This is an optimization exercise on Yosys and OpenROAD, whose aim is small area and a short achievable clock period, not a production implementation.
RTL that was checked went through simulation tests only; none was proved equivalent to the original.
Some runs may be left out. An edit can pass the tests and still lose a function that they never use.
Only the layout flow was run in runs 1 and 6 to 9; the RTL was not checked for function there.
Power figures rest on the tool's default switching activity, not on a simulated workload.

## flow/design.v in outline (module list and top-level ports)
// module alu: 986 lines
// module cpa: 137 lines
// module ltu: 3 lines
// module mulov: 62 lines
// module ovtab: 18 lines
// module sfx4: 6 lines
// module ao8: 3 lines
// module ovsel: 6 lines
// module mx2: 3 lines
// module omux: 3 lines
// module logic_unit: 14 lines
// module fa: 4 lines
// module ha: 4 lines
module alu #(
    parameter DATA_WIDTH = 32,
    parameter INST_WIDTH = 4
)(
    input                   i_clk,
    input                   i_rst_n,
    input  [DATA_WIDTH-1:0] i_data_a,
    input  [DATA_WIDTH-1:0] i_data_b,
    input  [INST_WIDTH-1:0] i_inst,
    input                   i_valid,
    output [DATA_WIDTH-1:0] o_data,
    output                  o_overflow,
    output                  o_valid
);
  // ...
==> flow/flow/run.sh <==
#!/bin/bash
# The standard ORFS layout (standard synthesis included), with two
# changes to how it is made:
#  - the port buffers are plain buffers (buf_4) rather than the delay cell
#    that buffer_ports picks on its own; every port still gets its buffer;
set -uo pipefail
MARGIN=7
export BUFFER_PORTS_ARGS="-buffer_cell sky130_fd_sc_hd__buf_4"
bash standard.sh SETUP_SLACK_MARGIN=$MARGIN finish > flow_make.log 2>&1
status=$?
cp -r orfs/logs flow_logs 2>/dev/null || true
exit $status
==> flow/standard.sh <==
#!/bin/bash
# synth_recipe.tcl (not shown) runs the flow's synth.tcl, then flattens the netlist and writes it again
# the make line also repeats each setting of config.mk as NAME=value (left out here)
make -C /OpenROAD-flow-scripts/flow DESIGN_CONFIG=/design/flow/config.mk WORK_HOME=/design/flow/orfs CLKGATE_MAP_FILE= SYNTH_SCRIPT=/design/flow/synth_recipe.tcl "${@:-finish}"
==> flow/config.mk <==
export PLATFORM = sky130hd
export DESIGN_NAME = alu
export DESIGN_NICKNAME = alu
export VERILOG_FILES = /design/flow/design.v
export SDC_FILE = /design/flow/constraint.sdc
export NUM_CORES = 4
export LEC_CHECK = 0
export CAP_MARGIN = 20
export CORE_MARGIN = 2
export CORE_UTILIZATION = 45
export PLACE_DENSITY = 0.6
export SLEW_MARGIN = 20
export SYNTH_HIERARCHICAL = 1
export SYNTH_MINIMUM_KEEP_SIZE = 0
==> flow/constraint.sdc <==
create_clock -name core_clock -period 13.0 [get_ports {i_clk}]
set_input_delay 2.6000 -clock core_clock [delete_from_list [all_inputs] [get_ports {i_clk}]]
set_output_delay 2.6000 -clock core_clock [all_outputs]
set_load 0.01 [all_outputs]
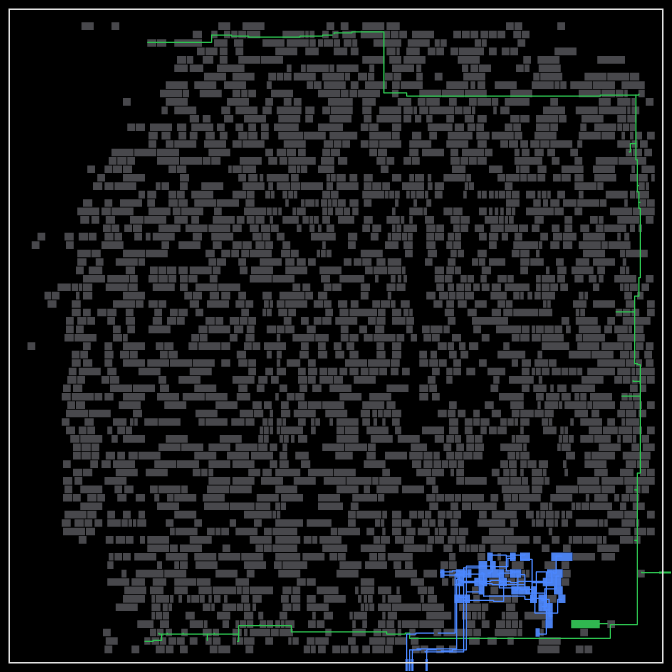
Fig. 1. Wires at chosen ports, followed through buffers (run 1).
port	colour	bits	direction	end cells	buffers	wire
o_valid	green	1	output	1	2	575 um
i_inst	blue	4	input	38	4	531 um

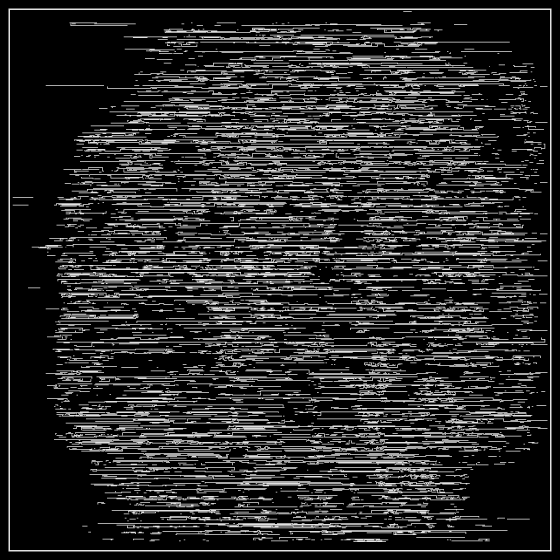
Fig. 2. Met1 routing (run 1).
nets with wire on the layer	2,183
share of all routed wire	40%

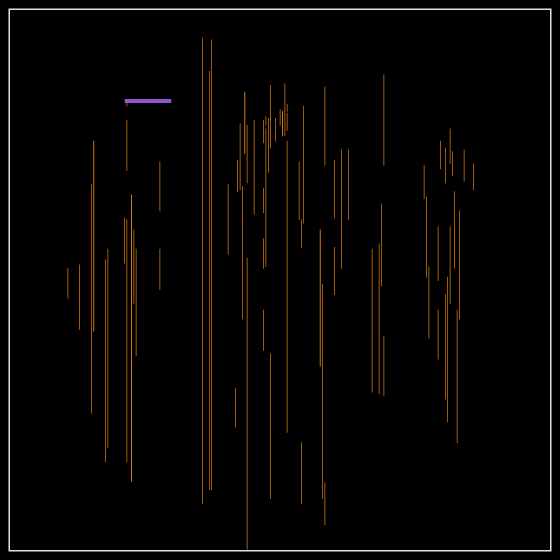
Fig. 3. Signal wires by layer (run 1).
Two of the layers only.
layer	colour	wire length
metal 5	purple	16.6 um
metal 4	orange	2,970 um

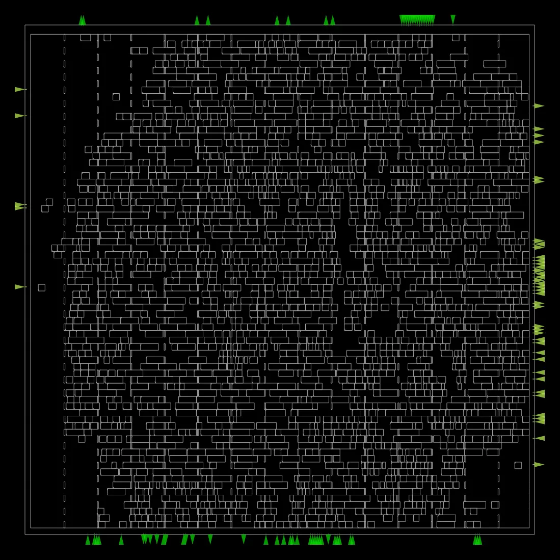
Fig. 4. Cell placement (run 1).
fin cells: 2,563
Rows: 75
core area: 0.0420 sq mm
sequential cell area share: 10.2%
Fill cells: 3,884

==> results.txt, run 1 <==
Core Util, Final: 50.5%
Setup CP Type: reg2out
number of routed nets with antenna violations: 0
CTS sink count: 108
Max Cap Viol: 0
die width: 211 um
Rel. slew slack: 23.3%
first-pass GRT wire length: 107,000 um
YS warnings: 8
grt met2 use: 52.0%
htree depth: 3
Worst-path clk slew: 80 ps
PwrDens: 136 mW/mm^2
Critical Path RT: 10,400 ps
max layer used: met5
Die Height: 211 um
RSZ-0062 raised after global routing: true
Largest register FFs: 96
vias in the first global route: 17,000
setup violators final: 0
Routed WL: 70,700 um
clk root buf: clkbuf_16
M1 wire length: 28,300 um
grt met1 use: 42.2%
Initial Util: 45.7%
overflow left after global routing: 0
LEAKAGE: 8.71 nW
met3 routed WL: 6360 um
met2 wire len: 33,000 um
proportion of layout cells with a drive suffix above 1: 16.8%
pin count of the biggest net entering global routing: 76
Pwr Total: 2.89 mW
top-level port count: 105
n_diodes: 0
via count: 16,700
largest cells by area after synthesis: fa_1 23%, xnor2_1 15%, a22oi_1 12%
DP HPWL: 47,500 um
status: complete, no violations
top-area cell type share of the netlist area: 23.5%
GP Congestion: 0.981
Startpoint Class: flip-flop
Total Routing Usage GR: 32.1%
Crit path buffers/inverters: 3
register area share after synthesis: 11.3%
fin crit period: 6070 ps
top_reg_cell synth: dfxtp_1
clk buf depth: 2
Gate Count Post-Synth: 2,034
CP Max Fanout: 5
CP delay by family, top: adder cells
Initial DRC Count: 1,688
FMAX: 0.165 GHz
hold crit path type: in2async
Mapped Avg Cell Area: 9.44 sq um
critical path's slowest cell: fa_1
Yosys cell types: 84
GR peak layer: met2
Slew Viols, Final: 0
Initial DRT Pass Iterations: 8
area leader, netlist: fa_1
Netlist Area Pre-Place: 0.0192 sq mm
CTS Hold Bufs: 0
CTS tree: done
CP endpoint kind: primary output
Inserted Clock Buffers: 9
critical path, cell by cell: fa_1, ha_4, nand3_2, a211oi_2, nor3_2, buf_4, o31ai_4, buf_6, a31o_1, a31o_1, ha_4, nor2_2, xnor2_1, and2_4, buf_6
die area: 0.0443 sq mm
Syn Nets: 2,455
WL/cell: 27.6 um
port bufs: 104
Max IR drop VDD: 0.0000799 V
instance count on the critical path: 15
met3 usage: 6.11%
flops & latches, synth: 108
Crit path largest cell delay: 520 ps
Worst Path Arrival: 3470 ps
setup TNS: 0 ps
fin nets: 2,440
area delta synth->final: 10.6%
Slew @ Worst Pin: 1150 ps
share of async-settable or async-resettable flops after synthesis: 0.926%
dpl cells: 2,523
antenna violations before repair: 1
# DRC: 0
Fin. Hold Viols: 0
Avg Vias per Cell: 6.51
Post-synth EDFFs: 0
final period utilization: 46.7%
run 1: power by group:
group | total [mW] | internal, mW | switching [mW]
Clock | 0.289 | 0.138 | 0.151
Sequential | 0.410 | 0.380 | 0.0295
Combinational | 2.19 | 1.00 | 1.19
Total | 2.89 | 1.52 | 1.37
run 1: final cells by class:
class	count	area [sq um]	share of cell area, %
clock buffers	10	239	1.13
clock inverters	6	46.3	0.218
inverters	56	228	1.07
multi-input cells	1677	16400	77.1
flip-flops and latches	108	2170	10.2
well taps	539	674	3.18
repair buffers	167	1510	7.11
run 1: what timing repair did:
action	in CTS	in global routing
gates resized for setup	56	61
endpoints found under the setup margin	76	53
pin swaps	27	13
gates cloned	1	1
buffers inserted	17	5
run 1: through the flow:
| stage | cell area, sq um | worst slack (ps) | hold slack, ps |
|---|---|---|---|
| global placement | 20200 | 6290 | 2380 |
| global route | 21200 | 6770 | 1960 |
| floorplan | 19300 | 6880 | 2300 |
| detailed placement | 20200 | 6190 | 2380 |
| finish | 21200 | 6930 | 1970 |
| CTS | 20900 | 6910 | 1960 |
run 1: Yosys cell counts, types with 14 or more instances:
library cell	number
a22oi_1	297
xnor2_1	319
inv_1	46
dfxtp_1	107
and2_1	37
xor2_1	16
or4_1	14
mux4_2	34
nand3_1	38
a21oi_1	27
buf_1	17
nor2_1	41
ha_1	125
and3_1	34
a21o_1	70
or3_1	14
nand3b_1	15
fa_1	225
nand2b_1	32
o21ai_0	71
nand2_1	107
buf_2	43
or2_2	15
nand4_1	16
o21ai_1	15
clkbuf_1	114
run 1: layout by cell type, fill, tap and decap left out, drive strengths merged, types with 8 or more instances in the layout:
cell,n
nand4,16
clkbuf,11
xnor2,320
inv,55
nand3b,15
nand3,38
buf,165
xor2,16
and2,38
o21ai,86
dfxtp,107
or4,15
fa,225
nor3,8
a21oi,29
a22oi,298
nand2b,32
and3,34
a21o,70
or3,21
or2,23
nand2,107
ha,125
nor2,42
nor2b,11
mux4,34
run 1: cells by family (layout without fill, tap and decap cells):
kind of cell / after synthesis / in the layout / share of synthesized area, %
other: 1 / 1 / 0.0195
muxes: 37 / 37 / 4.18
DFF: 108 / 108 / 11.3
buffers and inverters: 249 / 239 / 5.68
xor gates and xnor gates: 337 / 337 / 15.5
and+or+nand+nor: 415 / 415 / 11.8
AOI/OAI and AO/OA: 537 / 537 / 20.0
adders and majority gates: 350 / 350 / 31.6
==> run 1 -> run 2 <==
--- a/flow/design.v
+++ b/flow/design.v
@@ -897,12 +897,14 @@
 reg        valid_r;
-always @(posedge i_clk) begin
-    cs_r  <= cs_w;
-    sub_r <= sub;
-    ovi_r <= ovi;
-end
 always @(posedge i_clk or negedge i_rst_n) begin
-    if (~i_rst_n)
+    if (~i_rst_n) begin
+        cs_r    <= 96'd0;
+        sub_r   <= 1'b0;
+        ovi_r   <= 10'd0;
         valid_r <= 1'b0;
-    else
+    end else begin
+        cs_r    <= cs_w;
+        sub_r   <= sub;
+        ovi_r   <= ovi;
         valid_r <= i_valid;
+    end
 end
@@ -982,4 +984,4 @@
 ovsel u_ovsel (.t(ovt), .p31(p31), .g31(g31), .q32(q32), .c31(c31), .y(ov));
-assign o_data     = s & {32{valid_r}};
-assign o_overflow = ov & valid_r;
+assign o_data     = s;
+assign o_overflow = ov;
 assign o_valid    = valid_r;
--- a/flow/flow/run.sh
+++ b/flow/flow/run.sh
@@ -6,3 +6,3 @@
 set -uo pipefail
-MARGIN=7
+MARGIN=6.5
 export BUFFER_PORTS_ARGS="-buffer_cell sky130_fd_sc_hd__buf_4"
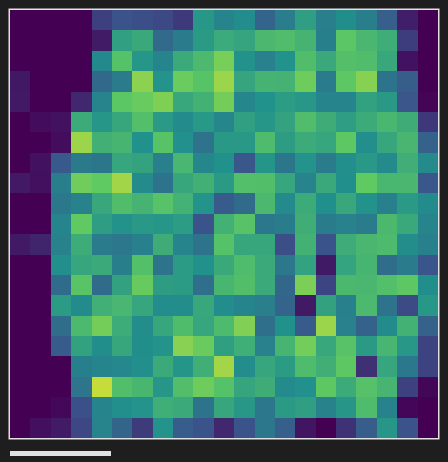
Fig. 5. Cell area per tile (run 2).
Scale bar: 50 um. The die is cut into 21 by 21 equal tiles; dark purple is low, yellow is high, 0 to 100% covered.
fullest tile	91%
emptiest ninth of the die	upper left
tiles over 75% full	5.9%
mean over tiles	45%
nearly empty tiles	12%

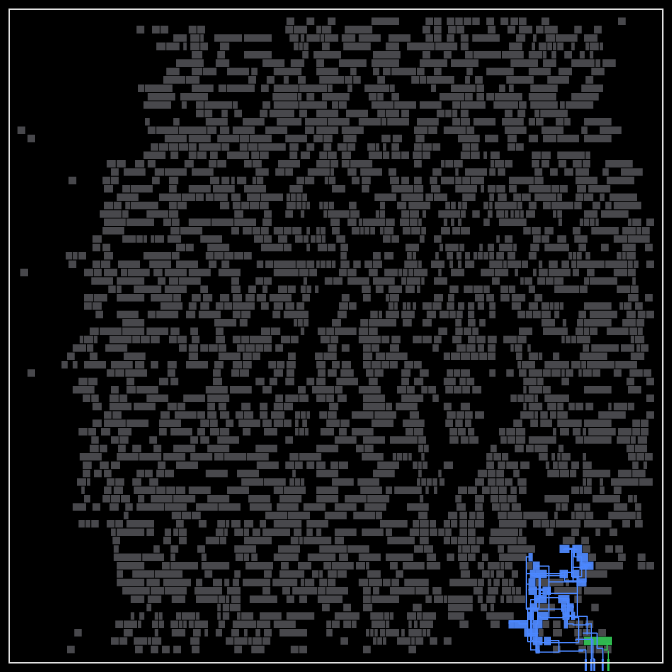
Fig. 6. Wires at chosen ports, followed through buffers (run 2).
port	colour	bits	direction	end cells	buffers	wire
o_valid	green	1	output	1	1	7.60 um
i_inst	blue	4	input	35	4	460 um

==> run 2 against run 1 <==
Net effect: synthesized area grew 1.1%; worst hold slack improved by 270 ps; critical path depth down 3; wire length fell by 5.3%; fmax shrank 4.5%; core utilization fell by 2.2 points; clock-buffer cell count grew 2; sequential power is essentially flat; final cell count decreased by 2.6%; via count decreased by 3.4%; die area up 1.1%; critical path type is now in2reg; critical endpoint is now cs_r[91]$_DFF_PN0_; largest power group unchanged; highest routed layer is now met4.
==> results.txt, run 2 <==
hold crit path type: in2async (unchanged)
share of async-settable or async-resettable flops after synthesis: 100% (was 0.926%)
CTS sink count: 108 (unchanged)
first-pass GRT wire length: 103,000 um (was 107,000 um)
Max IR drop VDD: 0.0000826 V (was 0.0000799 V)
port bufs: 104 (unchanged)
Fin. Hold Viols: 0 (unchanged)
flops & latches, synth: 108 (unchanged)
Largest register FFs: 96 (unchanged)
setup TNS: 0 ps (unchanged)
Total Routing Usage GR: 31.0% (was 32.1%)
Worst-path clk slew: 80 ps (about the same)
Pwr Total: 2.84 mW (was 2.89 mW)
Initial DRT Pass Iterations: 6 (was 8)
CP Max Fanout: 75 (was 5)
fin crit period: 6350 ps (was 6070 ps)
Mapped Avg Cell Area: 9.79 sq um (was 9.44 sq um)
number of routed nets with antenna violations: 0 (unchanged)
via count: 16,100 (was 16,700)
# DRC: 0 (unchanged)
n_diodes: 0 (unchanged)
overflow left after global routing: 0 (unchanged)
clk buf depth: 2 (unchanged)
CTS tree: done (unchanged)
Avg Vias per Cell: 6.45 (was 6.51)
proportion of layout cells with a drive suffix above 1: 12.6% (was 16.8%)
antenna violations before repair: 0 (was 1)
top_reg_cell synth: dfrtp_1 (was dfxtp_1)
RSZ-0062 raised after global routing: false (was true)
Critical Path RT: 13,270 ps (was 10,400 ps)
register area share after synthesis: 13.9% (was 11.3%)
setup violators final: 0 (unchanged)
Inserted Clock Buffers: 9 (unchanged)
dpl cell area: 0.0203 sq mm (was 0.0202 sq mm)
commonest non-fill, non-tap cell in the layout: a22oi_1 (was xnor2_1)
WL/cell: 26.8 um (was 27.6 um)
clk root buf: clkbuf_16 (unchanged)
YS warnings: 8 (unchanged)
final period utilization: 48.9% (was 46.7%)
die area: 0.0448 sq mm (was 0.0443 sq mm)
Worst Path Arrival: 6620 ps (was 3470 ps)
htree depth: 3 (unchanged)
area leader, netlist: fa_1 (unchanged)
Syn Nets: 2,404 (was 2,455)
Initial Util: 45.4% (was 45.7%)
pin count of the biggest net entering global routing: 91 (was 76)
top post-synthesis cells by count: 298 x a22oi_1, 294 x xnor2_1, 225 x fa_1, 125 x ha_1, 108 x dfrtp_1 (was 319 x xnor2_1, 297 x a22oi_1, 225 x fa_1, 125 x ha_1, 114 x clkbuf_1)
FMAX: 0.157 GHz (was 0.165 GHz)
area delta synth->final: 6.38% (was 10.6%)
CTS Hold Bufs: 0 (unchanged)
DP HPWL: 45,200 um (was 47,500 um)
Yosys cell types: 83 (was 84)
CP endpoint kind: flip-flop (was primary output)
Gate Count Post-Synth: 1,983 (was 2,034)
top-area cell type share of the netlist area: 23.2% (was 23.5%)
Max Cap Viol: 0 (unchanged)
Rel. slew slack: 22.4% (was 23.3%)
Routed WL: 66,900 um (was 70,700 um)
Die Height: 212 um (was 211 um)
Rows: 76 (was 75)
Initial DRC Count: 1,565 (was 1,688)
status: complete, no violations (unchanged)
Setup CP Type: in2reg (was reg2out)
Slew Viols, Final: 0 (unchanged)
largest cells by area after synthesis: fa_1 23%, dfrtp_1 14%, xnor2_1 13% (was fa_1 23%, xnor2_1 15%, a22oi_1 12%)
Netlist Area Pre-Place: 0.0194 sq mm (was 0.0192 sq mm)
Slew @ Worst Pin: 1160 ps (was 1150 ps)
Startpoint Class: primary input (was flip-flop)
PwrDens: 137 mW/mm^2 (was 136 mW/mm^2)
LEAKAGE: 8.85 nW (was 8.71 nW)
GP Congestion: 0.903 (was 0.981)
Post-synth EDFFs: 0 (unchanged)
die width: 212 um (was 211 um)
cell area after layout: 0.0207 sq mm (was 0.0212 sq mm)
top-count cell post-synth: a22oi_1 (was xnor2_1)
vias in the first global route: 17,100 (was 17,000)
fin nets: 2,367 (was 2,440)
top-level port count: 105 (unchanged)
most frequent cells in the layout: 298 x a22oi_1, 294 x xnor2_1, 225 x fa_1 (was 318 x xnor2_1, 295 x a22oi_1, 215 x fa_1)
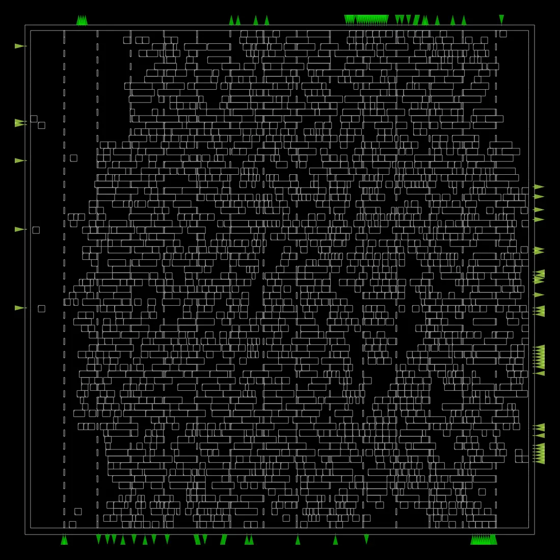
Fig. 7. Cell placement (run 2).
sequential cell area share: 13.1%
Tap Cells: 546
Fill cells: 4,000
core area: 0.0428 sq mm

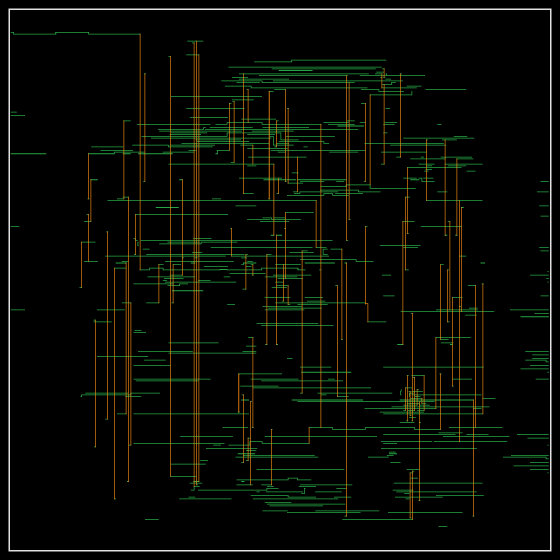
Fig. 8. Signal wires by layer (run 2).
Two of the layers only.
layer	colour	wire length
metal 3	green	5,450 um
metal 4	orange	3,520 um

run 2: cell types whose count changed in the layout (fill, tap and decap cells not counted), sizes merged, moves of 26 or more:
| cell | change |
|---|---|
| dfrtp | +107 |
| buf | -30 |
| xnor2 | -26 |
| xor2 | +26 |
| dfxtp | -107 |
| and3 | -29 |
run 2: final cells by class:
class / count / area, sq um
inverters: 55 / 210
clock inverters: 4 / 33.8
multi-input cells: 1637 / 15800
fillers: 4000 / 22100
clock buffers: 12 / 246
well taps: 546 / 683
repair buffers: 135 / 1020
flip-flops and latches: 108 / 2700
run 2: cells by family after synthesis:
kind of cell	after synthesis	synth area share, %
fa+ha+maj	350	31.2
xor+xnor	336	15.2
other cells	1	0.0193
mux	37	4.13
flops	108	13.9
compound gates	535	19.6
buf+inv	238	5.26
simple gates	378	10.7
run 2: repair_timing:
item                                    4_1_cts  5_1_grt
gates cloned                                  0        0
endpoints found under the setup margin       10       16
buffers inserted                              2        0
gates resized for setup                       2        6
pin swaps                                     1        1
run 2: worst max-delay path: stages:
cell and delay [ps]:
buf_6 220, or3b_2 580, nand2_4 310, a22oi_1 130, xor2_1 180, fa_1 500
fa_1 520, fa_1 430, fa_1 400, fa_1 380, a22oi_1 170, o21ai_0 120
run 2: metrics by stage:
stage | hold slack (ps) | setup slack [ps] | cells | utilization (%)
floorplan | 2300 | 6650 | 1983 | -
global placement | 2660 | 6030 | 2479 | 47.5
detailed placement | 2670 | 5960 | 2479 | 47.5
CTS | 2260 | 6530 | 2497 | 48.2
global route | 2290 | 6530 | 2497 | 48.3
finish | 2240 | 6650 | 2497 | 48.3
run 2: per-layer routing:
layer / share of wire [%] / GRT usage, % / vias to the layer above
li1: - / - / 6945
met1: 40 / 39.3 / 8114
met2: 47 / 50.5 / 845
met3: 8.1 / 5.53 / 205
met4: 5.3 / 16.7 / 0
met5: 0 / 0 / -
run 2: power by group:
group          switching, mW  total [mW]  internal, mW  leakage, nW
sequential            0.0285       0.412         0.383         1.44
combinational           1.18        2.15         0.966         7.27
clock                  0.145       0.282         0.137        0.133
==> run 2 -> run 3 <==
--- a/flow/flow/run.sh
+++ b/flow/flow/run.sh
@@ -6,3 +6,3 @@
 set -uo pipefail
-MARGIN=6.5
+MARGIN=6.75
 export BUFFER_PORTS_ARGS="-buffer_cell sky130_fd_sc_hd__buf_4"
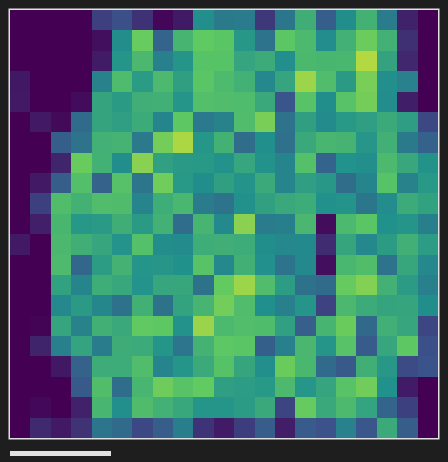
Fig. 9. Cell area per tile (run 3).
Scale bar: 50 um. The die is cut into 21 by 21 equal tiles; dark purple is low, yellow is high, 0 to 100% covered.
fullest tile	88%
nearly empty tiles	12%
tiles over 75% full	6.1%
emptiest ninth of the die	upper left
mean over tiles	45%

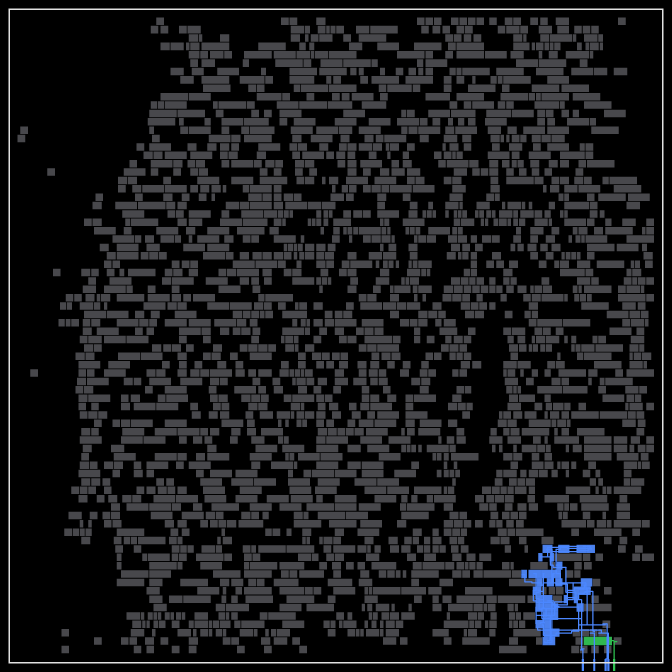
Fig. 10. Wires at chosen ports, followed through buffers (run 3).
port	colour	bits	direction	end cells	buffers	wire
i_inst	blue	4	input	35	4	439 um
o_valid	green	1	output	1	1	8.50 um

==> run 3 against run 2 <==
Net effect: sequential share of layout area fell by 0.16 points; via count rose by 2.6%; largest power group unchanged; sequential power barely moved; final area rose by 1.2%; highest routed layer unchanged; global-route usage rose by 0.34 points; still clean on timing, DRC and antenna.
==> results.txt, run 3 <==
status: complete, no violations (unchanged)
CTS sink count: 108 (unchanged)
area leader, netlist: fa_1 (unchanged)
# DRC: 0 (unchanged)
via count: 16,500 (was 16,100)
overflow left after global routing: 0 (unchanged)
Netlist Area Pre-Place: 0.0194 sq mm (unchanged)
CP endpoint kind: flip-flop (unchanged)
top-area cell type share of the netlist area: 23.2% (unchanged)
dpl cells: 2,481 (was 2,479)
vias in the first global route: 16,900 (was 17,100)
Worst-path clk slew: 80 ps (about the same)
clk buf depth: 2 (unchanged)
Initial Util: 45.4% (unchanged)
PwrDens: 139 mW/mm^2 (was 137 mW/mm^2)
hold crit path type: in2async (unchanged)
die width: 212 um (unchanged)
top-count cell post-synth: a22oi_1 (unchanged)
CTS Hold Bufs: 0 (unchanged)
critical path's slowest cell: o21ai_2 (was or3b_2)
fin nets: 2,382 (was 2,367)
register area share after synthesis: 13.9% (unchanged)
Max IR drop VDD: 0.0000973 V (was 0.0000826 V)
Slew Viols, Final: 0 (unchanged)
Avg Vias per Cell: 6.58 (was 6.45)
Critical Path RT: 13,250 ps (was 13,270 ps)
fin crit period: 6190 ps (was 6350 ps)
Worst Path Arrival: 6440 ps (was 6620 ps)
flops & latches, synth: 108 (unchanged)
Inserted Clock Buffers: 9 (unchanged)
YS warnings: 8 (unchanged)
proportion of layout cells with a drive suffix above 1: 13.8% (was 12.6%)
DP HPWL: 46,400 um (was 45,200 um)
largest cells by area after synthesis: fa_1 23%, dfrtp_1 14%, xnor2_1 13% (unchanged)
fin cells: 2,511 (was 2,497)
Initial DRC Count: 1,735 (was 1,565)
pin count of the biggest net entering global routing: 76 (was 91)
die area: 0.0448 sq mm (unchanged)
Largest register FFs: 96 (unchanged)
Most common cell on crit path: fa_1 (unchanged)
GP Congestion: 0.922 (was 0.903)
antenna violations before repair: 0 (unchanged)
n_diodes: 0 (unchanged)
port bufs: 104 (unchanged)
Rel. slew slack: 35.7% (was 22.4%)
core area: 0.0428 sq mm (unchanged)
WL/cell: 27.5 um (was 26.8 um)
FMAX: 0.162 GHz (was 0.157 GHz)
Slew @ Worst Pin: 962 ps (was 1160 ps)
Max Cap Viol: 0 (unchanged)
Initial DRT Pass Iterations: 7 (was 6)
Crit path largest cell delay: 580 ps (about the same)
Startpoint Class: primary input (unchanged)
Setup CP Type: in2reg (unchanged)
Mapped Avg Cell Area: 9.79 sq um (unchanged)
CP Max Fanout: 14 (was 75)
final period utilization: 47.6% (was 48.9%)
setup TNS: 0 ps (unchanged)
first-pass GRT wire length: 104,000 um (was 103,000 um)
Yosys cell types: 83 (unchanged)
commonest non-fill, non-tap cell in the layout: a22oi_1 (unchanged)
share of async-settable or async-resettable flops after synthesis: 100% (unchanged)
most frequent cells in the layout: 298 x a22oi_1, 294 x xnor2_1, 225 x fa_1 (unchanged)
setup violators final: 0 (unchanged)
LEAKAGE: 8.91 nW (was 8.85 nW)
CTS tree: done (unchanged)
top post-synthesis cells by count: 298 x a22oi_1, 294 x xnor2_1, 225 x fa_1, 125 x ha_1, 108 x dfrtp_1 (unchanged)
Fin. Hold Viols: 0 (unchanged)
Rows: 76 (unchanged)
top-level port count: 105 (unchanged)
clk root buf: clkbuf_16 (unchanged)
Total Routing Usage GR: 31.3% (was 31.0%)
critical path, cell by cell: buf_4, nand2b_1, o21ai_2, a22oi_1, xnor2_1, fa_1, fa_1, fa_1, fa_1, fa_1, a22oi_1, o21ai_0 (was buf_6, or3b_2, nand2_4, a22oi_1, xor2_1, fa_1, fa_1, fa_1, fa_1, fa_1, a22oi_1, o21ai_0)
Routed WL: 69,000 um (was 66,900 um)
Post-synth EDFFs: 0 (unchanged)
Gate Count Post-Synth: 1,983 (unchanged)
htree depth: 3 (unchanged)
area delta synth->final: 7.65% (was 6.38%)
RSZ-0062 raised after global routing: true (was false)
Syn Nets: 2,404 (unchanged)
top_reg_cell synth: dfrtp_1 (unchanged)
number of routed nets with antenna violations: 0 (unchanged)
Die Height: 212 um (unchanged)
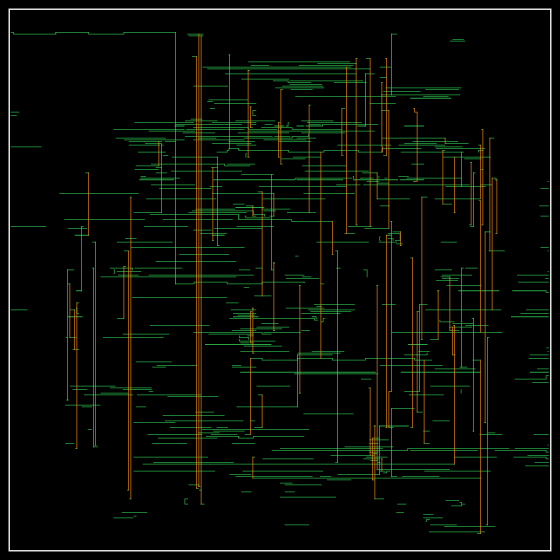
Fig. 11. Signal wires by layer (run 3).
Two of the layers only.
layer	colour	wire length
metal 4	orange	3,640 um
metal 3	green	5,940 um

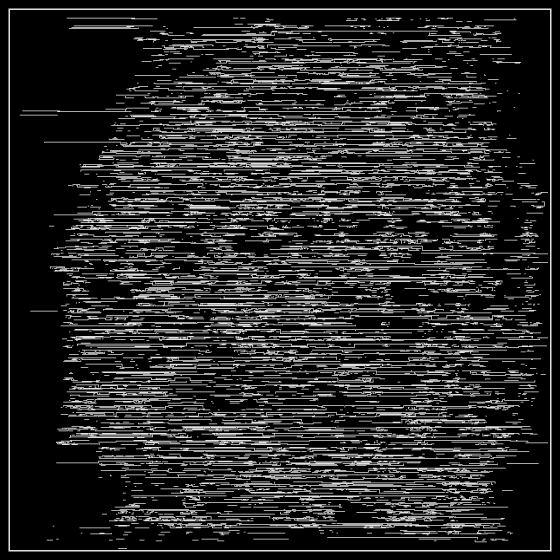
Fig. 12. Met1 routing (run 3).
share of all routed wire	40%
nets with wire on the layer	2,114
wire length on this layer	27.7 mm

[run 3: layout make-up]
class / count / area, sq um
Clock buffer: 12 / 246
Clock inverter: 3 / 23.8
Fill cell: 3975 / 21900
Inverter: 55 / 223
Multi-Input combinational cell: 1638 / 15900
Sequential cell: 108 / 2700
Tap cell: 546 / 683
Timing Repair Buffer: 149 / 1140
[run 3: layer usage]
layer  track usage (%)  wire length (um)
met1              41.0             27700
met2              49.6             31800
met5                 0                 0
met4              16.4              3640
met3              5.77              5940
[run 3: report_power, final]
part | switching (mW) | total, mW | internal [mW] | leakage, nW
Clock | 0.145 | 0.280 | 0.135 | 0.125
Sequential | 0.0300 | 0.413 | 0.383 | 1.44
Combinational | 1.22 | 2.21 | 0.992 | 7.34
Total | 1.39 | 2.90 | 1.51 | 8.91
[run 3: repair_timing]
action | 4_1_cts | 5_1_grt
endpoints found under the setup margin | 20 | 52
gates resized for setup | 8 | 27
cloned | 0 | 1
setup buffers | 2 | 12
pin swaps | 2 | 9
[run 3: cell families after synthesis]
kind of cell	Yosys count	synth area share (%)
AOI/OAI and AO/OA	535	19.6
xor gates and xnor gates	336	15.2
adders and majority gates	350	31.2
buffers and inverters	238	5.26
DFF	108	13.9
muxes	37	4.13
other	1	0.0193
and+or+nand+nor	378	10.7
[run 3: through the flow]
step | area, sq um | setup WS [ps] | power, mW | util [%] | hold WS [ps]
floorplan | 19400 | 6760 | 1.82 | - | 2300
global placement | 20300 | 6260 | 2.58 | 47.6 | 2690
detailed placement | 20300 | 6200 | 2.61 | 47.6 | 2690
CTS | 20700 | 6760 | 2.90 | 48.3 | 2280
global route | 20900 | 6730 | 3.14 | 48.9 | 2320
finish | 20900 | 6810 | 2.90 | 48.9 | 2270
[run 3: critical path, delay by kind of cell]
family | cells | cell delay (ps)
XOR/XNOR | 1 | 200
buffers and inverters | 1 | 160
AO/OA/AOI/OAI | 4 | 1120
AND/OR/NAND/NOR | 1 | 160
adder cells (fa/ha/maj) | 5 | 2200
==> run 3 -> run 4 <==
--- a/flow/flow/run.sh
+++ b/flow/flow/run.sh
@@ -6,3 +6,3 @@
 set -uo pipefail
-MARGIN=6.75
+MARGIN=7
 export BUFFER_PORTS_ARGS="-buffer_cell sky130_fd_sc_hd__buf_4"
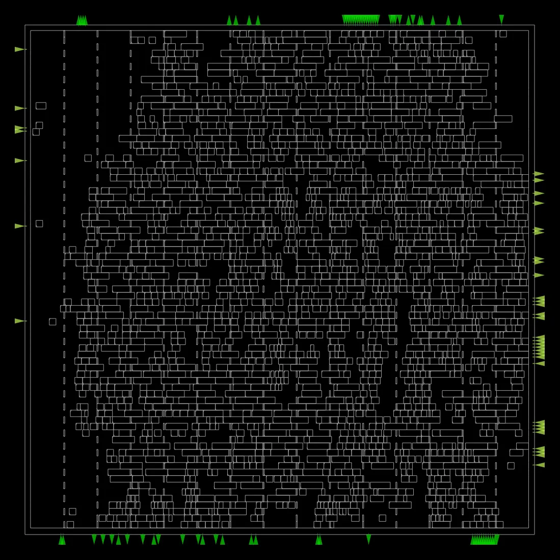
Fig. 13. Cell placement (run 4).
Fill cells: 3,939
FFs & Latches: 108
sequential cell area share: 12.6%
Rows: 76

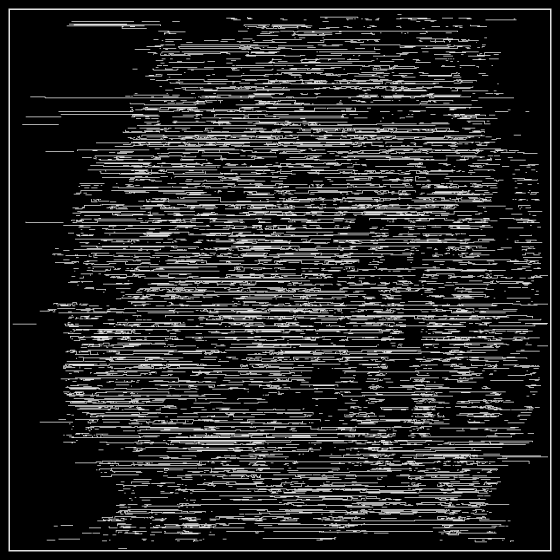
Fig. 14. Met1 routing (run 4).
longest straight run	87.4 um
share of all routed wire	39%

==> run 4 against run 3 <==
Net effect: critical endpoint is now o_data[22]; critical path type is now reg2out; clock power is 1% higher; die area stayed put; final area is 2.7% higher; worst setup slack better by 200 ps; flip-flop and latch count stayed put; core utilization is 1.3 points higher; first-iteration DRC count is 5.8% higher; global-route usage hardly changed; synthesized area stayed put; combinational power is 2% higher.
==> results.txt, run 4 <==
Sw Ratio: 47.8% (was 48.0%)
overflow left after global routing: 0 (unchanged)
top-level port count: 105 (unchanged)
area leader, netlist: fa_1 (unchanged)
Max IR drop VDD: 0.000101 V (was 0.0000973 V)
instance count on the critical path: 14 (was 12)
number of routed nets with antenna violations: 0 (unchanged)
register area: 0.00270 sq mm (unchanged)
Startpoint Class: flip-flop (was primary input)
Net Sw Power: 1.41 mW (was 1.39 mW)
Critical Path RT: 10,400 ps (was 13,250 ps)
Syn Nets: 2,404 (unchanged)
Fin. Hold Viols: 0 (unchanged)
n_diodes: 0 (unchanged)
largest cells by area after synthesis: fa_1 23%, dfrtp_1 14%, xnor2_1 13% (unchanged)
Initial DRT Pass Iterations: 8 (was 7)
Routed WL: 69,400 um (was 69,000 um)
top-count cell post-synth: a22oi_1 (unchanged)
proportion of layout cells with a drive suffix above 1: 16.7% (was 13.8%)
Initial DRC Count: 1,836 (was 1,735)
dpl cell area: 0.0204 sq mm (was 0.0203 sq mm)
top post-synthesis cells by count: 298 x a22oi_1, 294 x xnor2_1, 225 x fa_1, 125 x ha_1, 108 x dfrtp_1 (unchanged)
core area: 0.0428 sq mm (unchanged)
Total Routing Usage GR: 31.4% (was 31.3%)
top_reg_cell synth: dfrtp_1 (unchanged)
flops & latches, synth: 108 (unchanged)
fin nets: 2,395 (was 2,382)
pin count of the biggest net entering global routing: 76 (unchanged)
critical path's slowest cell: fa_1 (was o21ai_2)
antenna violations before repair: 2 (was 0)
Avg Vias per Cell: 6.59 (was 6.58)
RSZ-0062 raised after global routing: true (unchanged)
power share of the combinational group: 76.5% (was 76.1%)
Largest register FFs: 96 (unchanged)
area delta synth->final: 10.6% (was 7.65%)
commonest non-fill, non-tap cell in the layout: a22oi_1 (unchanged)
CP delay by family, top: adder cells (unchanged)
Die Height: 212 um (unchanged)
fin crit period: 5990 ps (was 6190 ps)
CP Max Fanout: 5 (was 14)
Crit path largest cell delay: 580 ps (about the same)
FMAX: 0.167 GHz (was 0.162 GHz)
Slew Viols, Final: 0 (unchanged)
DP HPWL: 46,000 um (was 46,400 um)
critical path, cell by cell: fa_1, ha_4, a21o_1, nor3b_2, nor3_2, buf_4, o31ai_4, buf_6, a31o_1, a31o_1, ha_2, nor2_2, xnor2_1, buf_4 (was buf_4, nand2b_1, o21ai_2, a22oi_1, xnor2_1, fa_1, fa_1, fa_1, fa_1, fa_1, a22oi_1, o21ai_0)
cell area after layout: 0.0215 sq mm (was 0.0209 sq mm)
Setup CP Type: reg2out (was in2reg)
Rel. slew slack: 37.6% (was 35.7%)
top-area cell type share of the netlist area: 23.2% (unchanged)
setup violators final: 0 (unchanged)
Mapped Avg Cell Area: 9.79 sq um (unchanged)
Hold Slack: 2260 ps (was 2270 ps)
vias in the first global route: 16,700 (was 16,900)
CTS sink count: 108 (unchanged)
Gate Count Post-Synth: 1,983 (unchanged)
most frequent cells in the layout: 297 x a22oi_1, 294 x xnor2_1, 217 x fa_1 (was 298 x a22oi_1, 294 x xnor2_1, 225 x fa_1)
port bufs: 104 (unchanged)
Netlist Area Pre-Place: 0.0194 sq mm (unchanged)
Max Cap Viol: 0 (unchanged)
Crit path buffers/inverters: 3 (was 1)
Worst Path Arrival: 3390 ps (was 6440 ps)
Slew @ Worst Pin: 933 ps (was 962 ps)
die width: 212 um (unchanged)
Multi-input gate area: 0.0162 sq mm (was 0.0159 sq mm)
hold crit path type: in2async (unchanged)
GP Congestion: 0.910 (was 0.922)
Post-synth EDFFs: 0 (unchanged)
final period utilization: 46.1% (was 47.6%)
first-pass GRT wire length: 104,000 um (about the same)
PwrDens: 138 mW/mm^2 (was 139 mW/mm^2)
register area share after synthesis: 13.9% (unchanged)
Yosys cell types: 83 (unchanged)
Inserted Clock Buffers: 9 (unchanged)
clk buf depth: 2 (unchanged)
status: complete, no violations (unchanged)
LEAKAGE: 9.03 nW (was 8.91 nW)
YS warnings: 8 (unchanged)
Initial Util: 45.4% (unchanged)
die area: 0.0448 sq mm (unchanged)
internal power: 1.54 mW (was 1.51 mW)
CP endpoint kind: primary output (was flip-flop)
share of async-settable or async-resettable flops after synthesis: 100% (unchanged)
setup TNS: 0 ps (unchanged)
WL/cell: 27.5 um (about the same)
htree depth: 3 (unchanged)
clk root buf: clkbuf_16 (unchanged)
Worst-path clk slew: 80 ps (about the same)
CTS tree: done (unchanged)
clock power share: 9.6% (was 9.7%)
Flop pwr share: 13.9% (was 14.2%)
# DRC: 0 (unchanged)
via count: 16,600 (was 16,500)
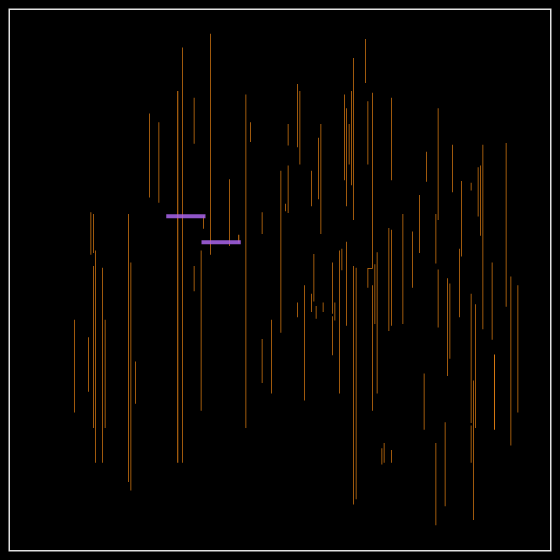
Fig. 15. Signal wires by layer (run 4).
Two of the layers only.
layer	colour	wire length
metal 4	orange	3,470 um
metal 5	purple	27.6 um

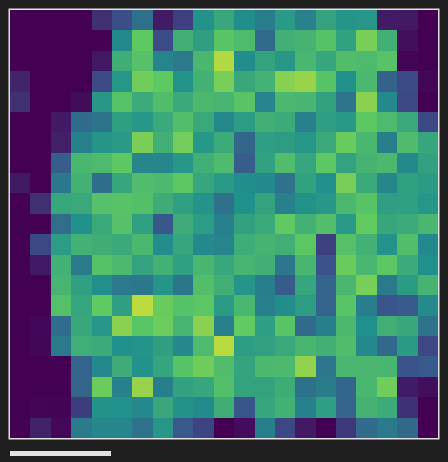
Fig. 16. Cell area per tile (run 4).
Scale bar: 50 um. The die is cut into 21 by 21 equal tiles; dark purple is low, yellow is high, 0 to 100% covered.
tiles over 75% full	6.8%
emptiest ninth of the die	upper left
fullest tile	90%

==> run 4: area by class of cell <==
class / count / share of cell area (%)
Multi-Input combinational cell: 1639 / 75.4
Sequential cell: 108 / 12.6
Timing Repair Buffer: 160 / 6.44
Tap cell: 546 / 3.18
Inverter: 55 / 1.10
Clock buffer: 9 / 1.05
Clock inverter: 7 / 0.227
Timing Repair inverter: 1 / 0.0233
==> run 4: power groups by stage <==
stage / clock, mW / sequential [mW] / combinational (mW)
after floorplan: 0 / 0.412 / 1.43
after global placement: 0 / 0.420 / 2.17
after detailed placement: 0 / 0.419 / 2.20
after CTS: 0.291 / 0.413 / 2.24
after global routing: 0.304 / 0.419 / 2.49
final: 0.284 / 0.413 / 2.26
==> run 4: cells by family after synthesis <==
logic type	after synthesis	share of synthesized area, %
DFF	108	13.9
muxes	37	4.13
AOI/OAI and AO/OA	535	19.6
buffers and inverters	238	5.26
adders and majority gates	350	31.2
other	1	0.0193
and+or+nand+nor	378	10.7
xor gates and xnor gates	336	15.2
==> run 4: repair_timing <==
action | CTS | global route
setup buffers | 17 | 9
hold endpoints to repair | 0 | 0
hold buffers | 0 | 0
resized for setup | 49 | 55
gates cloned | 2 | 3
setup endpoints to repair | 72 | 60
pin swaps | 32 | 29
==> run 4: metal layers <==
metal  part of all wire, %  vias to the layer above  GRT usage [%]
met4                   5.0                        4           15.0
met1                    39                     8460           40.6
met3                   8.9                      201           5.83
li1                      -                     7005              -
met5                 0.039                        -              0
met2                    47                      978           50.8
==> run 4: through the flow <==
step	power (mW)	worst slack (ps)	util [%]	std cells
after floorplan	1.84	6920	-	1983
after global placement	2.59	6240	47.6	2478
after detailed placement	2.62	6130	47.6	2478
after CTS	2.95	6940	49.2	2513
after global routing	3.22	6880	50.2	2525
final	2.96	7010	50.2	2525
==> run 4 -> run 5 <==
==> flow/flow/run.sh (replaced) <==
#!/bin/bash
# The standard ORFS layout (standard synthesis included), with two
# changes to how it is made:
#  - the port buffers are plain buffers (buf_2) rather than the delay cell
#    that buffer_ports picks on its own; every port still gets its buffer;
set -uo pipefail
MARGIN=7
export BUFFER_PORTS_ARGS="-buffer_cell sky130_fd_sc_hd__buf_2"
bash standard.sh SETUP_SLACK_MARGIN=$MARGIN finish > flow_make.log 2>&1
status=$?
cp -r orfs/logs flow_logs 2>/dev/null || true
exit $status
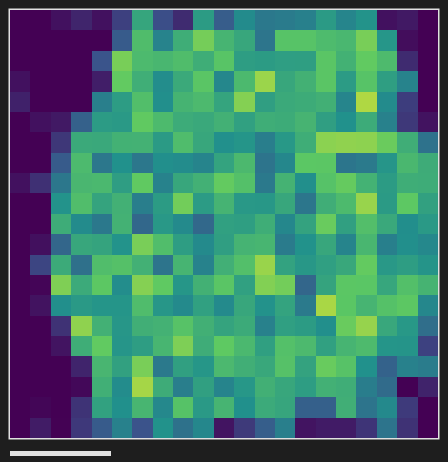
Fig. 17. Cell area per tile (run 5).
Scale bar: 50 um. The die is cut into 21 by 21 equal tiles; dark purple is low, yellow is high, 0 to 100% covered.
emptiest ninth of the die	upper left
tiles over 75% full	8.2%
fullest tile	88%

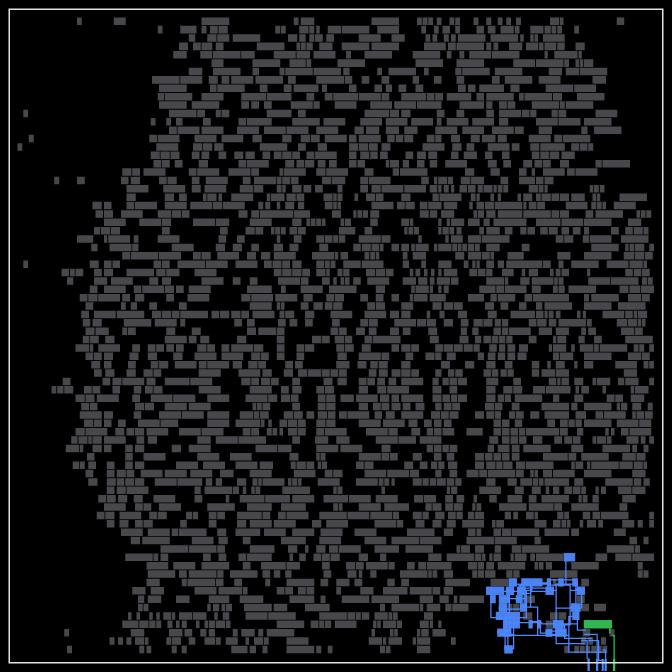
Fig. 18. Wires at chosen ports, followed through buffers (run 5).
port	colour	bits	direction	end cells	buffers	wire
o_valid	green	1	output	1	1	11.3 um
i_inst	blue	4	input	35	4	467 um

==> run 5 against run 4 <==
Net effect: fmax down 1.1%; highest routed layer is now met4; still clean; largest cell class unchanged; final cell count up 0.99%; first-iteration DRC count up 3.4%; clock-buffer cell count unchanged.
==> results.txt, run 5 <==
Netlist Area Pre-Place: 0.0194 sq mm (unchanged)
Rel. slew slack: 38.1% (was 37.6%)
Largest register FFs: 96 (unchanged)
area leader, netlist: fa_1 (unchanged)
Fin. Hold Viols: 0 (unchanged)
power share of the combinational group: 75.0% (was 76.5%)
Inserted Clock Buffers: 9 (unchanged)
status: complete, no violations (unchanged)
CTS tree: done (unchanged)
flops & latches, synth: 108 (unchanged)
Slew Viols, Final: 0 (unchanged)
proportion of layout cells with a drive suffix above 1: 18.2% (was 16.7%)
via count: 16,900 (was 16,600)
Critical Path RT: 10,400 ps (about the same)
most frequent cells in the layout: 296 x a22oi_1, 292 x xnor2_1, 214 x fa_1 (was 297 x a22oi_1, 294 x xnor2_1, 217 x fa_1)
commonest non-fill, non-tap cell in the layout: a22oi_1 (unchanged)
top post-synthesis cells by count: 298 x a22oi_1, 294 x xnor2_1, 225 x fa_1, 125 x ha_1, 108 x dfrtp_1 (unchanged)
clk buf depth: 2 (unchanged)
antenna violations before repair: 1 (was 2)
WL/cell: 28.1 um (was 27.5 um)
Initial Util: 45.4% (unchanged)
Mapped Avg Cell Area: 9.79 sq um (unchanged)
dpl cells: 2,492 (was 2,478)
largest cells by area after synthesis: fa_1 23%, dfrtp_1 14%, xnor2_1 13% (unchanged)
RSZ-0062 raised after global routing: true (unchanged)
top-count cell post-synth: a22oi_1 (unchanged)
core area: 0.0428 sq mm (unchanged)
clock power share: 11.1% (was 9.6%)
# DRC: 0 (unchanged)
register area: 0.00270 sq mm (unchanged)
Rows: 76 (unchanged)
vias in the first global route: 17,400 (was 16,700)
internal power: 1.58 mW (was 1.54 mW)
Sw Ratio: 47.0% (was 47.8%)
port bufs: 104 (unchanged)
number of routed nets with antenna violations: 0 (unchanged)
CP endpoint kind: primary output (unchanged)
LEAKAGE: 9.17 nW (was 9.03 nW)
Syn Nets: 2,404 (unchanged)
Net Sw Power: 1.40 mW (was 1.41 mW)
area delta synth->final: 11.4% (was 10.6%)
share of async-settable or async-resettable flops after synthesis: 100% (unchanged)
DP HPWL: 46,500 um (was 46,000 um)
Total Routing Usage GR: 32.4% (was 31.4%)
Gate Count Post-Synth: 1,983 (unchanged)
setup TNS: 0 ps (unchanged)
pin count of the biggest net entering global routing: 61 (was 76)
final period utilization: 46.6% (was 46.1%)
PwrDens: 138 mW/mm^2 (about the same)
setup violators final: 0 (unchanged)
Worst Path Arrival: 3460 ps (was 3390 ps)
Initial DRC Count: 1,898 (was 1,836)
hold crit path type: in2async (unchanged)
CTS Hold Bufs: 0 (unchanged)
Slew @ Worst Pin: 926 ps (was 933 ps)
Setup CP Type: reg2out (unchanged)
Avg Vias per Cell: 6.62 (was 6.59)
die width: 212 um (unchanged)
register area share after synthesis: 13.9% (unchanged)
Die Height: 212 um (unchanged)
top_reg_cell synth: dfrtp_1 (unchanged)
Post-synth EDFFs: 0 (unchanged)
Worst-path clk slew: 70 ps (was 80 ps)
top-level port count: 105 (unchanged)
fin crit period: 6060 ps (was 5990 ps)
CTS sink count: 108 (unchanged)
overflow left after global routing: 0 (unchanged)
Initial DRT Pass Iterations: 6 (was 8)
htree depth: 3 (unchanged)
fin nets: 2,422 (was 2,395)
n_diodes: 0 (unchanged)
Multi-input gate area: 0.0162 sq mm (about the same)
Routed WL: 71,700 um (was 69,400 um)
Startpoint Class: flip-flop (unchanged)
Max IR drop VDD: 0.0000777 V (was 0.000101 V)
FMAX: 0.165 GHz (was 0.167 GHz)
GP Congestion: 0.970 (was 0.910)
first-pass GRT wire length: 108,000 um (was 104,000 um)
Max Cap Viol: 0 (unchanged)
top-area cell type share of the netlist area: 23.2% (unchanged)
Flop pwr share: 13.9% (about the same)
CP Max Fanout: 7 (was 5)
YS warnings: 8 (unchanged)
die area: 0.0448 sq mm (unchanged)
clk root buf: clkbuf_16 (unchanged)
Yosys cell types: 83 (unchanged)
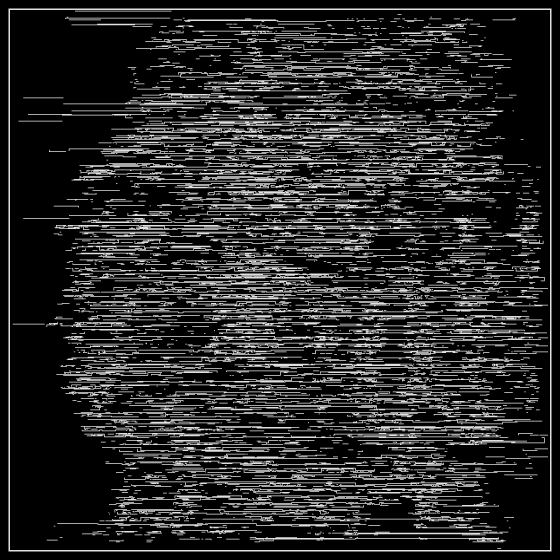
Fig. 19. Met1 routing (run 5).
nets with wire on the layer	2,173
main direction	horizontal
longest straight run	57.0 um

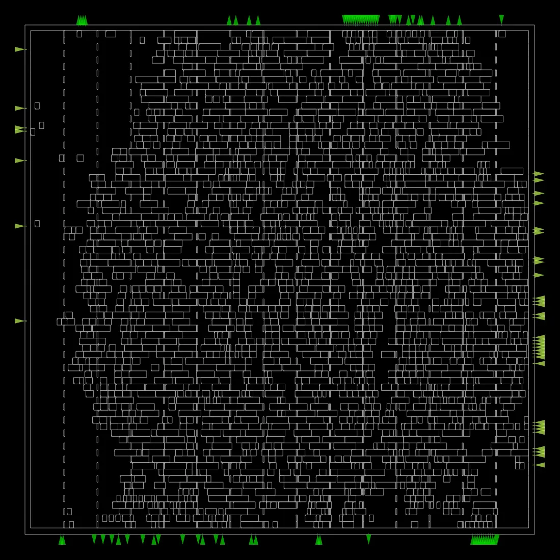
Fig. 20. Cell placement (run 5).
Core Util, Final: 50.5%
Fill cells: 3,923
fin cells: 2,550

==> run 5: critical path, cell delays in order (launching register included) <==
cell	delay, ps
dfrtp_1	400
fa_1	600
ha_4	230
a21o_1	170
nor3b_2	160
nor3_2	100
buf_4	170
o31ai_4	60
buf_6	170
a31o_1	250
buf_4	140
buf_6	110
ha_4	150
nor2_4	90
xnor2_1	110
buf_2	160
==> run 5: metal layers <==
metal / vias to the layer above / track usage (%) / part of all wire (%)
met5: - / 0 / 0
met4: 0 / 16.2 / 5.5
li1: 7062 / - / -
met3: 228 / 5.83 / 9.6
met2: 1025 / 51.9 / 46
met1: 8573 / 42.2 / 39
==> run 5: through the flow <==
stage / worst slack (ps) / total power [mW] / instance area [sq um] / hold WS [ps]
6_report: 6940 / 2.98 / 21600 / 2240
2_1_floorplan: 6920 / 1.84 / 19500 / 2300
3_5_place_dp: 6030 / 2.56 / 20200 / 2670
4_1_cts: 6990 / 2.95 / 21200 / 2260
5_1_grt: 6820 / 3.23 / 21600 / 2290
3_3_place_gp: 6080 / 2.55 / 20200 / 2660
==> run 5: kinds of logic (layout without fill, tap and decap cells) <==
family / after synthesis / count (layout) / synth area share, %
AOI/OAI and AO/OA: 535 / 536 / 19.6
buffers and inverters: 238 / 256 / 5.26
adders and majority gates: 350 / 350 / 31.2
muxes: 37 / 37 / 4.13
other: 1 / 1 / 0.0193
and+or+nand+nor: 378 / 380 / 10.7
DFF: 108 / 108 / 13.9
xor gates and xnor gates: 336 / 336 / 15.2
==> run 5: power by group through the flow <==
stage	clock [mW]	combinational [mW]	sequential, mW
after floorplan	0	1.43	0.412
after global placement	0	2.13	0.420
after detailed placement	0	2.14	0.420
after CTS	0.333	2.21	0.414
after global routing	0.346	2.46	0.419
final	0.331	2.23	0.413
==> run 5: repair_timing <==
action                                  CTS  global route
endpoints found under the setup margin   80            53
pin swaps                                30            24
setup buffers                            20            17
resized for setup                        77            51
gates cloned                              4             3
==> run 5: area by class of cell <==
cell class | instances | share of cell area [%]
Multi-Input combinational cell | 1640 | 74.9
Inverter | 55 | 1.07
Timing Repair Buffer | 187 | 6.84
Tap cell | 546 | 3.16
Clock inverter | 5 | 0.474
Clock buffer | 9 | 1.04
Sequential cell | 108 | 12.5
==> run 5 -> run 6 <==
--- a/flow/design.v
+++ b/flow/design.v
@@ -32,13 +32,11 @@
 endgenerate
-wire lt_u;
-ltu u_ltu (.a(a), .b(b), .lt(lt_u));
-wire lt_s = a[31] ^ b[31] ^ lt_u;
-wire lt = op[3] ? lt_u : lt_s;           
+wire lt;
+ltcmp u_lt (.a(a), .b(b), .sgn(~op[3]), .lt(lt));
 wire mx = (op == 4'd3) | (op == 4'd8);
 wire mn = (op == 4'd4) | (op == 4'd9);
-wire sel_a = (mx & ~lt) | (mn & lt);
-wire sel_b = (mx & lt) | (mn & ~lt);
-wire e11 = i_valid & (sel_a | sel_b | (op == 4'd10) | (op == 4'd11)) | addop;
-wire e10 = i_valid & (sel_a | (op == 4'd11) | (op == 4'd12)) | addop;
-wire e01 = i_valid & (sel_b | (op == 4'd11) | (op == 4'd12) | (op == 4'd13));
+wire e11 = i_valid & (mx | mn | (op == 4'd10) | (op == 4'd11)) | addop;
+wire k10 = i_valid & ((op == 4'd11) | (op == 4'd12)) | addop;
+wire k01 = i_valid & ((op == 4'd11) | (op == 4'd12) | (op == 4'd13));
+wire e10 = k10 | (i_valid & (lt ? mn : mx));
+wire e01 = k01 | (i_valid & (lt ? mx : mn));
 wire e00 = i_valid & (op == 4'd13);
@@ -1125,4 +1123,32 @@
 endmodule
-module ltu (input [31:0] a, input [31:0] b, output lt);
-assign lt = a < b;
+module ltcmp (input [31:0] a, input [31:0] b, input sgn, output lt);
+wire [31:0] g0, e0;
+assign g0[30:0] = ~a[30:0] & b[30:0];
+assign e0[30:0] = ~(a[30:0] ^ b[30:0]);
+assign g0[31] = sgn ? (a[31] & ~b[31]) : (~a[31] & b[31]);
+assign e0[31] = ~(a[31] ^ b[31]);
+wire [15:0] g1, e1;
+wire [7:0]  g2, e2;
+wire [3:0]  g3, e3;
+wire [1:0]  g4, e4;
+genvar i;
+generate
+    for (i = 0; i < 16; i = i + 1) begin : l1
+        assign g1[i] = g0[2*i+1] | (e0[2*i+1] & g0[2*i]);
+        assign e1[i] = e0[2*i+1] & e0[2*i];
+    end
+    for (i = 0; i < 8; i = i + 1) begin : l2
+        assign g2[i] = g1[2*i+1] | (e1[2*i+1] & g1[2*i]);
+        assign e2[i] = e1[2*i+1] & e1[2*i];
+    end
+    for (i = 0; i < 4; i = i + 1) begin : l3
+        assign g3[i] = g2[2*i+1] | (e2[2*i+1] & g2[2*i]);
+        assign e3[i] = e2[2*i+1] & e2[2*i];
+    end
+    for (i = 0; i < 2; i = i + 1) begin : l4
+        assign g4[i] = g3[2*i+1] | (e3[2*i+1] & g3[2*i]);
+        assign e4[i] = e3[2*i+1] & e3[2*i];
+    end
+endgenerate
+assign lt = g4[1] | (e4[1] & g4[0]);
 endmodule
==> flow/flow/run.sh (replaced) <==
#!/bin/bash
# The standard ORFS layout (standard synthesis included), with two
# changes to how it is made:
#  - the port buffers are plain buffers (buf_4) rather than the delay cell
#    that buffer_ports picks on its own; every port still gets its buffer;
set -uo pipefail
MARGIN=7
export BUFFER_PORTS_ARGS="-buffer_cell sky130_fd_sc_hd__buf_4"
bash standard.sh SETUP_SLACK_MARGIN=$MARGIN finish > flow_make.log 2>&1
status=$?
cp -r orfs/logs flow_logs 2>/dev/null || true
exit $status
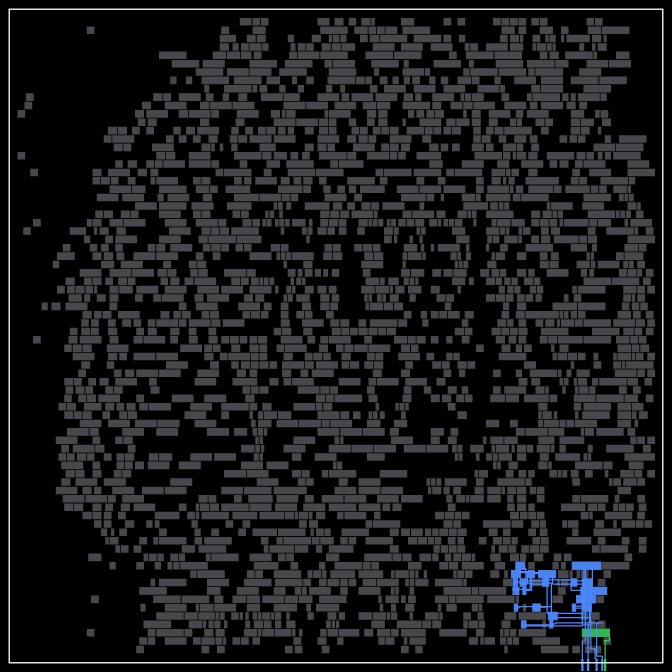
Fig. 21. Wires at chosen ports, followed through buffers (run 6).
port	colour	bits	direction	end cells	buffers	wire
i_inst	blue	4	input	22	4	361 um
o_valid	green	1	output	1	1	10.3 um

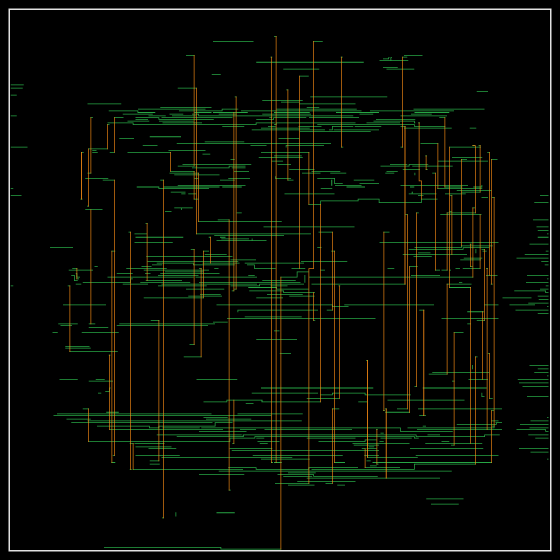
Fig. 22. Signal wires by layer (run 6).
Two of the layers only.
layer	colour	wire length
metal 3	green	6,550 um
metal 4	orange	3,640 um

==> run 6 against run 5 <==
Net effect: still clean on timing, DRC and antenna; fmax decreased by 1.4%; flip-flop and latch count unchanged; synthesized cell count decreased by 0.10%; global-route usage decreased by 0.40 points; sequential power about the same; non-clock buffer count decreased by 25.
==> results.txt, run 6 <==
status: complete, no violations (unchanged)
Setup CP Type: reg2out (unchanged)
critical path, cell by cell: fa_1, ha_4, buf_6, nand3_2, a211oi_2, nor3_2, buf_4, o31ai_4, buf_12, buf_4, a31oi_4, o21ai_2, ha_1, nor2_1, xnor2_1, buf_4 (was fa_1, ha_4, a21o_1, nor3b_2, nor3_2, buf_4, o31ai_4, buf_6, a31o_1, buf_4, buf_6, ha_4, nor2_4, xnor2_1, buf_2)
Hold Slack: 2240 ps (about the same)
clk root buf: clkbuf_16 (unchanged)
Net Sw Power: 1.43 mW (was 1.40 mW)
Rows: 76 (unchanged)
Rel. slew slack: 38.5% (was 38.1%)
WL/cell: 27.7 um (was 28.1 um)
final period utilization: 47.3% (was 46.6%)
Critical Path RT: 10,400 ps (about the same)
flops & latches, synth: 108 (unchanged)
Die Height: 212 um (about the same)
Slew @ Worst Pin: 920 ps (was 926 ps)
setup TNS: 0 ps (unchanged)
die width: 212 um (about the same)
Yosys cell types: 75 (was 83)
share of async-settable or async-resettable flops after synthesis: 100% (unchanged)
Initial DRC Count: 1,656 (was 1,898)
Slew Viols, Final: 0 (unchanged)
Syn Nets: 2,403 (was 2,404)
n_diodes: 0 (unchanged)
Sw Ratio: 47.4% (was 47.0%)
pin count of the biggest net entering global routing: 76 (was 61)
Initial DRT Pass Iterations: 6 (unchanged)
Multi-input gate area: 0.0161 sq mm (was 0.0162 sq mm)
Mapped Avg Cell Area: 9.82 sq um (was 9.79 sq um)
area delta synth->final: 11.0% (was 11.4%)
area leader, netlist: fa_1 (unchanged)
vias in the first global route: 16,900 (was 17,400)
Worst Path Arrival: 3550 ps (was 3460 ps)
Max Cap Viol: 0 (unchanged)
clk buf depth: 2 (unchanged)
Netlist Area Pre-Place: 0.0195 sq mm (was 0.0194 sq mm)
commonest non-fill, non-tap cell in the layout: xnor2_1 (was a22oi_1)
Crit path largest cell delay: 520 ps (was 600 ps)
core area: 0.0429 sq mm (was 0.0428 sq mm)
htree depth: 3 (unchanged)
CP Max Fanout: 4 (was 7)
clock power share: 10.4% (was 11.1%)
fin nets: 2,387 (was 2,422)
proportion of layout cells with a drive suffix above 1: 16.7% (was 18.2%)
dpl cells: 2,510 (was 2,492)
most frequent cells in the layout: 317 x xnor2_1, 293 x a22oi_1, 223 x fa_1 (was 296 x a22oi_1, 292 x xnor2_1, 214 x fa_1)
Flop pwr share: 13.8% (was 13.9%)
overflow left after global routing: 0 (unchanged)
register area: 0.00270 sq mm (unchanged)
fin crit period: 6150 ps (was 6060 ps)
CTS tree: done (unchanged)
Fin. Hold Viols: 0 (unchanged)
Total Routing Usage GR: 32.0% (was 32.4%)
Fill cells: 3,906 (was 3,923)
port bufs: 104 (unchanged)
top-level port count: 105 (unchanged)
cell area after layout: 0.0216 sq mm (about the same)
FMAX: 0.163 GHz (was 0.165 GHz)
CTS sink count: 108 (unchanged)
Post-synth EDFFs: 0 (unchanged)
via count: 16,400 (was 16,900)
hold crit path type: in2async (unchanged)
RSZ-0062 raised after global routing: true (unchanged)
top-count cell post-synth: xnor2_1 (was a22oi_1)
first-pass GRT wire length: 106,000 um (was 108,000 um)
dpl cell area: 0.0204 sq mm (was 0.0202 sq mm)
CP delay by family, top: adder cells (unchanged)
instance count on the critical path: 16 (was 15)
Avg Vias per Cell: 6.43 (was 6.62)
DP HPWL: 47,800 um (was 46,500 um)
die area: 0.0449 sq mm (was 0.0448 sq mm)
# DRC: 0 (unchanged)
CP endpoint kind: primary output (unchanged)
top post-synthesis cells by count: 320 x xnor2_1, 297 x a22oi_1, 225 x fa_1, 126 x ha_1, 108 x dfrtp_1 (was 298 x a22oi_1, 294 x xnor2_1, 225 x fa_1, 125 x ha_1, 108 x dfrtp_1)
Worst-path clk slew: 80 ps (was 70 ps)
GP Congestion: 0.937 (was 0.970)
PwrDens: 139 mW/mm^2 (was 138 mW/mm^2)
number of routed nets with antenna violations: 0 (unchanged)
Most common cell on crit path: buf_4
YS warnings: 8 (unchanged)
Gate Count Post-Synth: 1,981 (was 1,983)
register area share after synthesis: 13.9% (about the same)
Startpoint Class: flip-flop (unchanged)
Max IR drop VDD: 0.0000932 V (was 0.0000777 V)
Crit path buffers/inverters: 5 (unchanged)
Largest register FFs: 96 (unchanged)
Routed WL: 70,600 um (was 71,700 um)
largest cells by area after synthesis: fa_1 23%, xnor2_1 14%, dfrtp_1 14% (was fa_1 23%, dfrtp_1 14%, xnor2_1 13%)
power share of the combinational group: 75.8% (was 75.0%)
internal power: 1.58 mW (about the same)
setup violators final: 0 (unchanged)
Initial Util: 45.4% (about the same)
LEAKAGE: 9.16 nW (was 9.17 nW)
Inserted Clock Buffers: 9 (unchanged)
antenna violations before repair: 0 (was 1)
top_reg_cell synth: dfrtp_1 (unchanged)
CTS Hold Bufs: 0 (unchanged)
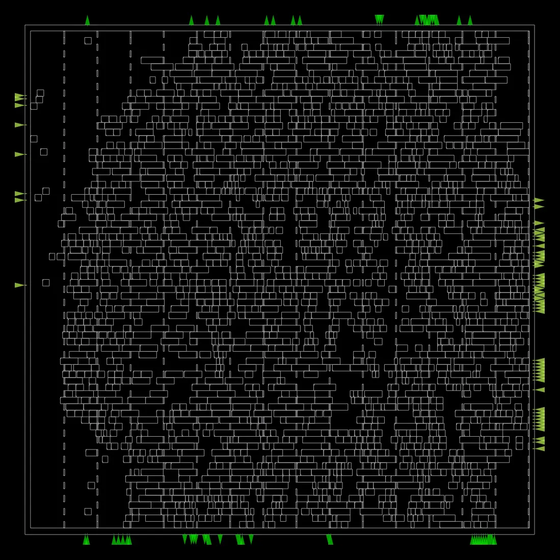
Fig. 23. Cell placement (run 6).
fin cells: 2,554
sequential cell area share: 12.5%
Core Util, Final: 50.4%
Tap Cells: 585

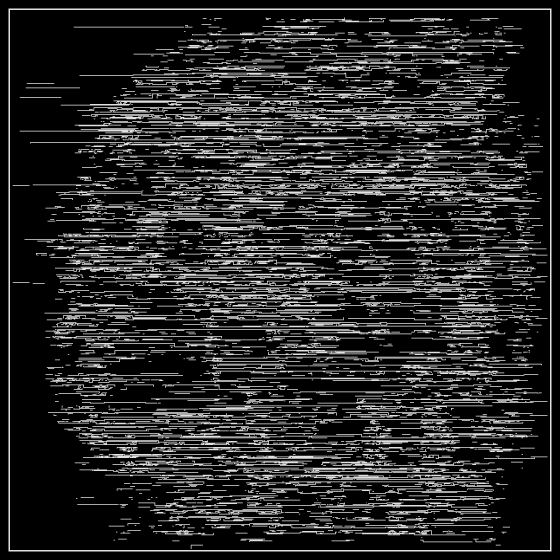
Fig. 24. Met1 routing (run 6).
nets with wire on the layer	2,105
share of all routed wire	40%
longest straight run	79.1 um
main direction	horizontal
wire length on this layer	27.9 mm

==> run 6: metrics by stage <==
stage / worst slack, ps / total power, mW
floorplan: 7000 / 1.82
global placement: 6200 / 2.59
detailed placement: 6150 / 2.62
CTS: 6840 / 2.97
global route: 6670 / 3.27
finish: 6850 / 3.01
==> run 6: what timing repair did <==
action                                  4_1_cts  5_1_grt
hold endpoints to repair                      0        0
gates cloned                                  0        2
setup buffers                                18        9
pin swaps                                    23       20
endpoints found under the setup margin       48       34
resized for setup                            50       73
==> run 6: cell families (layout without fill, tap and decap cells) <==
kind of cell,Yosys count,in the layout,share of synthesized area (%)
mux,41,41,4.33
other cells,1,1,0.0193
xor+xnor,337,337,15.2
fa+ha+maj,351,351,31.3
compound gates,527,527,19.5
flops,108,108,13.9
buf+inv,248,236,5.56
simple gates,368,368,10.2
==> run 6: routing by layer <==
| layer | up-vias | GRT usage [%] | wire, um |
|---|---|---|---|
| met1 | 8320 | 41.1 | 27900 |
| met4 | 0 | 16.0 | 3640 |
| met3 | 174 | 7.31 | 6550 |
| met5 | - | 0 | 0 |
| li1 | 6997 | - | - |
| met2 | 929 | 50.8 | 32500 |
==> run 6: power groups by stage <==
stage / registers, mW / clock network, mW / logic [mW]
floorplan: 0.411 / 0 / 1.41
global placement: 0.424 / 0 / 2.17
detailed placement: 0.424 / 0 / 2.20
CTS: 0.418 / 0.317 / 2.24
global route: 0.422 / 0.333 / 2.51
finish: 0.416 / 0.314 / 2.28
==> run 6: final cells by class <==
| class | instances | share of cell area [%] |
|---|---|---|
| sequential | 108 | 12.5 |
| clock buffer | 11 | 1.08 |
| multi-input combinational | 1625 | 74.5 |
| clock inverter | 4 | 0.348 |
| timing repair buffer | 162 | 6.88 |
| inverter | 59 | 1.24 |
| tap | 585 | 3.39 |
--- run 7: outline of the changes from run 6 ---
flow/design.v: 1277 -> 1229 lines; modules unchanged: 11
  alu: edited, 986 -> 966 lines
  ltu: new, 3 lines
  removed: ltcmp
==> module ltu as of run 7 <==
module ltu (input [31:0] a, input [31:0] b, output lt);
assign lt = a < b;
endmodule
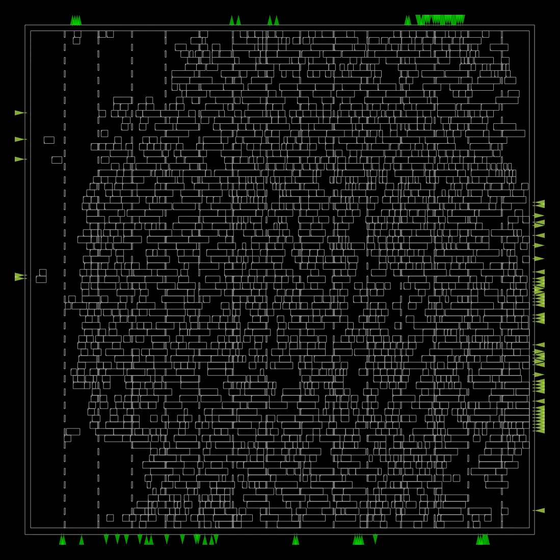
Fig. 25. Cell placement (run 7).
Fill cells: 3,722
core area: 0.0418 sq mm
Rows: 75
FFs & Latches: 86

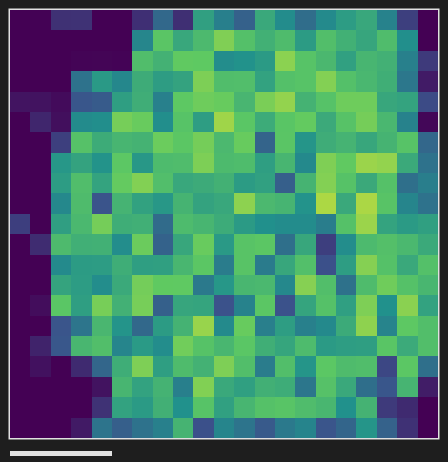
Fig. 26. Cell area per tile (run 7).
Scale bar: 50 um. The die is cut into 21 by 21 equal tiles; dark purple is low, yellow is high, 0 to 100% covered.
mean over tiles	49%
fullest tile	87%
emptiest ninth of the die	upper left

==> run 7 against run 6 <==
Net effect: sequential share of layout area is 2.8 points lower; die area down 2.6%; power decreased by 2.1%; critical endpoint is now cs_r[47]$_DFF_PN0_; highest routed layer unchanged.
==> results.txt, run 7 <==
port bufs: 104 (unchanged)
Worst-path clk slew: 70 ps (was 80 ps)
Startpoint Class: primary input (was flip-flop)
critical path, cell by cell: buf_6, ha_1, buf_12, a22oi_2, xnor2_2, fa_1, fa_1, fa_2, fa_2, and3_1, fa_1 (was fa_1, ha_4, buf_6, nand3_2, a211oi_2, nor3_2, buf_4, o31ai_4, buf_12, buf_4, a31oi_4, o21ai_2, ha_1, nor2_1, xnor2_1, buf_4)
vias in the first global route: 17,400 (was 16,900)
WL/cell: 29.6 um (was 27.7 um)
largest cells by area after synthesis: fa_1 24%, xnor2_1 15%, a22oi_1 12% (was fa_1 23%, xnor2_1 14%, dfrtp_1 14%)
final period utilization: 45.9% (was 47.3%)
Crit path largest cell delay: 610 ps (was 520 ps)
CTS Hold Bufs: 0 (unchanged)
worst slack at placement: 5770 ps (was 6150 ps)
number of routed nets with antenna violations: 0 (unchanged)
top post-synthesis cells by count: 322 x xnor2_1, 299 x a22oi_1, 225 x fa_1, 125 x ha_1, 110 x clkbuf_1 (was 320 x xnor2_1, 297 x a22oi_1, 225 x fa_1, 126 x ha_1, 108 x dfrtp_1)
area delta synth->final: 17.6% (was 11.0%)
CTS tree: done (unchanged)
Post-synth EDFFs: 0 (unchanged)
Avg Vias per Cell: 6.75 (was 6.43)
Netlist Area Pre-Place: 0.0189 sq mm (was 0.0195 sq mm)
pin count of the biggest net entering global routing: 61 (was 76)
Worst Path Arrival: 6230 ps (was 3550 ps)
Crit path buffers/inverters: 2 (was 5)
overflow left after global routing: 0 (unchanged)
PwrDens: 132 mW/mm^2 (was 139 mW/mm^2)
Die Height: 209 um (was 212 um)
GP Congestion: 0.968 (was 0.937)
clk root buf: clkbuf_16 (unchanged)
Sw Ratio: 47.9% (was 47.4%)
share of async-settable or async-resettable flops after synthesis: 100% (unchanged)
CP delay by family, top: adder cells (unchanged)
register area share after synthesis: 11.4% (was 13.9%)
area leader, netlist: fa_1 (unchanged)
Fin. Hold Viols: 0 (unchanged)
Syn Nets: 2,395 (was 2,403)
Routed WL: 75,600 um (was 70,600 um)
Initial Util: 45.3% (was 45.4%)
die width: 209 um (was 212 um)
antenna violations before repair: 1 (was 0)
commonest non-fill, non-tap cell in the layout: xnor2_1 (unchanged)
clock power share: 9.6% (was 10.4%)
status: complete, no violations (unchanged)
fin crit period: 5970 ps (was 6150 ps)
Rel. slew slack: 46.6% (was 38.5%)
htree depth: 3 (unchanged)
die area: 0.0437 sq mm (was 0.0449 sq mm)
Max IR drop VDD: 0.0000789 V (was 0.0000932 V)
Initial DRC Count: 2,163 (was 1,656)
DP HPWL: 47,100 um (was 47,800 um)
top-area cell type share of the netlist area: 23.8% (was 23.2%)
CP endpoint kind: flip-flop (was primary output)
Critical Path RT: 13,260 ps (was 10,400 ps)
Initial DRT Pass Iterations: 6 (unchanged)
setup violators final: 0 (unchanged)
Most common cell on crit path: fa_1 (was buf_4)
first-pass GRT wire length: 108,000 um (was 106,000 um)
Setup CP Type: in2reg (was reg2out)
CP Max Fanout: 21 (was 4)
LEAKAGE: 9.38 nW (was 9.16 nW)
CTS sink count: 86 (was 108)
Slew Viols, Final: 0 (unchanged)
top-level port count: 105 (unchanged)
Gate Count Post-Synth: 1,974 (was 1,981)
top_reg_cell synth: dfrtp_1 (unchanged)
via count: 17,200 (was 16,400)
clk buf depth: 2 (unchanged)
Inserted Clock Buffers: 9 (unchanged)
flops & latches, synth: 86 (was 108)
Flop pwr share: 11.8% (was 13.8%)
# DRC: 0 (unchanged)
hold crit path type: in2async (unchanged)
Net Sw Power: 1.41 mW (was 1.43 mW)
instance count on the critical path: 11 (was 16)
setup TNS: 0 ps (unchanged)
Max Cap Viol: 0 (unchanged)
RSZ-0062 raised after global routing: true (unchanged)
power share of the combinational group: 78.7% (was 75.8%)
most frequent cells in the layout: 315 x xnor2_1, 284 x a22oi_1, 206 x fa_1 (was 317 x xnor2_1, 293 x a22oi_1, 223 x fa_1)
Yosys cell types: 78 (was 75)
internal power: 1.54 mW (was 1.58 mW)
critical path's slowest cell: fa_1 (unchanged)
YS warnings: 8 (unchanged)
proportion of layout cells with a drive suffix above 1: 21.0% (was 16.7%)
Slew @ Worst Pin: 801 ps (was 920 ps)
FMAX: 0.167 GHz (was 0.163 GHz)
top-count cell post-synth: xnor2_1 (unchanged)
fin nets: 2,424 (was 2,387)
Total Routing Usage GR: 33.0% (was 32.0%)
setup slack after layout: 7030 ps (was 6850 ps)
Largest register FFs: 74 (was 96)
Mapped Avg Cell Area: 9.59 sq um (was 9.82 sq um)
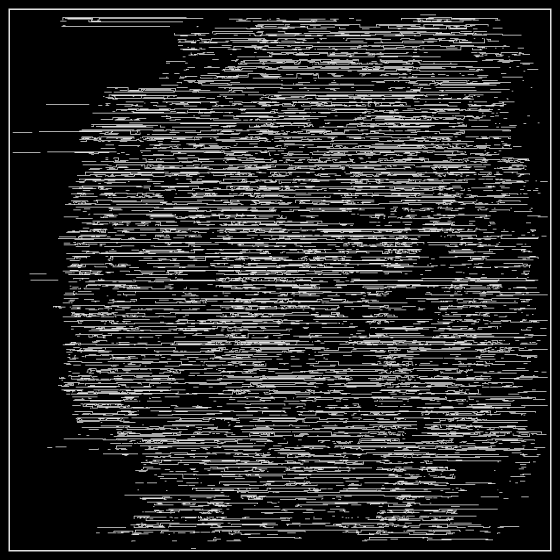
Fig. 27. Met1 routing (run 7).
nets with wire on the layer	2,184
share of all routed wire	39%

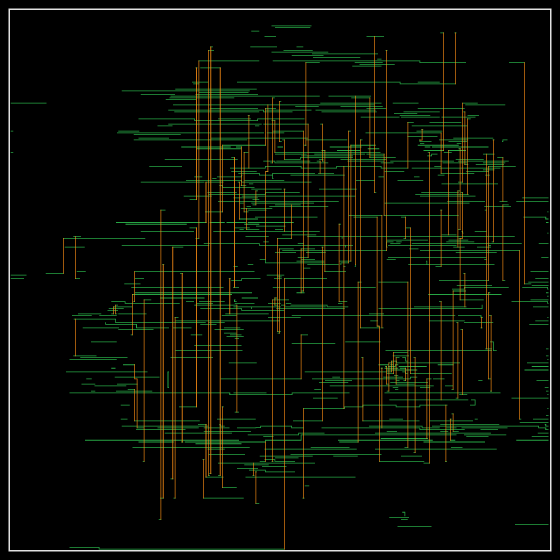
Fig. 28. Signal wires by layer (run 7).
Two of the layers only.
layer	colour	wire length
metal 3	green	7,430 um
metal 4	orange	4,450 um

-- run 7: cell count changes after synthesis, sizes merged, moves of 3 or more --
cell and delta:
o21ai +7, dfrtp -22, mux2i -3, and3 +3, buf -5, a211oi -3
nor2b +3, clkbuf +5, o211ai +3, nand2 +4
-- run 7: what timing repair did --
action | in CTS | in global routing
setup endpoints to repair | 83 | 65
cloned | 4 | 17
pin swaps | 10 | 69
resized for setup | 91 | 179
setup buffers | 14 | 36
-- run 7: cell families (layout without fill, tap and decap cells) --
| group | count (synthesis) | in the layout | share of synthesized area, % |
|---|---|---|---|
| fa+ha+maj | 350 | 350 | 32.1 |
| mux | 38 | 38 | 4.29 |
| flops | 86 | 86 | 11.4 |
| other cells | 1 | 4 | 0.0198 |
| compound gates | 535 | 538 | 20.1 |
| simple gates | 381 | 381 | 10.9 |
| xor+xnor | 337 | 337 | 15.6 |
| buf+inv | 246 | 277 | 5.60 |
-- run 7: final cells by class --
class,instances,area (sq um)
antenna,3,7.51
clock buffer,9,225
clock inverter,7,72.6
fill,3722,19500
inverter,57,308
multi-input combinational,1645,16500
sequential,86,2150
tap,539,674
timing repair buffer,202,2290
timing repair inverter,2,17.5
-- run 7: layer usage --
layer | wire (um) | up-vias | global-route usage (%) | share of wire (%)
li1 | - | 7091 | - | -
met1 | 29500 | 8764 | 42.4 | 39
met2 | 34200 | 1114 | 52.3 | 45
met3 | 7430 | 256 | 6.73 | 9.8
met4 | 4450 | 0 | 18.4 | 5.9
met5 | 0 | - | 0 | 0
-- run 7: per-stage QoR --
stage | hold WS [ps] | std cells | area [sq um] | power [mW] | utilization, %
final | 2230 | 2550 | 22300 | 2.95 | 53.3
after global routing | 2270 | 2547 | 22300 | 3.18 | 53.3
after detailed placement | 2660 | 2460 | 19900 | 2.50 | 47.6
after floorplan | 2300 | 1974 | 19000 | 1.76 | -
after global placement | 2660 | 2459 | 19900 | 2.46 | 47.6
after CTS | 2240 | 2494 | 20800 | 2.84 | 49.9
-- run 7: power by group through the flow --
stage / clock network, mW / registers [mW] / logic [mW]
after floorplan: 0 / 0.339 / 1.42
after global placement: 0 / 0.352 / 2.11
after detailed placement: 0 / 0.353 / 2.15
after CTS: 0.287 / 0.348 / 2.20
after global routing: 0.297 / 0.351 / 2.53
final: 0.282 / 0.347 / 2.32
==> run 7 -> run 8 <==
--- a/flow/flow/run.sh
+++ b/flow/flow/run.sh
@@ -6,3 +6,3 @@
 set -uo pipefail
-MARGIN=7
+MARGIN=6.5
 export BUFFER_PORTS_ARGS="-buffer_cell sky130_fd_sc_hd__buf_4"
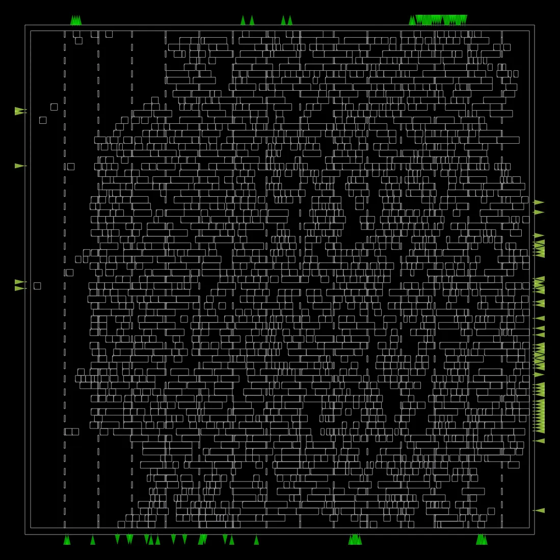
Fig. 29. Cell placement (run 8).
Fill cells: 3,856
Core Util, Final: 48.5%

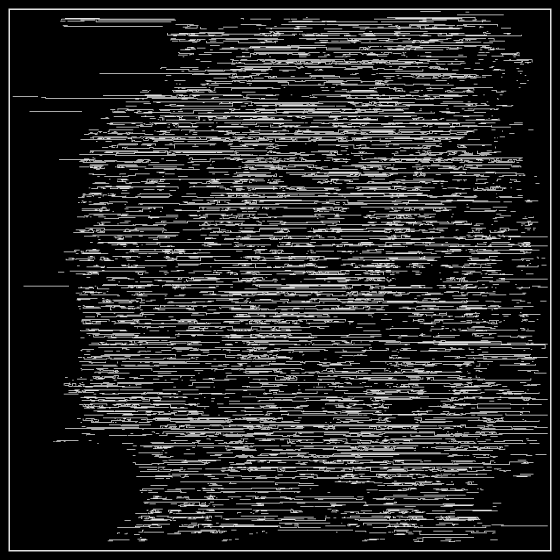
Fig. 30. Met1 routing (run 8).
wire length on this layer	27.0 mm
main direction	horizontal

==> run 8 against run 7 <==
Net effect: core utilization shrank 4.8 points; flip-flop and latch count is the same; via count shrank 4.8%; final area shrank 8.9%; non-clock buffer count shrank 60; wire length shrank 11%; final cell count shrank 2.7%; sequential share of layout area grew 0.95 points; clock-buffer cell count grew 3; critical path depth grew 3; power shrank 6.7%; fmax shrank 6.7%; critical endpoint unchanged.
==> results.txt, run 8 <==
status: complete, no violations (unchanged)
via count: 16,400 (was 17,200)
fin cells: 2,482 (was 2,550)
hold crit path type: in2async (unchanged)
clk root buf: clkbuf_16 (unchanged)
LEAKAGE: 8.67 nW (was 9.38 nW)
largest cells by area after synthesis: fa_1 24%, xnor2_1 15%, a22oi_1 12% (unchanged)
share of async-settable or async-resettable flops after synthesis: 100% (unchanged)
YS warnings: 8 (unchanged)
CP endpoint kind: flip-flop (unchanged)
Initial DRT Pass Iterations: 6 (unchanged)
Max IR drop VDD: 0.0000710 V (was 0.0000789 V)
PwrDens: 136 mW/mm^2 (was 132 mW/mm^2)
DP HPWL: 46,300 um (was 47,100 um)
critical path, cell by cell: buf_4, clkinvlp_4, buf_4, buf_4, nand2_1, nand3_1, o21ai_0, fa_1, fa_1, fa_1, fa_1, a22oi_1, o21ai_0, fa_1 (was buf_6, ha_1, buf_12, a22oi_2, xnor2_2, fa_1, fa_1, fa_2, fa_2, and3_1, fa_1)
Startpoint Class: primary input (unchanged)
top post-synthesis cells by count: 322 x xnor2_1, 299 x a22oi_1, 225 x fa_1, 125 x ha_1, 110 x clkbuf_1 (unchanged)
setup TNS: 0 ps (unchanged)
synthesized-area fraction occupied by adder cells: 32.1% (unchanged)
main combinational cell family by area after synthesis: adder cells (unchanged)
Netlist Area Pre-Place: 0.0189 sq mm (unchanged)
grt met1 use: 40.8% (was 42.4%)
FMAX: 0.156 GHz (was 0.167 GHz)
CTS sink count: 86 (unchanged)
Slew Viols, Final: 0 (unchanged)
number of routed nets with antenna violations: 0 (unchanged)
top-level port count: 105 (unchanged)
CTS tree: done (unchanged)
die width: 209 um (unchanged)
die area: 0.0437 sq mm (unchanged)
Avg Vias per Cell: 6.61 (was 6.75)
Largest register FFs: 74 (unchanged)
Most common cell on crit path: fa_1 (unchanged)
vias in the first global route: 17,000 (was 17,400)
CP Max Fanout: 41 (was 21)
Crit path largest cell delay: 530 ps (was 610 ps)
Fin. Hold Viols: 0 (unchanged)
dpl cells: 2,462 (was 2,460)
Die Height: 209 um (unchanged)
Worst Path Arrival: 6650 ps (was 6230 ps)
WL/cell: 27.2 um (was 29.6 um)
met3 usage: 5.91% (was 6.73%)
CTS Hold Bufs: 0 (unchanged)
Gate Count Post-Synth: 1,974 (unchanged)
Max Cap Viol: 0 (unchanged)
Inserted Clock Buffers: 9 (unchanged)
Syn Nets: 2,395 (unchanged)
commonest non-fill, non-tap cell in the layout: xnor2_1 (unchanged)
port bufs: 104 (unchanged)
Synth Area in XOR/XNOR: 15.6% (unchanged)
Critical Path RT: 13,250 ps (was 13,260 ps)
overflow left after global routing: 0 (unchanged)
core area: 0.0418 sq mm (unchanged)
Crit path buffers/inverters: 4 (was 2)
Yosys cell types: 78 (unchanged)
flops & latches, synth: 86 (unchanged)
critical path's slowest cell: fa_1 (unchanged)
Slew @ Worst Pin: 1040 ps (was 801 ps)
Setup CP Type: in2reg (unchanged)
area leader, netlist: fa_1 (unchanged)
# DRC: 0 (unchanged)
instance count on the critical path: 14 (was 11)
top_reg_cell synth: dfrtp_1 (unchanged)
Total Routing Usage GR: 31.3% (was 33.0%)
proportion of layout cells with a drive suffix above 1: 13.3% (was 21.0%)
GR peak layer: met2 (unchanged)
Synth Area in Simple Gates: 10.9% (unchanged)
top-count cell post-synth: xnor2_1 (unchanged)
setup violators final: 0 (unchanged)
top-area cell type share of the netlist area: 23.8% (unchanged)
n_diodes: 0 (was 3)
most frequent cells in the layout: 321 x xnor2_1, 299 x a22oi_1, 225 x fa_1 (was 315 x xnor2_1, 284 x a22oi_1, 206 x fa_1)
register area share after synthesis: 11.4% (unchanged)
first-pass GRT wire length: 103,000 um (was 108,000 um)
Initial Util: 45.3% (unchanged)
Rel. slew slack: 30.6% (was 46.6%)
antenna violations before repair: 0 (was 1)
pin count of the biggest net entering global routing: 76 (was 61)
htree depth: 3 (unchanged)
Initial DRC Count: 1,608 (was 2,163)
final period utilization: 49.2% (was 45.9%)
Rows: 75 (unchanged)
clk buf depth: 2 (unchanged)
CP delay by family, top: adder cells (unchanged)
RSZ-0062 raised after global routing: true (unchanged)
Routed WL: 67,400 um (was 75,600 um)
fin crit period: 6400 ps (was 5970 ps)
GP Congestion: 0.936 (was 0.968)
Mapped Avg Cell Area: 9.59 sq um (unchanged)
fin nets: 2,359 (was 2,424)
area delta synth->final: 7.08% (was 17.6%)
post-synthesis compound-gate area fraction: 20.1% (unchanged)
grt met2 use: 50.3% (was 52.3%)
Worst-path clk slew: 70 ps (about the same)
mux cell area share after synthesis: 4.29% (unchanged)
Post-synth EDFFs: 0 (unchanged)
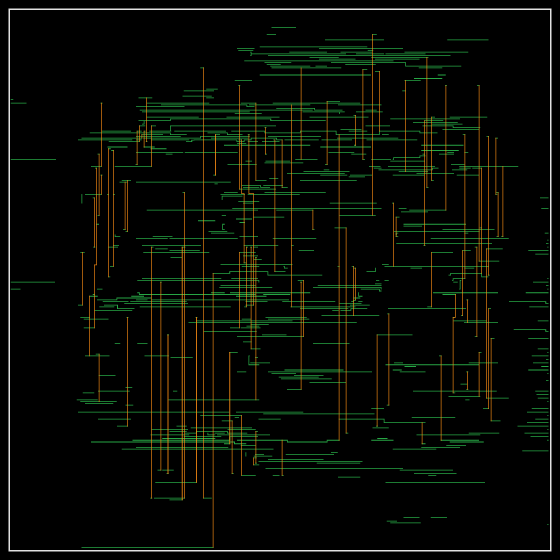
Fig. 31. Signal wires by layer (run 8).
Two of the layers only.
layer	colour	wire length
metal 4	orange	3,240 um
metal 3	green	6,050 um

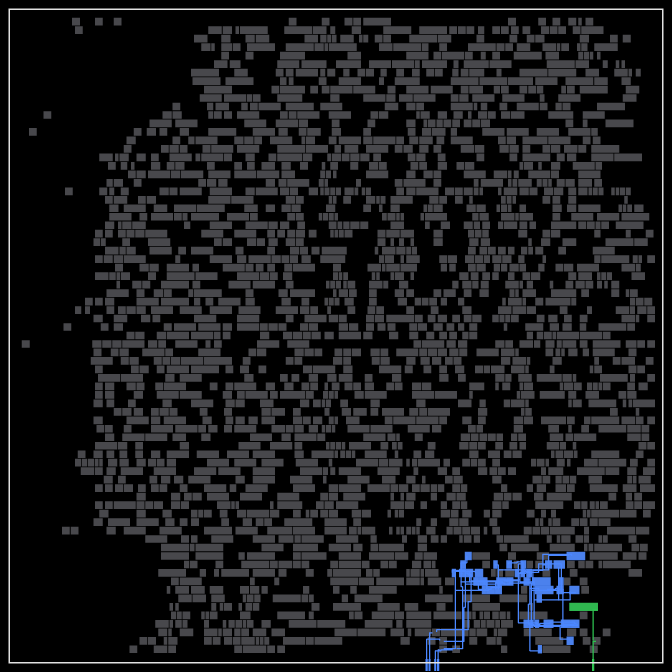
Fig. 32. Wires at chosen ports, followed through buffers (run 8).
port	colour	bits	direction	end cells	buffers	wire
o_valid	green	1	output	1	1	18.4 um
i_inst	blue	4	input	37	4	558 um

-- run 8: area by class of cell --
class	count	area (sq um)	area share, %
inverter	57	226	1.12
tap	539	674	3.33
sequential	86	2150	10.6
timing repair buffer	142	1110	5.48
clock buffer	12	267	1.31
multi-input combinational	1642	15800	78.0
clock inverter	4	28.8	0.142
-- run 8: power breakdown --
group | internal (mW) | switching [mW]
combinational | 0.964 | 1.17
clock | 0.146 | 0.122
sequential | 0.317 | 0.0290
total | 1.43 | 1.32
-- run 8: layer usage --
| layer | share of wire, % | wire length (um) |
|---|---|---|
| met5 | 0 | 0 |
| met4 | 4.8 | 3240 |
| met3 | 9.0 | 6050 |
| met2 | 46 | 31200 |
| met1 | 40 | 27000 |
-- run 8: stage by stage --
step / power [mW] / hold WS [ps] / worst slack [ps] / utilization [%] / instance area, sq um
final: 2.75 / 2210 / 6600 / 48.5 / 20300
after global placement: 2.44 / 2630 / 6030 / 47.6 / 19900
after global routing: 2.98 / 2260 / 6460 / 48.5 / 20300
after detailed placement: 2.48 / 2630 / 6000 / 47.6 / 19900
after floorplan: 1.75 / 2300 / 6690 / - / 18900
after CTS: 2.77 / 2220 / 6540 / 48.3 / 20200
-- run 8: cells by family (layout without fill, tap and decap cells) --
| logic type | after synthesis | in the layout |
|---|---|---|
| compound gates | 535 | 535 |
| simple gates | 381 | 381 |
| fa+ha+maj | 350 | 350 |
| xor+xnor | 337 | 337 |
| buf+inv | 246 | 215 |
| flops | 86 | 86 |
| mux | 38 | 38 |
| other cells | 1 | 1 |
-- run 8: timing repair --
item / in CTS / in global routing
setup endpoints to repair: 11 / 49
gates resized for setup: 1 / 24
setup buffers: 0 / 4
endpoints found under the hold margin: 0 / 0
==> run 8 -> run 9 <==
--- a/flow/design.v
+++ b/flow/design.v
@@ -50,3 +50,3 @@
 wire [31:0] by = (b & {32{addp}}) | (~b & {32{sub}});
-wire [73:0] cs_w;
+wire [82:0] cs_w;
 wire pp0_0 = ((bt_one[0] & a[0])) ^ bt_neg[0];
@@ -818,20 +818,2 @@
 fa u_fa239 (.x((fs208 & is_mul)), .y((fs163 & is_mul) | ax[16]), .z((fc207 & is_mul) | by[16]), .s(fs239), .c(fc239));
-wire fs240, fc240;
-fa u_fa240 (.x((fs209 & is_mul)), .y((fs165 & is_mul) | ax[17]), .z((fc208 & is_mul) | by[17]), .s(fs240), .c(fc240));
-wire fs241, fc241;
-fa u_fa241 (.x((fs210 & is_mul)), .y((fs167 & is_mul) | ax[18]), .z((fc209 & is_mul) | by[18]), .s(fs241), .c(fc241));
-wire fs242, fc242;
-fa u_fa242 (.x((fs211 & is_mul)), .y((fs169 & is_mul) | ax[19]), .z((fc210 & is_mul) | by[19]), .s(fs242), .c(fc242));
-wire fs243, fc243;
-fa u_fa243 (.x((fs212 & is_mul)), .y((fs171 & is_mul) | ax[20]), .z((fc211 & is_mul) | by[20]), .s(fs243), .c(fc243));
-wire fs244, fc244;
-fa u_fa244 (.x((fs213 & is_mul)), .y((fs173 & is_mul) | ax[21]), .z((fc212 & is_mul) | by[21]), .s(fs244), .c(fc244));
-wire fs245, fc245;
-fa u_fa245 (.x((fs214 & is_mul)), .y((fs175 & is_mul) | ax[22]), .z((fc213 & is_mul) | by[22]), .s(fs245), .c(fc245));
-wire fs246, fc246;
-fa u_fa246 (.x((fs215 & is_mul)), .y((fs177 & is_mul) | ax[23]), .z((fc214 & is_mul) | by[23]), .s(fs246), .c(fc246));
-wire fs247, fc247;
-fa u_fa247 (.x((fs216 & is_mul)), .y((fs179 & is_mul) | ax[24]), .z((fc215 & is_mul) | by[24]), .s(fs247), .c(fc247));
-wire fs248, fc248;
-fa u_fa248 (.x((fs217 & is_mul)), .y((fs181 & is_mul) | ax[25]), .z((fc216 & is_mul) | by[25]), .s(fs248), .c(fc248));
 assign cs_w[0] = (bt_neg[0] & is_mul) | ax[0];
@@ -870,42 +852,51 @@
 assign cs_w[33] = fs239;
-assign cs_w[34] = fc239;
-assign cs_w[35] = fs240;
-assign cs_w[36] = fc240;
-assign cs_w[37] = fs241;
-assign cs_w[38] = fc241;
-assign cs_w[39] = fs242;
-assign cs_w[40] = fc242;
-assign cs_w[41] = fs243;
-assign cs_w[42] = fc243;
-assign cs_w[43] = fs244;
-assign cs_w[44] = fc244;
-assign cs_w[45] = fs245;
-assign cs_w[46] = fc245;
-assign cs_w[47] = fs246;
-assign cs_w[48] = fc246;
-assign cs_w[49] = fs247;
-assign cs_w[50] = fc247;
-assign cs_w[51] = fs248;
-assign cs_w[52] = (fs183 & is_mul) | ax[26];
-assign cs_w[53] = (fc217 & is_mul) | by[26];
-assign cs_w[54] = (fs218 & is_mul);
-assign cs_w[55] = fc248;
-assign cs_w[56] = (fs185 & is_mul) | ax[27];
-assign cs_w[57] = (fc218 & is_mul) | by[27];
-assign cs_w[58] = (fs219 & is_mul);
-assign cs_w[59] = (fs187 & is_mul) | ax[28];
-assign cs_w[60] = (fc219 & is_mul) | by[28];
-assign cs_w[61] = (fs220 & is_mul);
-assign cs_w[62] = (fs189 & is_mul) | ax[29];
-assign cs_w[63] = (fc220 & is_mul) | by[29];
-assign cs_w[64] = (fs221 & is_mul);
-assign cs_w[65] = (fs191 & is_mul) | ax[30];
-assign cs_w[66] = (fc221 & is_mul) | by[30];
-assign cs_w[67] = (fs222 & is_mul);
-assign cs_w[68] = (fs193 & is_mul) | ax[31];
-assign cs_w[69] = (fc222 & is_mul) | by[31];
-assign cs_w[70] = (fs223 & is_mul);
-assign cs_w[71] = (fs195 & is_mul);
-assign cs_w[72] = (fc223 & is_mul);
-assign cs_w[73] = (fs224 & is_mul);
+assign cs_w[34] = (fs165 & is_mul) | ax[17];
+assign cs_w[35] = (fc208 & is_mul) | by[17];
+assign cs_w[36] = (fs209 & is_mul);
+assign cs_w[37] = fc239;
+assign cs_w[38] = (fs167 & is_mul) | ax[18];
+assign cs_w[39] = (fc209 & is_mul) | by[18];
+assign cs_w[40] = (fs210 & is_mul);
+assign cs_w[41] = (fs169 & is_mul) | ax[19];
+assign cs_w[42] = (fc210 & is_mul) | by[19];
+assign cs_w[43] = (fs211 & is_mul);
+assign cs_w[44] = (fs171 & is_mul) | ax[20];
+assign cs_w[45] = (fc211 & is_mul) | by[20];
+assign cs_w[46] = (fs212 & is_mul);
+assign cs_w[47] = (fs173 & is_mul) | ax[21];
+assign cs_w[48] = (fc212 & is_mul) | by[21];
+assign cs_w[49] = (fs213 & is_mul);
+assign cs_w[50] = (fs175 & is_mul) | ax[22];
+assign cs_w[51] = (fc213 & is_mul) | by[22];
+assign cs_w[52] = (fs214 & is_mul);
+assign cs_w[53] = (fs177 & is_mul) | ax[23];
+assign cs_w[54] = (fc214 & is_mul) | by[23];
+assign cs_w[55] = (fs215 & is_mul);
+assign cs_w[56] = (fs179 & is_mul) | ax[24];
+assign cs_w[57] = (fc215 & is_mul) | by[24];
+assign cs_w[58] = (fs216 & is_mul);
+assign cs_w[59] = (fs181 & is_mul) | ax[25];
+assign cs_w[60] = (fc216 & is_mul) | by[25];
+assign cs_w[61] = (fs217 & is_mul);
+assign cs_w[62] = (fs183 & is_mul) | ax[26];
+assign cs_w[63] = (fc217 & is_mul) | by[26];
+assign cs_w[64] = (fs218 & is_mul);
+assign cs_w[65] = (fs185 & is_mul) | ax[27];
+assign cs_w[66] = (fc218 & is_mul) | by[27];
+assign cs_w[67] = (fs219 & is_mul);
+assign cs_w[68] = (fs187 & is_mul) | ax[28];
+assign cs_w[69] = (fc219 & is_mul) | by[28];
+assign cs_w[70] = (fs220 & is_mul);
+assign cs_w[71] = (fs189 & is_mul) | ax[29];
+assign cs_w[72] = (fc220 & is_mul) | by[29];
+assign cs_w[73] = (fs221 & is_mul);
+assign cs_w[74] = (fs191 & is_mul) | ax[30];
+assign cs_w[75] = (fc221 & is_mul) | by[30];
+assign cs_w[76] = (fs222 & is_mul);
+assign cs_w[77] = (fs193 & is_mul) | ax[31];
+assign cs_w[78] = (fc222 & is_mul) | by[31];
+assign cs_w[79] = (fs223 & is_mul);
+assign cs_w[80] = (fs195 & is_mul);
+assign cs_w[81] = (fc223 & is_mul);
+assign cs_w[82] = (fs224 & is_mul);
 wire ge32, ge31;
@@ -919,3 +910,3 @@
                   a[31] ^ b[31] ^ sub};                      
-reg [73:0] cs_r;
+reg [82:0] cs_r;
 reg        sub_r;
@@ -925,3 +916,3 @@
     if (~i_rst_n) begin
-        cs_r    <= 74'd0;
+        cs_r    <= 83'd0;
         sub_r   <= 1'b0;
@@ -936,18 +927,36 @@
 end
+wire fs240, fc240;
+fa u_fa240 (.x(cs_r[36]), .y(cs_r[34]), .z(cs_r[35]), .s(fs240), .c(fc240));
+wire fs241, fc241;
+fa u_fa241 (.x(cs_r[40]), .y(cs_r[38]), .z(cs_r[39]), .s(fs241), .c(fc241));
+wire fs242, fc242;
+fa u_fa242 (.x(cs_r[43]), .y(cs_r[41]), .z(cs_r[42]), .s(fs242), .c(fc242));
+wire fs243, fc243;
+fa u_fa243 (.x(cs_r[46]), .y(cs_r[44]), .z(cs_r[45]), .s(fs243), .c(fc243));
+wire fs244, fc244;
+fa u_fa244 (.x(cs_r[49]), .y(cs_r[47]), .z(cs_r[48]), .s(fs244), .c(fc244));
+wire fs245, fc245;
+fa u_fa245 (.x(cs_r[52]), .y(cs_r[50]), .z(cs_r[51]), .s(fs245), .c(fc245));
+wire fs246, fc246;
+fa u_fa246 (.x(cs_r[55]), .y(cs_r[53]), .z(cs_r[54]), .s(fs246), .c(fc246));
+wire fs247, fc247;
+fa u_fa247 (.x(cs_r[58]), .y(cs_r[56]), .z(cs_r[57]), .s(fs247), .c(fc247));
+wire fs248, fc248;
+fa u_fa248 (.x(cs_r[61]), .y(cs_r[59]), .z(cs_r[60]), .s(fs248), .c(fc248));
 wire fs249, fc249;
-fa u_fa249 (.x(cs_r[54]), .y(cs_r[52]), .z(cs_r[53]), .s(fs249), .c(fc249));
+fa u_fa249 (.x(cs_r[64]), .y(cs_r[62]), .z(cs_r[63]), .s(fs249), .c(fc249));
 wire fs250, fc250;
-fa u_fa250 (.x(cs_r[58]), .y(cs_r[56]), .z(cs_r[57]), .s(fs250), .c(fc250));
+fa u_fa250 (.x(cs_r[67]), .y(cs_r[65]), .z(cs_r[66]), .s(fs250), .c(fc250));
 wire fs251, fc251;
-fa u_fa251 (.x(cs_r[61]), .y(cs_r[59]), .z(cs_r[60]), .s(fs251), .c(fc251));
+fa u_fa251 (.x(cs_r[70]), .y(cs_r[68]), .z(cs_r[69]), .s(fs251), .c(fc251));
 wire fs252, fc252;
-fa u_fa252 (.x(cs_r[64]), .y(cs_r[62]), .z(cs_r[63]), .s(fs252), .c(fc252));
+fa u_fa252 (.x(cs_r[73]), .y(cs_r[71]), .z(cs_r[72]), .s(fs252), .c(fc252));
 wire fs253, fc253;
-fa u_fa253 (.x(cs_r[67]), .y(cs_r[65]), .z(cs_r[66]), .s(fs253), .c(fc253));
+fa u_fa253 (.x(cs_r[76]), .y(cs_r[74]), .z(cs_r[75]), .s(fs253), .c(fc253));
 wire fs254, fc254;
-fa u_fa254 (.x(cs_r[70]), .y(cs_r[68]), .z(cs_r[69]), .s(fs254), .c(fc254));
+fa u_fa254 (.x(cs_r[79]), .y(cs_r[77]), .z(cs_r[78]), .s(fs254), .c(fc254));
 wire fs255, fc255;
-fa u_fa255 (.x(cs_r[73]), .y(cs_r[71]), .z(cs_r[72]), .s(fs255), .c(fc255));
-wire [32:0] tr0 = {fc254, fc253, fc252, fc251, fc250, fc249, cs_r[55], cs_r[50], cs_r[48], cs_r[46], cs_r[44], cs_r[42], cs_r[40], cs_r[38], cs_r[36], cs_r[34], cs_r[32], cs_r[30], cs_r[28], cs_r[26], cs_r[24], cs_r[22], cs_r[20], cs_r[18], cs_r[16], cs_r[14], cs_r[12], cs_r[10], cs_r[8], cs_r[6], cs_r[4], cs_r[2], cs_r[0]};
-wire [32:0] tr1 = {fs255, fs254, fs253, fs252, fs251, fs250, fs249, cs_r[51], cs_r[49], cs_r[47], cs_r[45], cs_r[43], cs_r[41], cs_r[39], cs_r[37], cs_r[35], cs_r[33], cs_r[31], cs_r[29], cs_r[27], cs_r[25], cs_r[23], cs_r[21], cs_r[19], cs_r[17], cs_r[15], cs_r[13], cs_r[11], cs_r[9], cs_r[7], cs_r[5], cs_r[3], cs_r[1]};
+fa u_fa255 (.x(cs_r[82]), .y(cs_r[80]), .z(cs_r[81]), .s(fs255), .c(fc255));
+wire [32:0] tr0 = {fc254, fc253, fc252, fc251, fc250, fc249, fc248, fc247, fc246, fc245, fc244, fc243, fc242, fc241, fc240, cs_r[37], cs_r[32], cs_r[30], cs_r[28], cs_r[26], cs_r[24], cs_r[22], cs_r[20], cs_r[18], cs_r[16], cs_r[14], cs_r[12], cs_r[10], cs_r[8], cs_r[6], cs_r[4], cs_r[2], cs_r[0]};
+wire [32:0] tr1 = {fs255, fs254, fs253, fs252, fs251, fs250, fs249, fs248, fs247, fs246, fs245, fs244, fs243, fs242, fs241, fs240, cs_r[33], cs_r[31], cs_r[29], cs_r[27], cs_r[25], cs_r[23], cs_r[21], cs_r[19], cs_r[17], cs_r[15], cs_r[13], cs_r[11], cs_r[9], cs_r[7], cs_r[5], cs_r[3], cs_r[1]};
 wire [31:0] s;
--- a/flow/flow/run.sh
+++ b/flow/flow/run.sh
@@ -6,3 +6,3 @@
 set -uo pipefail
-MARGIN=6.5
+MARGIN=7
 export BUFFER_PORTS_ARGS="-buffer_cell sky130_fd_sc_hd__buf_4"
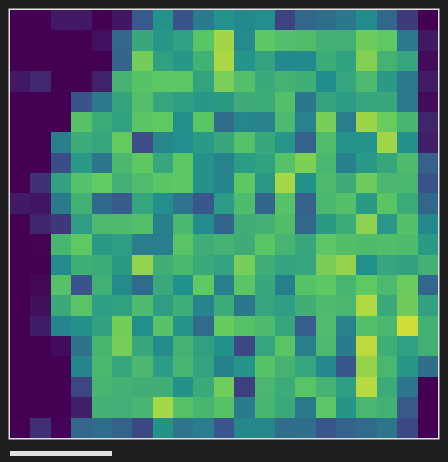
Fig. 33. Cell area per tile (run 9).
Scale bar: 50 um. The die is cut into 21 by 21 equal tiles; dark purple is low, yellow is high, 0 to 100% covered.
emptiest ninth of the die	upper left
mean over tiles	48%
tiles over 75% full	7.9%
fullest tile	93%
nearly empty tiles	11%

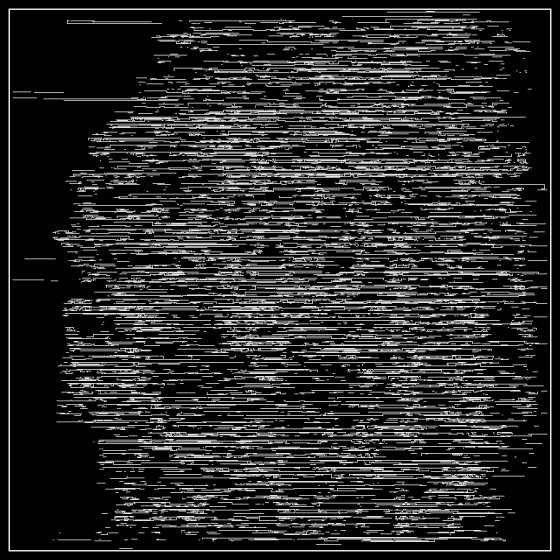
Fig. 34. Met1 routing (run 9).
nets with wire on the layer	2,182
share of all routed wire	40%
wire length on this layer	28.3 mm
longest straight run	70.8 um
main direction	horizontal

==> run 9 against run 8 <==
Net effect: still clean on timing, DRC and antenna; final cell count up 2.3%; global-route usage grew 1.5 points; critical path depth grew 3; die area rose by 0.64%; flip-flop and latch count rose by 9; synthesized cell count shrank 0.15%; core utilization is 3.7 points higher; worst setup slack better by 340 ps; combinational power increased by 4%; via count is 2.3% higher; sequential power up 7.2%; largest power group unchanged; highest routed layer is now met5.
==> results.txt, run 9 <==
status: complete, no violations (unchanged)
Syn Nets: 2,392 (was 2,395)
DP HPWL: 45,400 um (was 46,300 um)
clk buf depth: 2 (unchanged)
Rel. slew slack: 32.8% (was 30.6%)
top-count cell post-synth: a22oi_1 (was xnor2_1)
GP Congestion: 0.900 (was 0.936)
Crit path largest cell delay: 450 ps (was 530 ps)
WL/cell: 28.2 um (was 27.2 um)
Avg Vias per Cell: 6.61 (about the same)
n_diodes: 0 (unchanged)
setup slack after layout: 6940 ps (was 6600 ps)
Routed WL: 71,500 um (was 67,400 um)
area leader, netlist: fa_1 (unchanged)
area delta synth->final: 14.9% (was 7.08%)
pin count of the biggest net entering global routing: 56 (was 76)
top-level port count: 105 (unchanged)
Hold Slack: 2170 ps (was 2210 ps)
mux cell area share after synthesis: 4.21% (was 4.29%)
post-synthesis compound-gate area fraction: 20.0% (was 20.1%)
Post-synth EDFFs: 0 (unchanged)
htree depth: 3 (unchanged)
hold crit path type: in2async (unchanged)
via count: 16,800 (was 16,400)
Slew @ Worst Pin: 1000 ps (was 1040 ps)
worst slack at placement: 5700 ps (was 6000 ps)
Synth Area in XOR/XNOR: 15.5% (was 15.6%)
main combinational cell family by area after synthesis: adder cells (unchanged)
commonest non-fill, non-tap cell in the layout: a22oi_1 (was xnor2_1)
Startpoint Class: primary input (unchanged)
dpl cells: 2,457 (was 2,462)
Setup CP Type: in2reg (unchanged)
Netlist Area Pre-Place: 0.0191 sq mm (was 0.0189 sq mm)
largest cells by area after synthesis: fa_1 24%, xnor2_1 14%, dfrtp_1 12% (was fa_1 24%, xnor2_1 15%, a22oi_1 12%)
setup violators final: 0 (unchanged)
Slew Viols, Final: 0 (unchanged)
Largest register FFs: 83 (was 74)
fin crit period: 6060 ps (was 6400 ps)
first-pass GRT wire length: 107,000 um (was 103,000 um)
proportion of layout cells with a drive suffix above 1: 18.6% (was 13.3%)
Fin. Hold Viols: 0 (unchanged)
Max Cap Viol: 0 (unchanged)
Multi-input gate area: 0.0163 sq mm (was 0.0158 sq mm)
CTS sink count: 95 (was 86)
most frequent cells in the layout: 297 x a22oi_1, 294 x xnor2_1, 217 x fa_1 (was 321 x xnor2_1, 299 x a22oi_1, 225 x fa_1)
Critical Path RT: 13,290 ps (was 13,250 ps)
critical path's slowest cell: mux4_2 (was fa_1)
vias in the first global route: 16,900 (was 17,000)
Initial Util: 45.5% (was 45.3%)
Max IR drop VDD: 0.0000841 V (was 0.0000710 V)
die area: 0.0440 sq mm (was 0.0437 sq mm)
Initial DRT Pass Iterations: 9 (was 6)
register area: 0.00238 sq mm (was 0.00215 sq mm)
Die Height: 210 um (was 209 um)
Synth Area in Simple Gates: 10.6% (was 10.9%)
Mapped Avg Cell Area: 9.67 sq um (was 9.59 sq um)
Gate Count Post-Synth: 1,971 (was 1,974)
RSZ-0062 raised after global routing: true (unchanged)
final period utilization: 46.6% (was 49.2%)
critical path, cell by cell: buf_12, clkinv_8, ha_4, a211o_1, a31oi_4, o31ai_4, a211o_4, a21oi_4, a31oi_1, o211ai_1, a221oi_4, buf_4, buf_12, mux4_2, a21o_1, a211o_1, fa_1 (was buf_4, clkinvlp_4, buf_4, buf_4, nand2_1, nand3_1, o21ai_0, fa_1, fa_1, fa_1, fa_1, a22oi_1, o21ai_0, fa_1)
clk root buf: clkbuf_16 (unchanged)
setup TNS: 0 ps (unchanged)
die width: 210 um (was 209 um)
Rows: 75 (unchanged)
YS warnings: 8 (unchanged)
LEAKAGE: 9.18 nW (was 8.67 nW)
# DRC: 0 (unchanged)
Total Routing Usage GR: 32.7% (was 31.3%)
CP endpoint kind: flip-flop (unchanged)
core area: 0.0419 sq mm (was 0.0418 sq mm)
top_reg_cell synth: dfrtp_1 (unchanged)
CTS tree: done (unchanged)
register area share after synthesis: 12.5% (was 11.4%)
CP Max Fanout: 8 (was 41)
Inserted Clock Buffers: 9 (unchanged)
fin nets: 2,416 (was 2,359)
FMAX: 0.165 GHz (was 0.156 GHz)
port bufs: 104 (unchanged)
share of async-settable or async-resettable flops after synthesis: 100% (unchanged)
synthesized-area fraction occupied by adder cells: 31.8% (was 32.1%)
Worst-path clk slew: 70 ps (about the same)
Initial DRC Count: 1,770 (was 1,608)
top post-synthesis cells by count: 298 x a22oi_1, 294 x xnor2_1, 225 x fa_1, 125 x ha_1, 120 x clkbuf_1 (was 322 x xnor2_1, 299 x a22oi_1, 225 x fa_1, 125 x ha_1, 110 x clkbuf_1)
number of routed nets with antenna violations: 0 (unchanged)
top-area cell type share of the netlist area: 23.6% (was 23.8%)
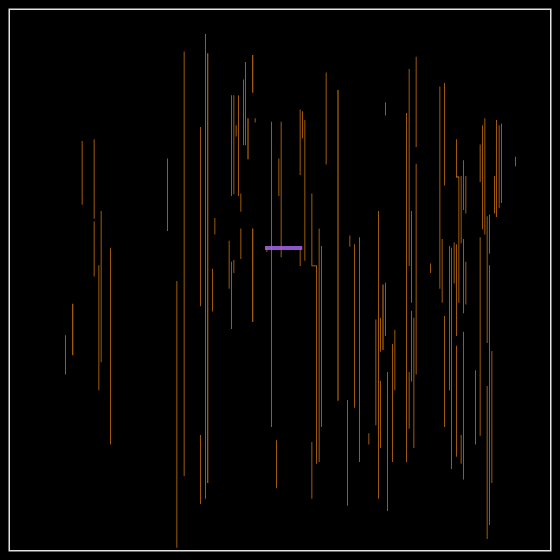
Fig. 35. Signal wires by layer (run 9).
Two of the layers only.
layer	colour	wire length
metal 5	purple	12.9 um
metal 4	orange	4,390 um

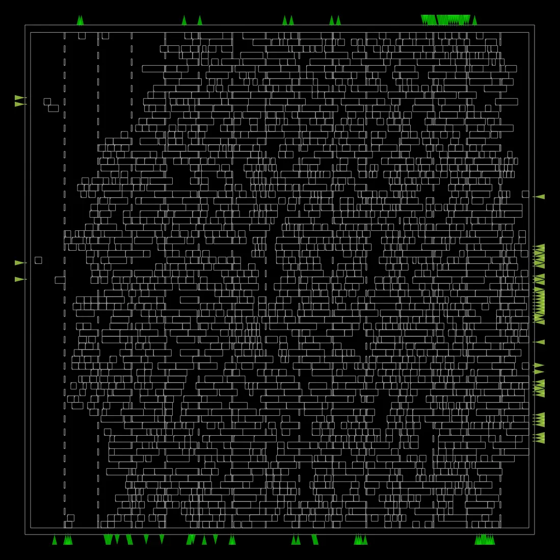
Fig. 36. Cell placement (run 9).
Core Util, Final: 52.3%
Tap Cells: 539
Fill cells: 3,766
fin cells: 2,539

## run 9: cell types whose count changed in the layout (fill, tap and decap cells not counted), sizes merged, moves of 5 or more
cell / delta
bufbuf: +6
o21ai: -7
buf: +45
dfrtp: +9
and3: -34
xnor2: -28
nand2b: -5
and2: +32
xor2: +29
## run 9: repair_timing
action | CTS | global route
gates cloned | 9 | 3
hold buffers | 0 | 0
resized for setup | 94 | 66
pin swaps | 21 | 55
endpoints found under the setup margin | 93 | 74
setup buffers | 25 | 29
## run 9: through the flow
stage / area [sq um] / power (mW) / util [%]
detailed placement: 20000 / 2.52 / 47.9
global route: 21900 / 3.16 / 52.3
floorplan: 19100 / 1.80 / -
global placement: 20000 / 2.50 / 47.9
CTS: 21300 / 2.90 / 50.9
finish: 21900 / 2.90 / 52.3
## run 9: critical path, delay by kind of cell
kind | cells | cell delay, ps
buffers and inverters | 4 | 460
multiplexers | 1 | 450
adder cells (fa/ha/maj) | 2 | 640
AO/OA/AOI/OAI | 10 | 2190
## run 9: kinds of logic (layout without fill, tap and decap cells)
| logic type | Yosys count | in the layout |
|---|---|---|
| AOI/OAI and AO/OA | 536 | 538 |
| xor gates and xnor gates | 338 | 338 |
| adders and majority gates | 350 | 350 |
| buffers and inverters | 241 | 266 |
| DFF | 95 | 95 |
| muxes | 37 | 37 |
| other | 1 | 1 |
| and+or+nand+nor | 373 | 375 |
## run 9: layout make-up
class,instances,area share [%]
repair buffers,194,9.08
flip-flops and latches,95,10.9
clock buffers,11,1.06
multi-input cells,1639,74.4
inverters,56,1.13
clock inverters,5,0.372
well taps,539,3.08
## run 9: per-layer routing
metal | GRT usage, % | wire length, um | vias to the layer above
met1 | 43.2 | 28300 | 8522
met5 | 0 | 12 | -
met2 | 50.4 | 32300 | 999
met3 | 6.93 | 6560 | 222
met4 | 18.1 | 4390 | 2
li1 | - | - | 7038
## run 9: power breakdown
part	switching, mW	internal [mW]
registers	0.0262	0.344
logic	1.20	1.02
clock network	0.134	0.169

==> notes/layouts.md <==
Pictures saved along the way, in no particular order.

Cell area per tile.
Scale bar: 50 um. The die is cut into 21 by 21 equal tiles; dark purple is low, yellow is high, 0 to 100% covered.
Plate I
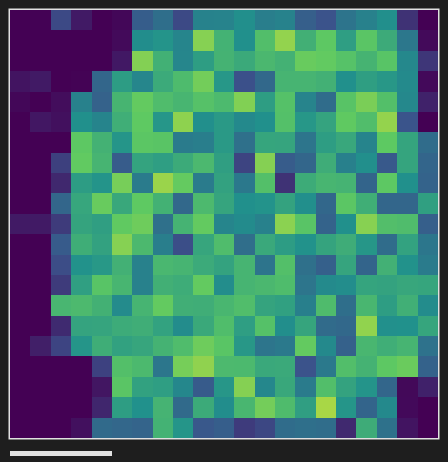
Plate II
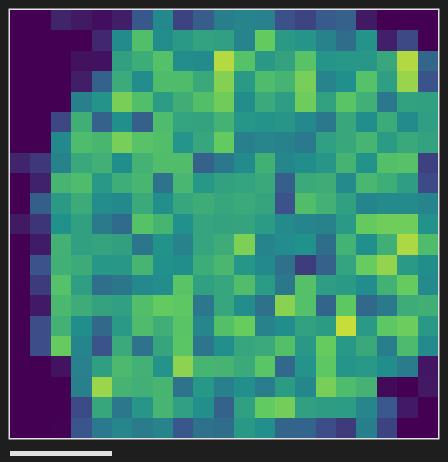
run 1 -> Plate II
run 8 -> Plate I

Key to Plate I:
mean over tiles	45%
emptiest ninth of the die	upper left
fullest tile	87%
tiles over 75% full	8.4%

==> separate check: timing with driven ports <==
Ports are ideal in the flow. The routed layouts listed here were re-timed in OpenROAD. Step 1: set_driving_cell puts a clkbuf_16 on i_clk and a buf_2 on each other input, an assumption about the parent block. Step 2 adds t to the input delays and takes it off the output delays; t is the mean of the earliest and latest rising clock arrival at the registers after step 1. Input paths then give back, and output paths get back, about the clock's delay inside the block. Three values: ideal, step 1, step 2; two values: the first two.
| run | t (ns) | slack for setup (ns) | worst setup path after step 2 | latest minus earliest clock arrival (ns) | worst register clock-pin slew, ns |
|---|---|---|---|---|---|
| run 1 | 0.434 | 6.934 / 6.880 / 6.579 | input to register | 0.014 / 0.014 | 0.09 / 0.09 |
| run 2 | 0.449 | 6.646 / 6.620 / 6.226 | input to register | 0.015 / 0.015 | 0.08 / 0.08 |
| run 3 | 0.446 | 6.813 / 6.822 / 6.403 | input to register | 0.020 / 0.020 | 0.09 / 0.09 |
| run 4 | 0.444 | 7.010 / 6.955 / 6.625 | input to register | 0.010 / 0.010 | 0.09 / 0.09 |
| run 5 | 0.444 | 6.943 / 6.885 / 6.561 | input to register | 0.018 / 0.018 | 0.09 / 0.09 |
| run 6 | 0.432 | 6.854 / 6.801 / 6.595 | input to register | 0.018 / 0.018 | 0.09 / 0.09 |
| run 7 | 0.435 | 7.028 / 6.924 / 6.489 | input to register | 0.012 / 0.011 | 0.08 / 0.08 |
| run 8 | 0.431 | 6.600 / 6.630 / 6.198 | input to register | 0.013 / 0.013 | 0.07 / 0.07 |
| run 9 | 0.461 | 6.944 / 6.872 / 6.411 | input to register | 0.011 / 0.011 | 0.07 / 0.07 |
After both steps every run listed still meets setup and hold. The setup slack of run 7, which loses most, moves by -0.104 ns with the drivers and by -0.539 ns with both steps.
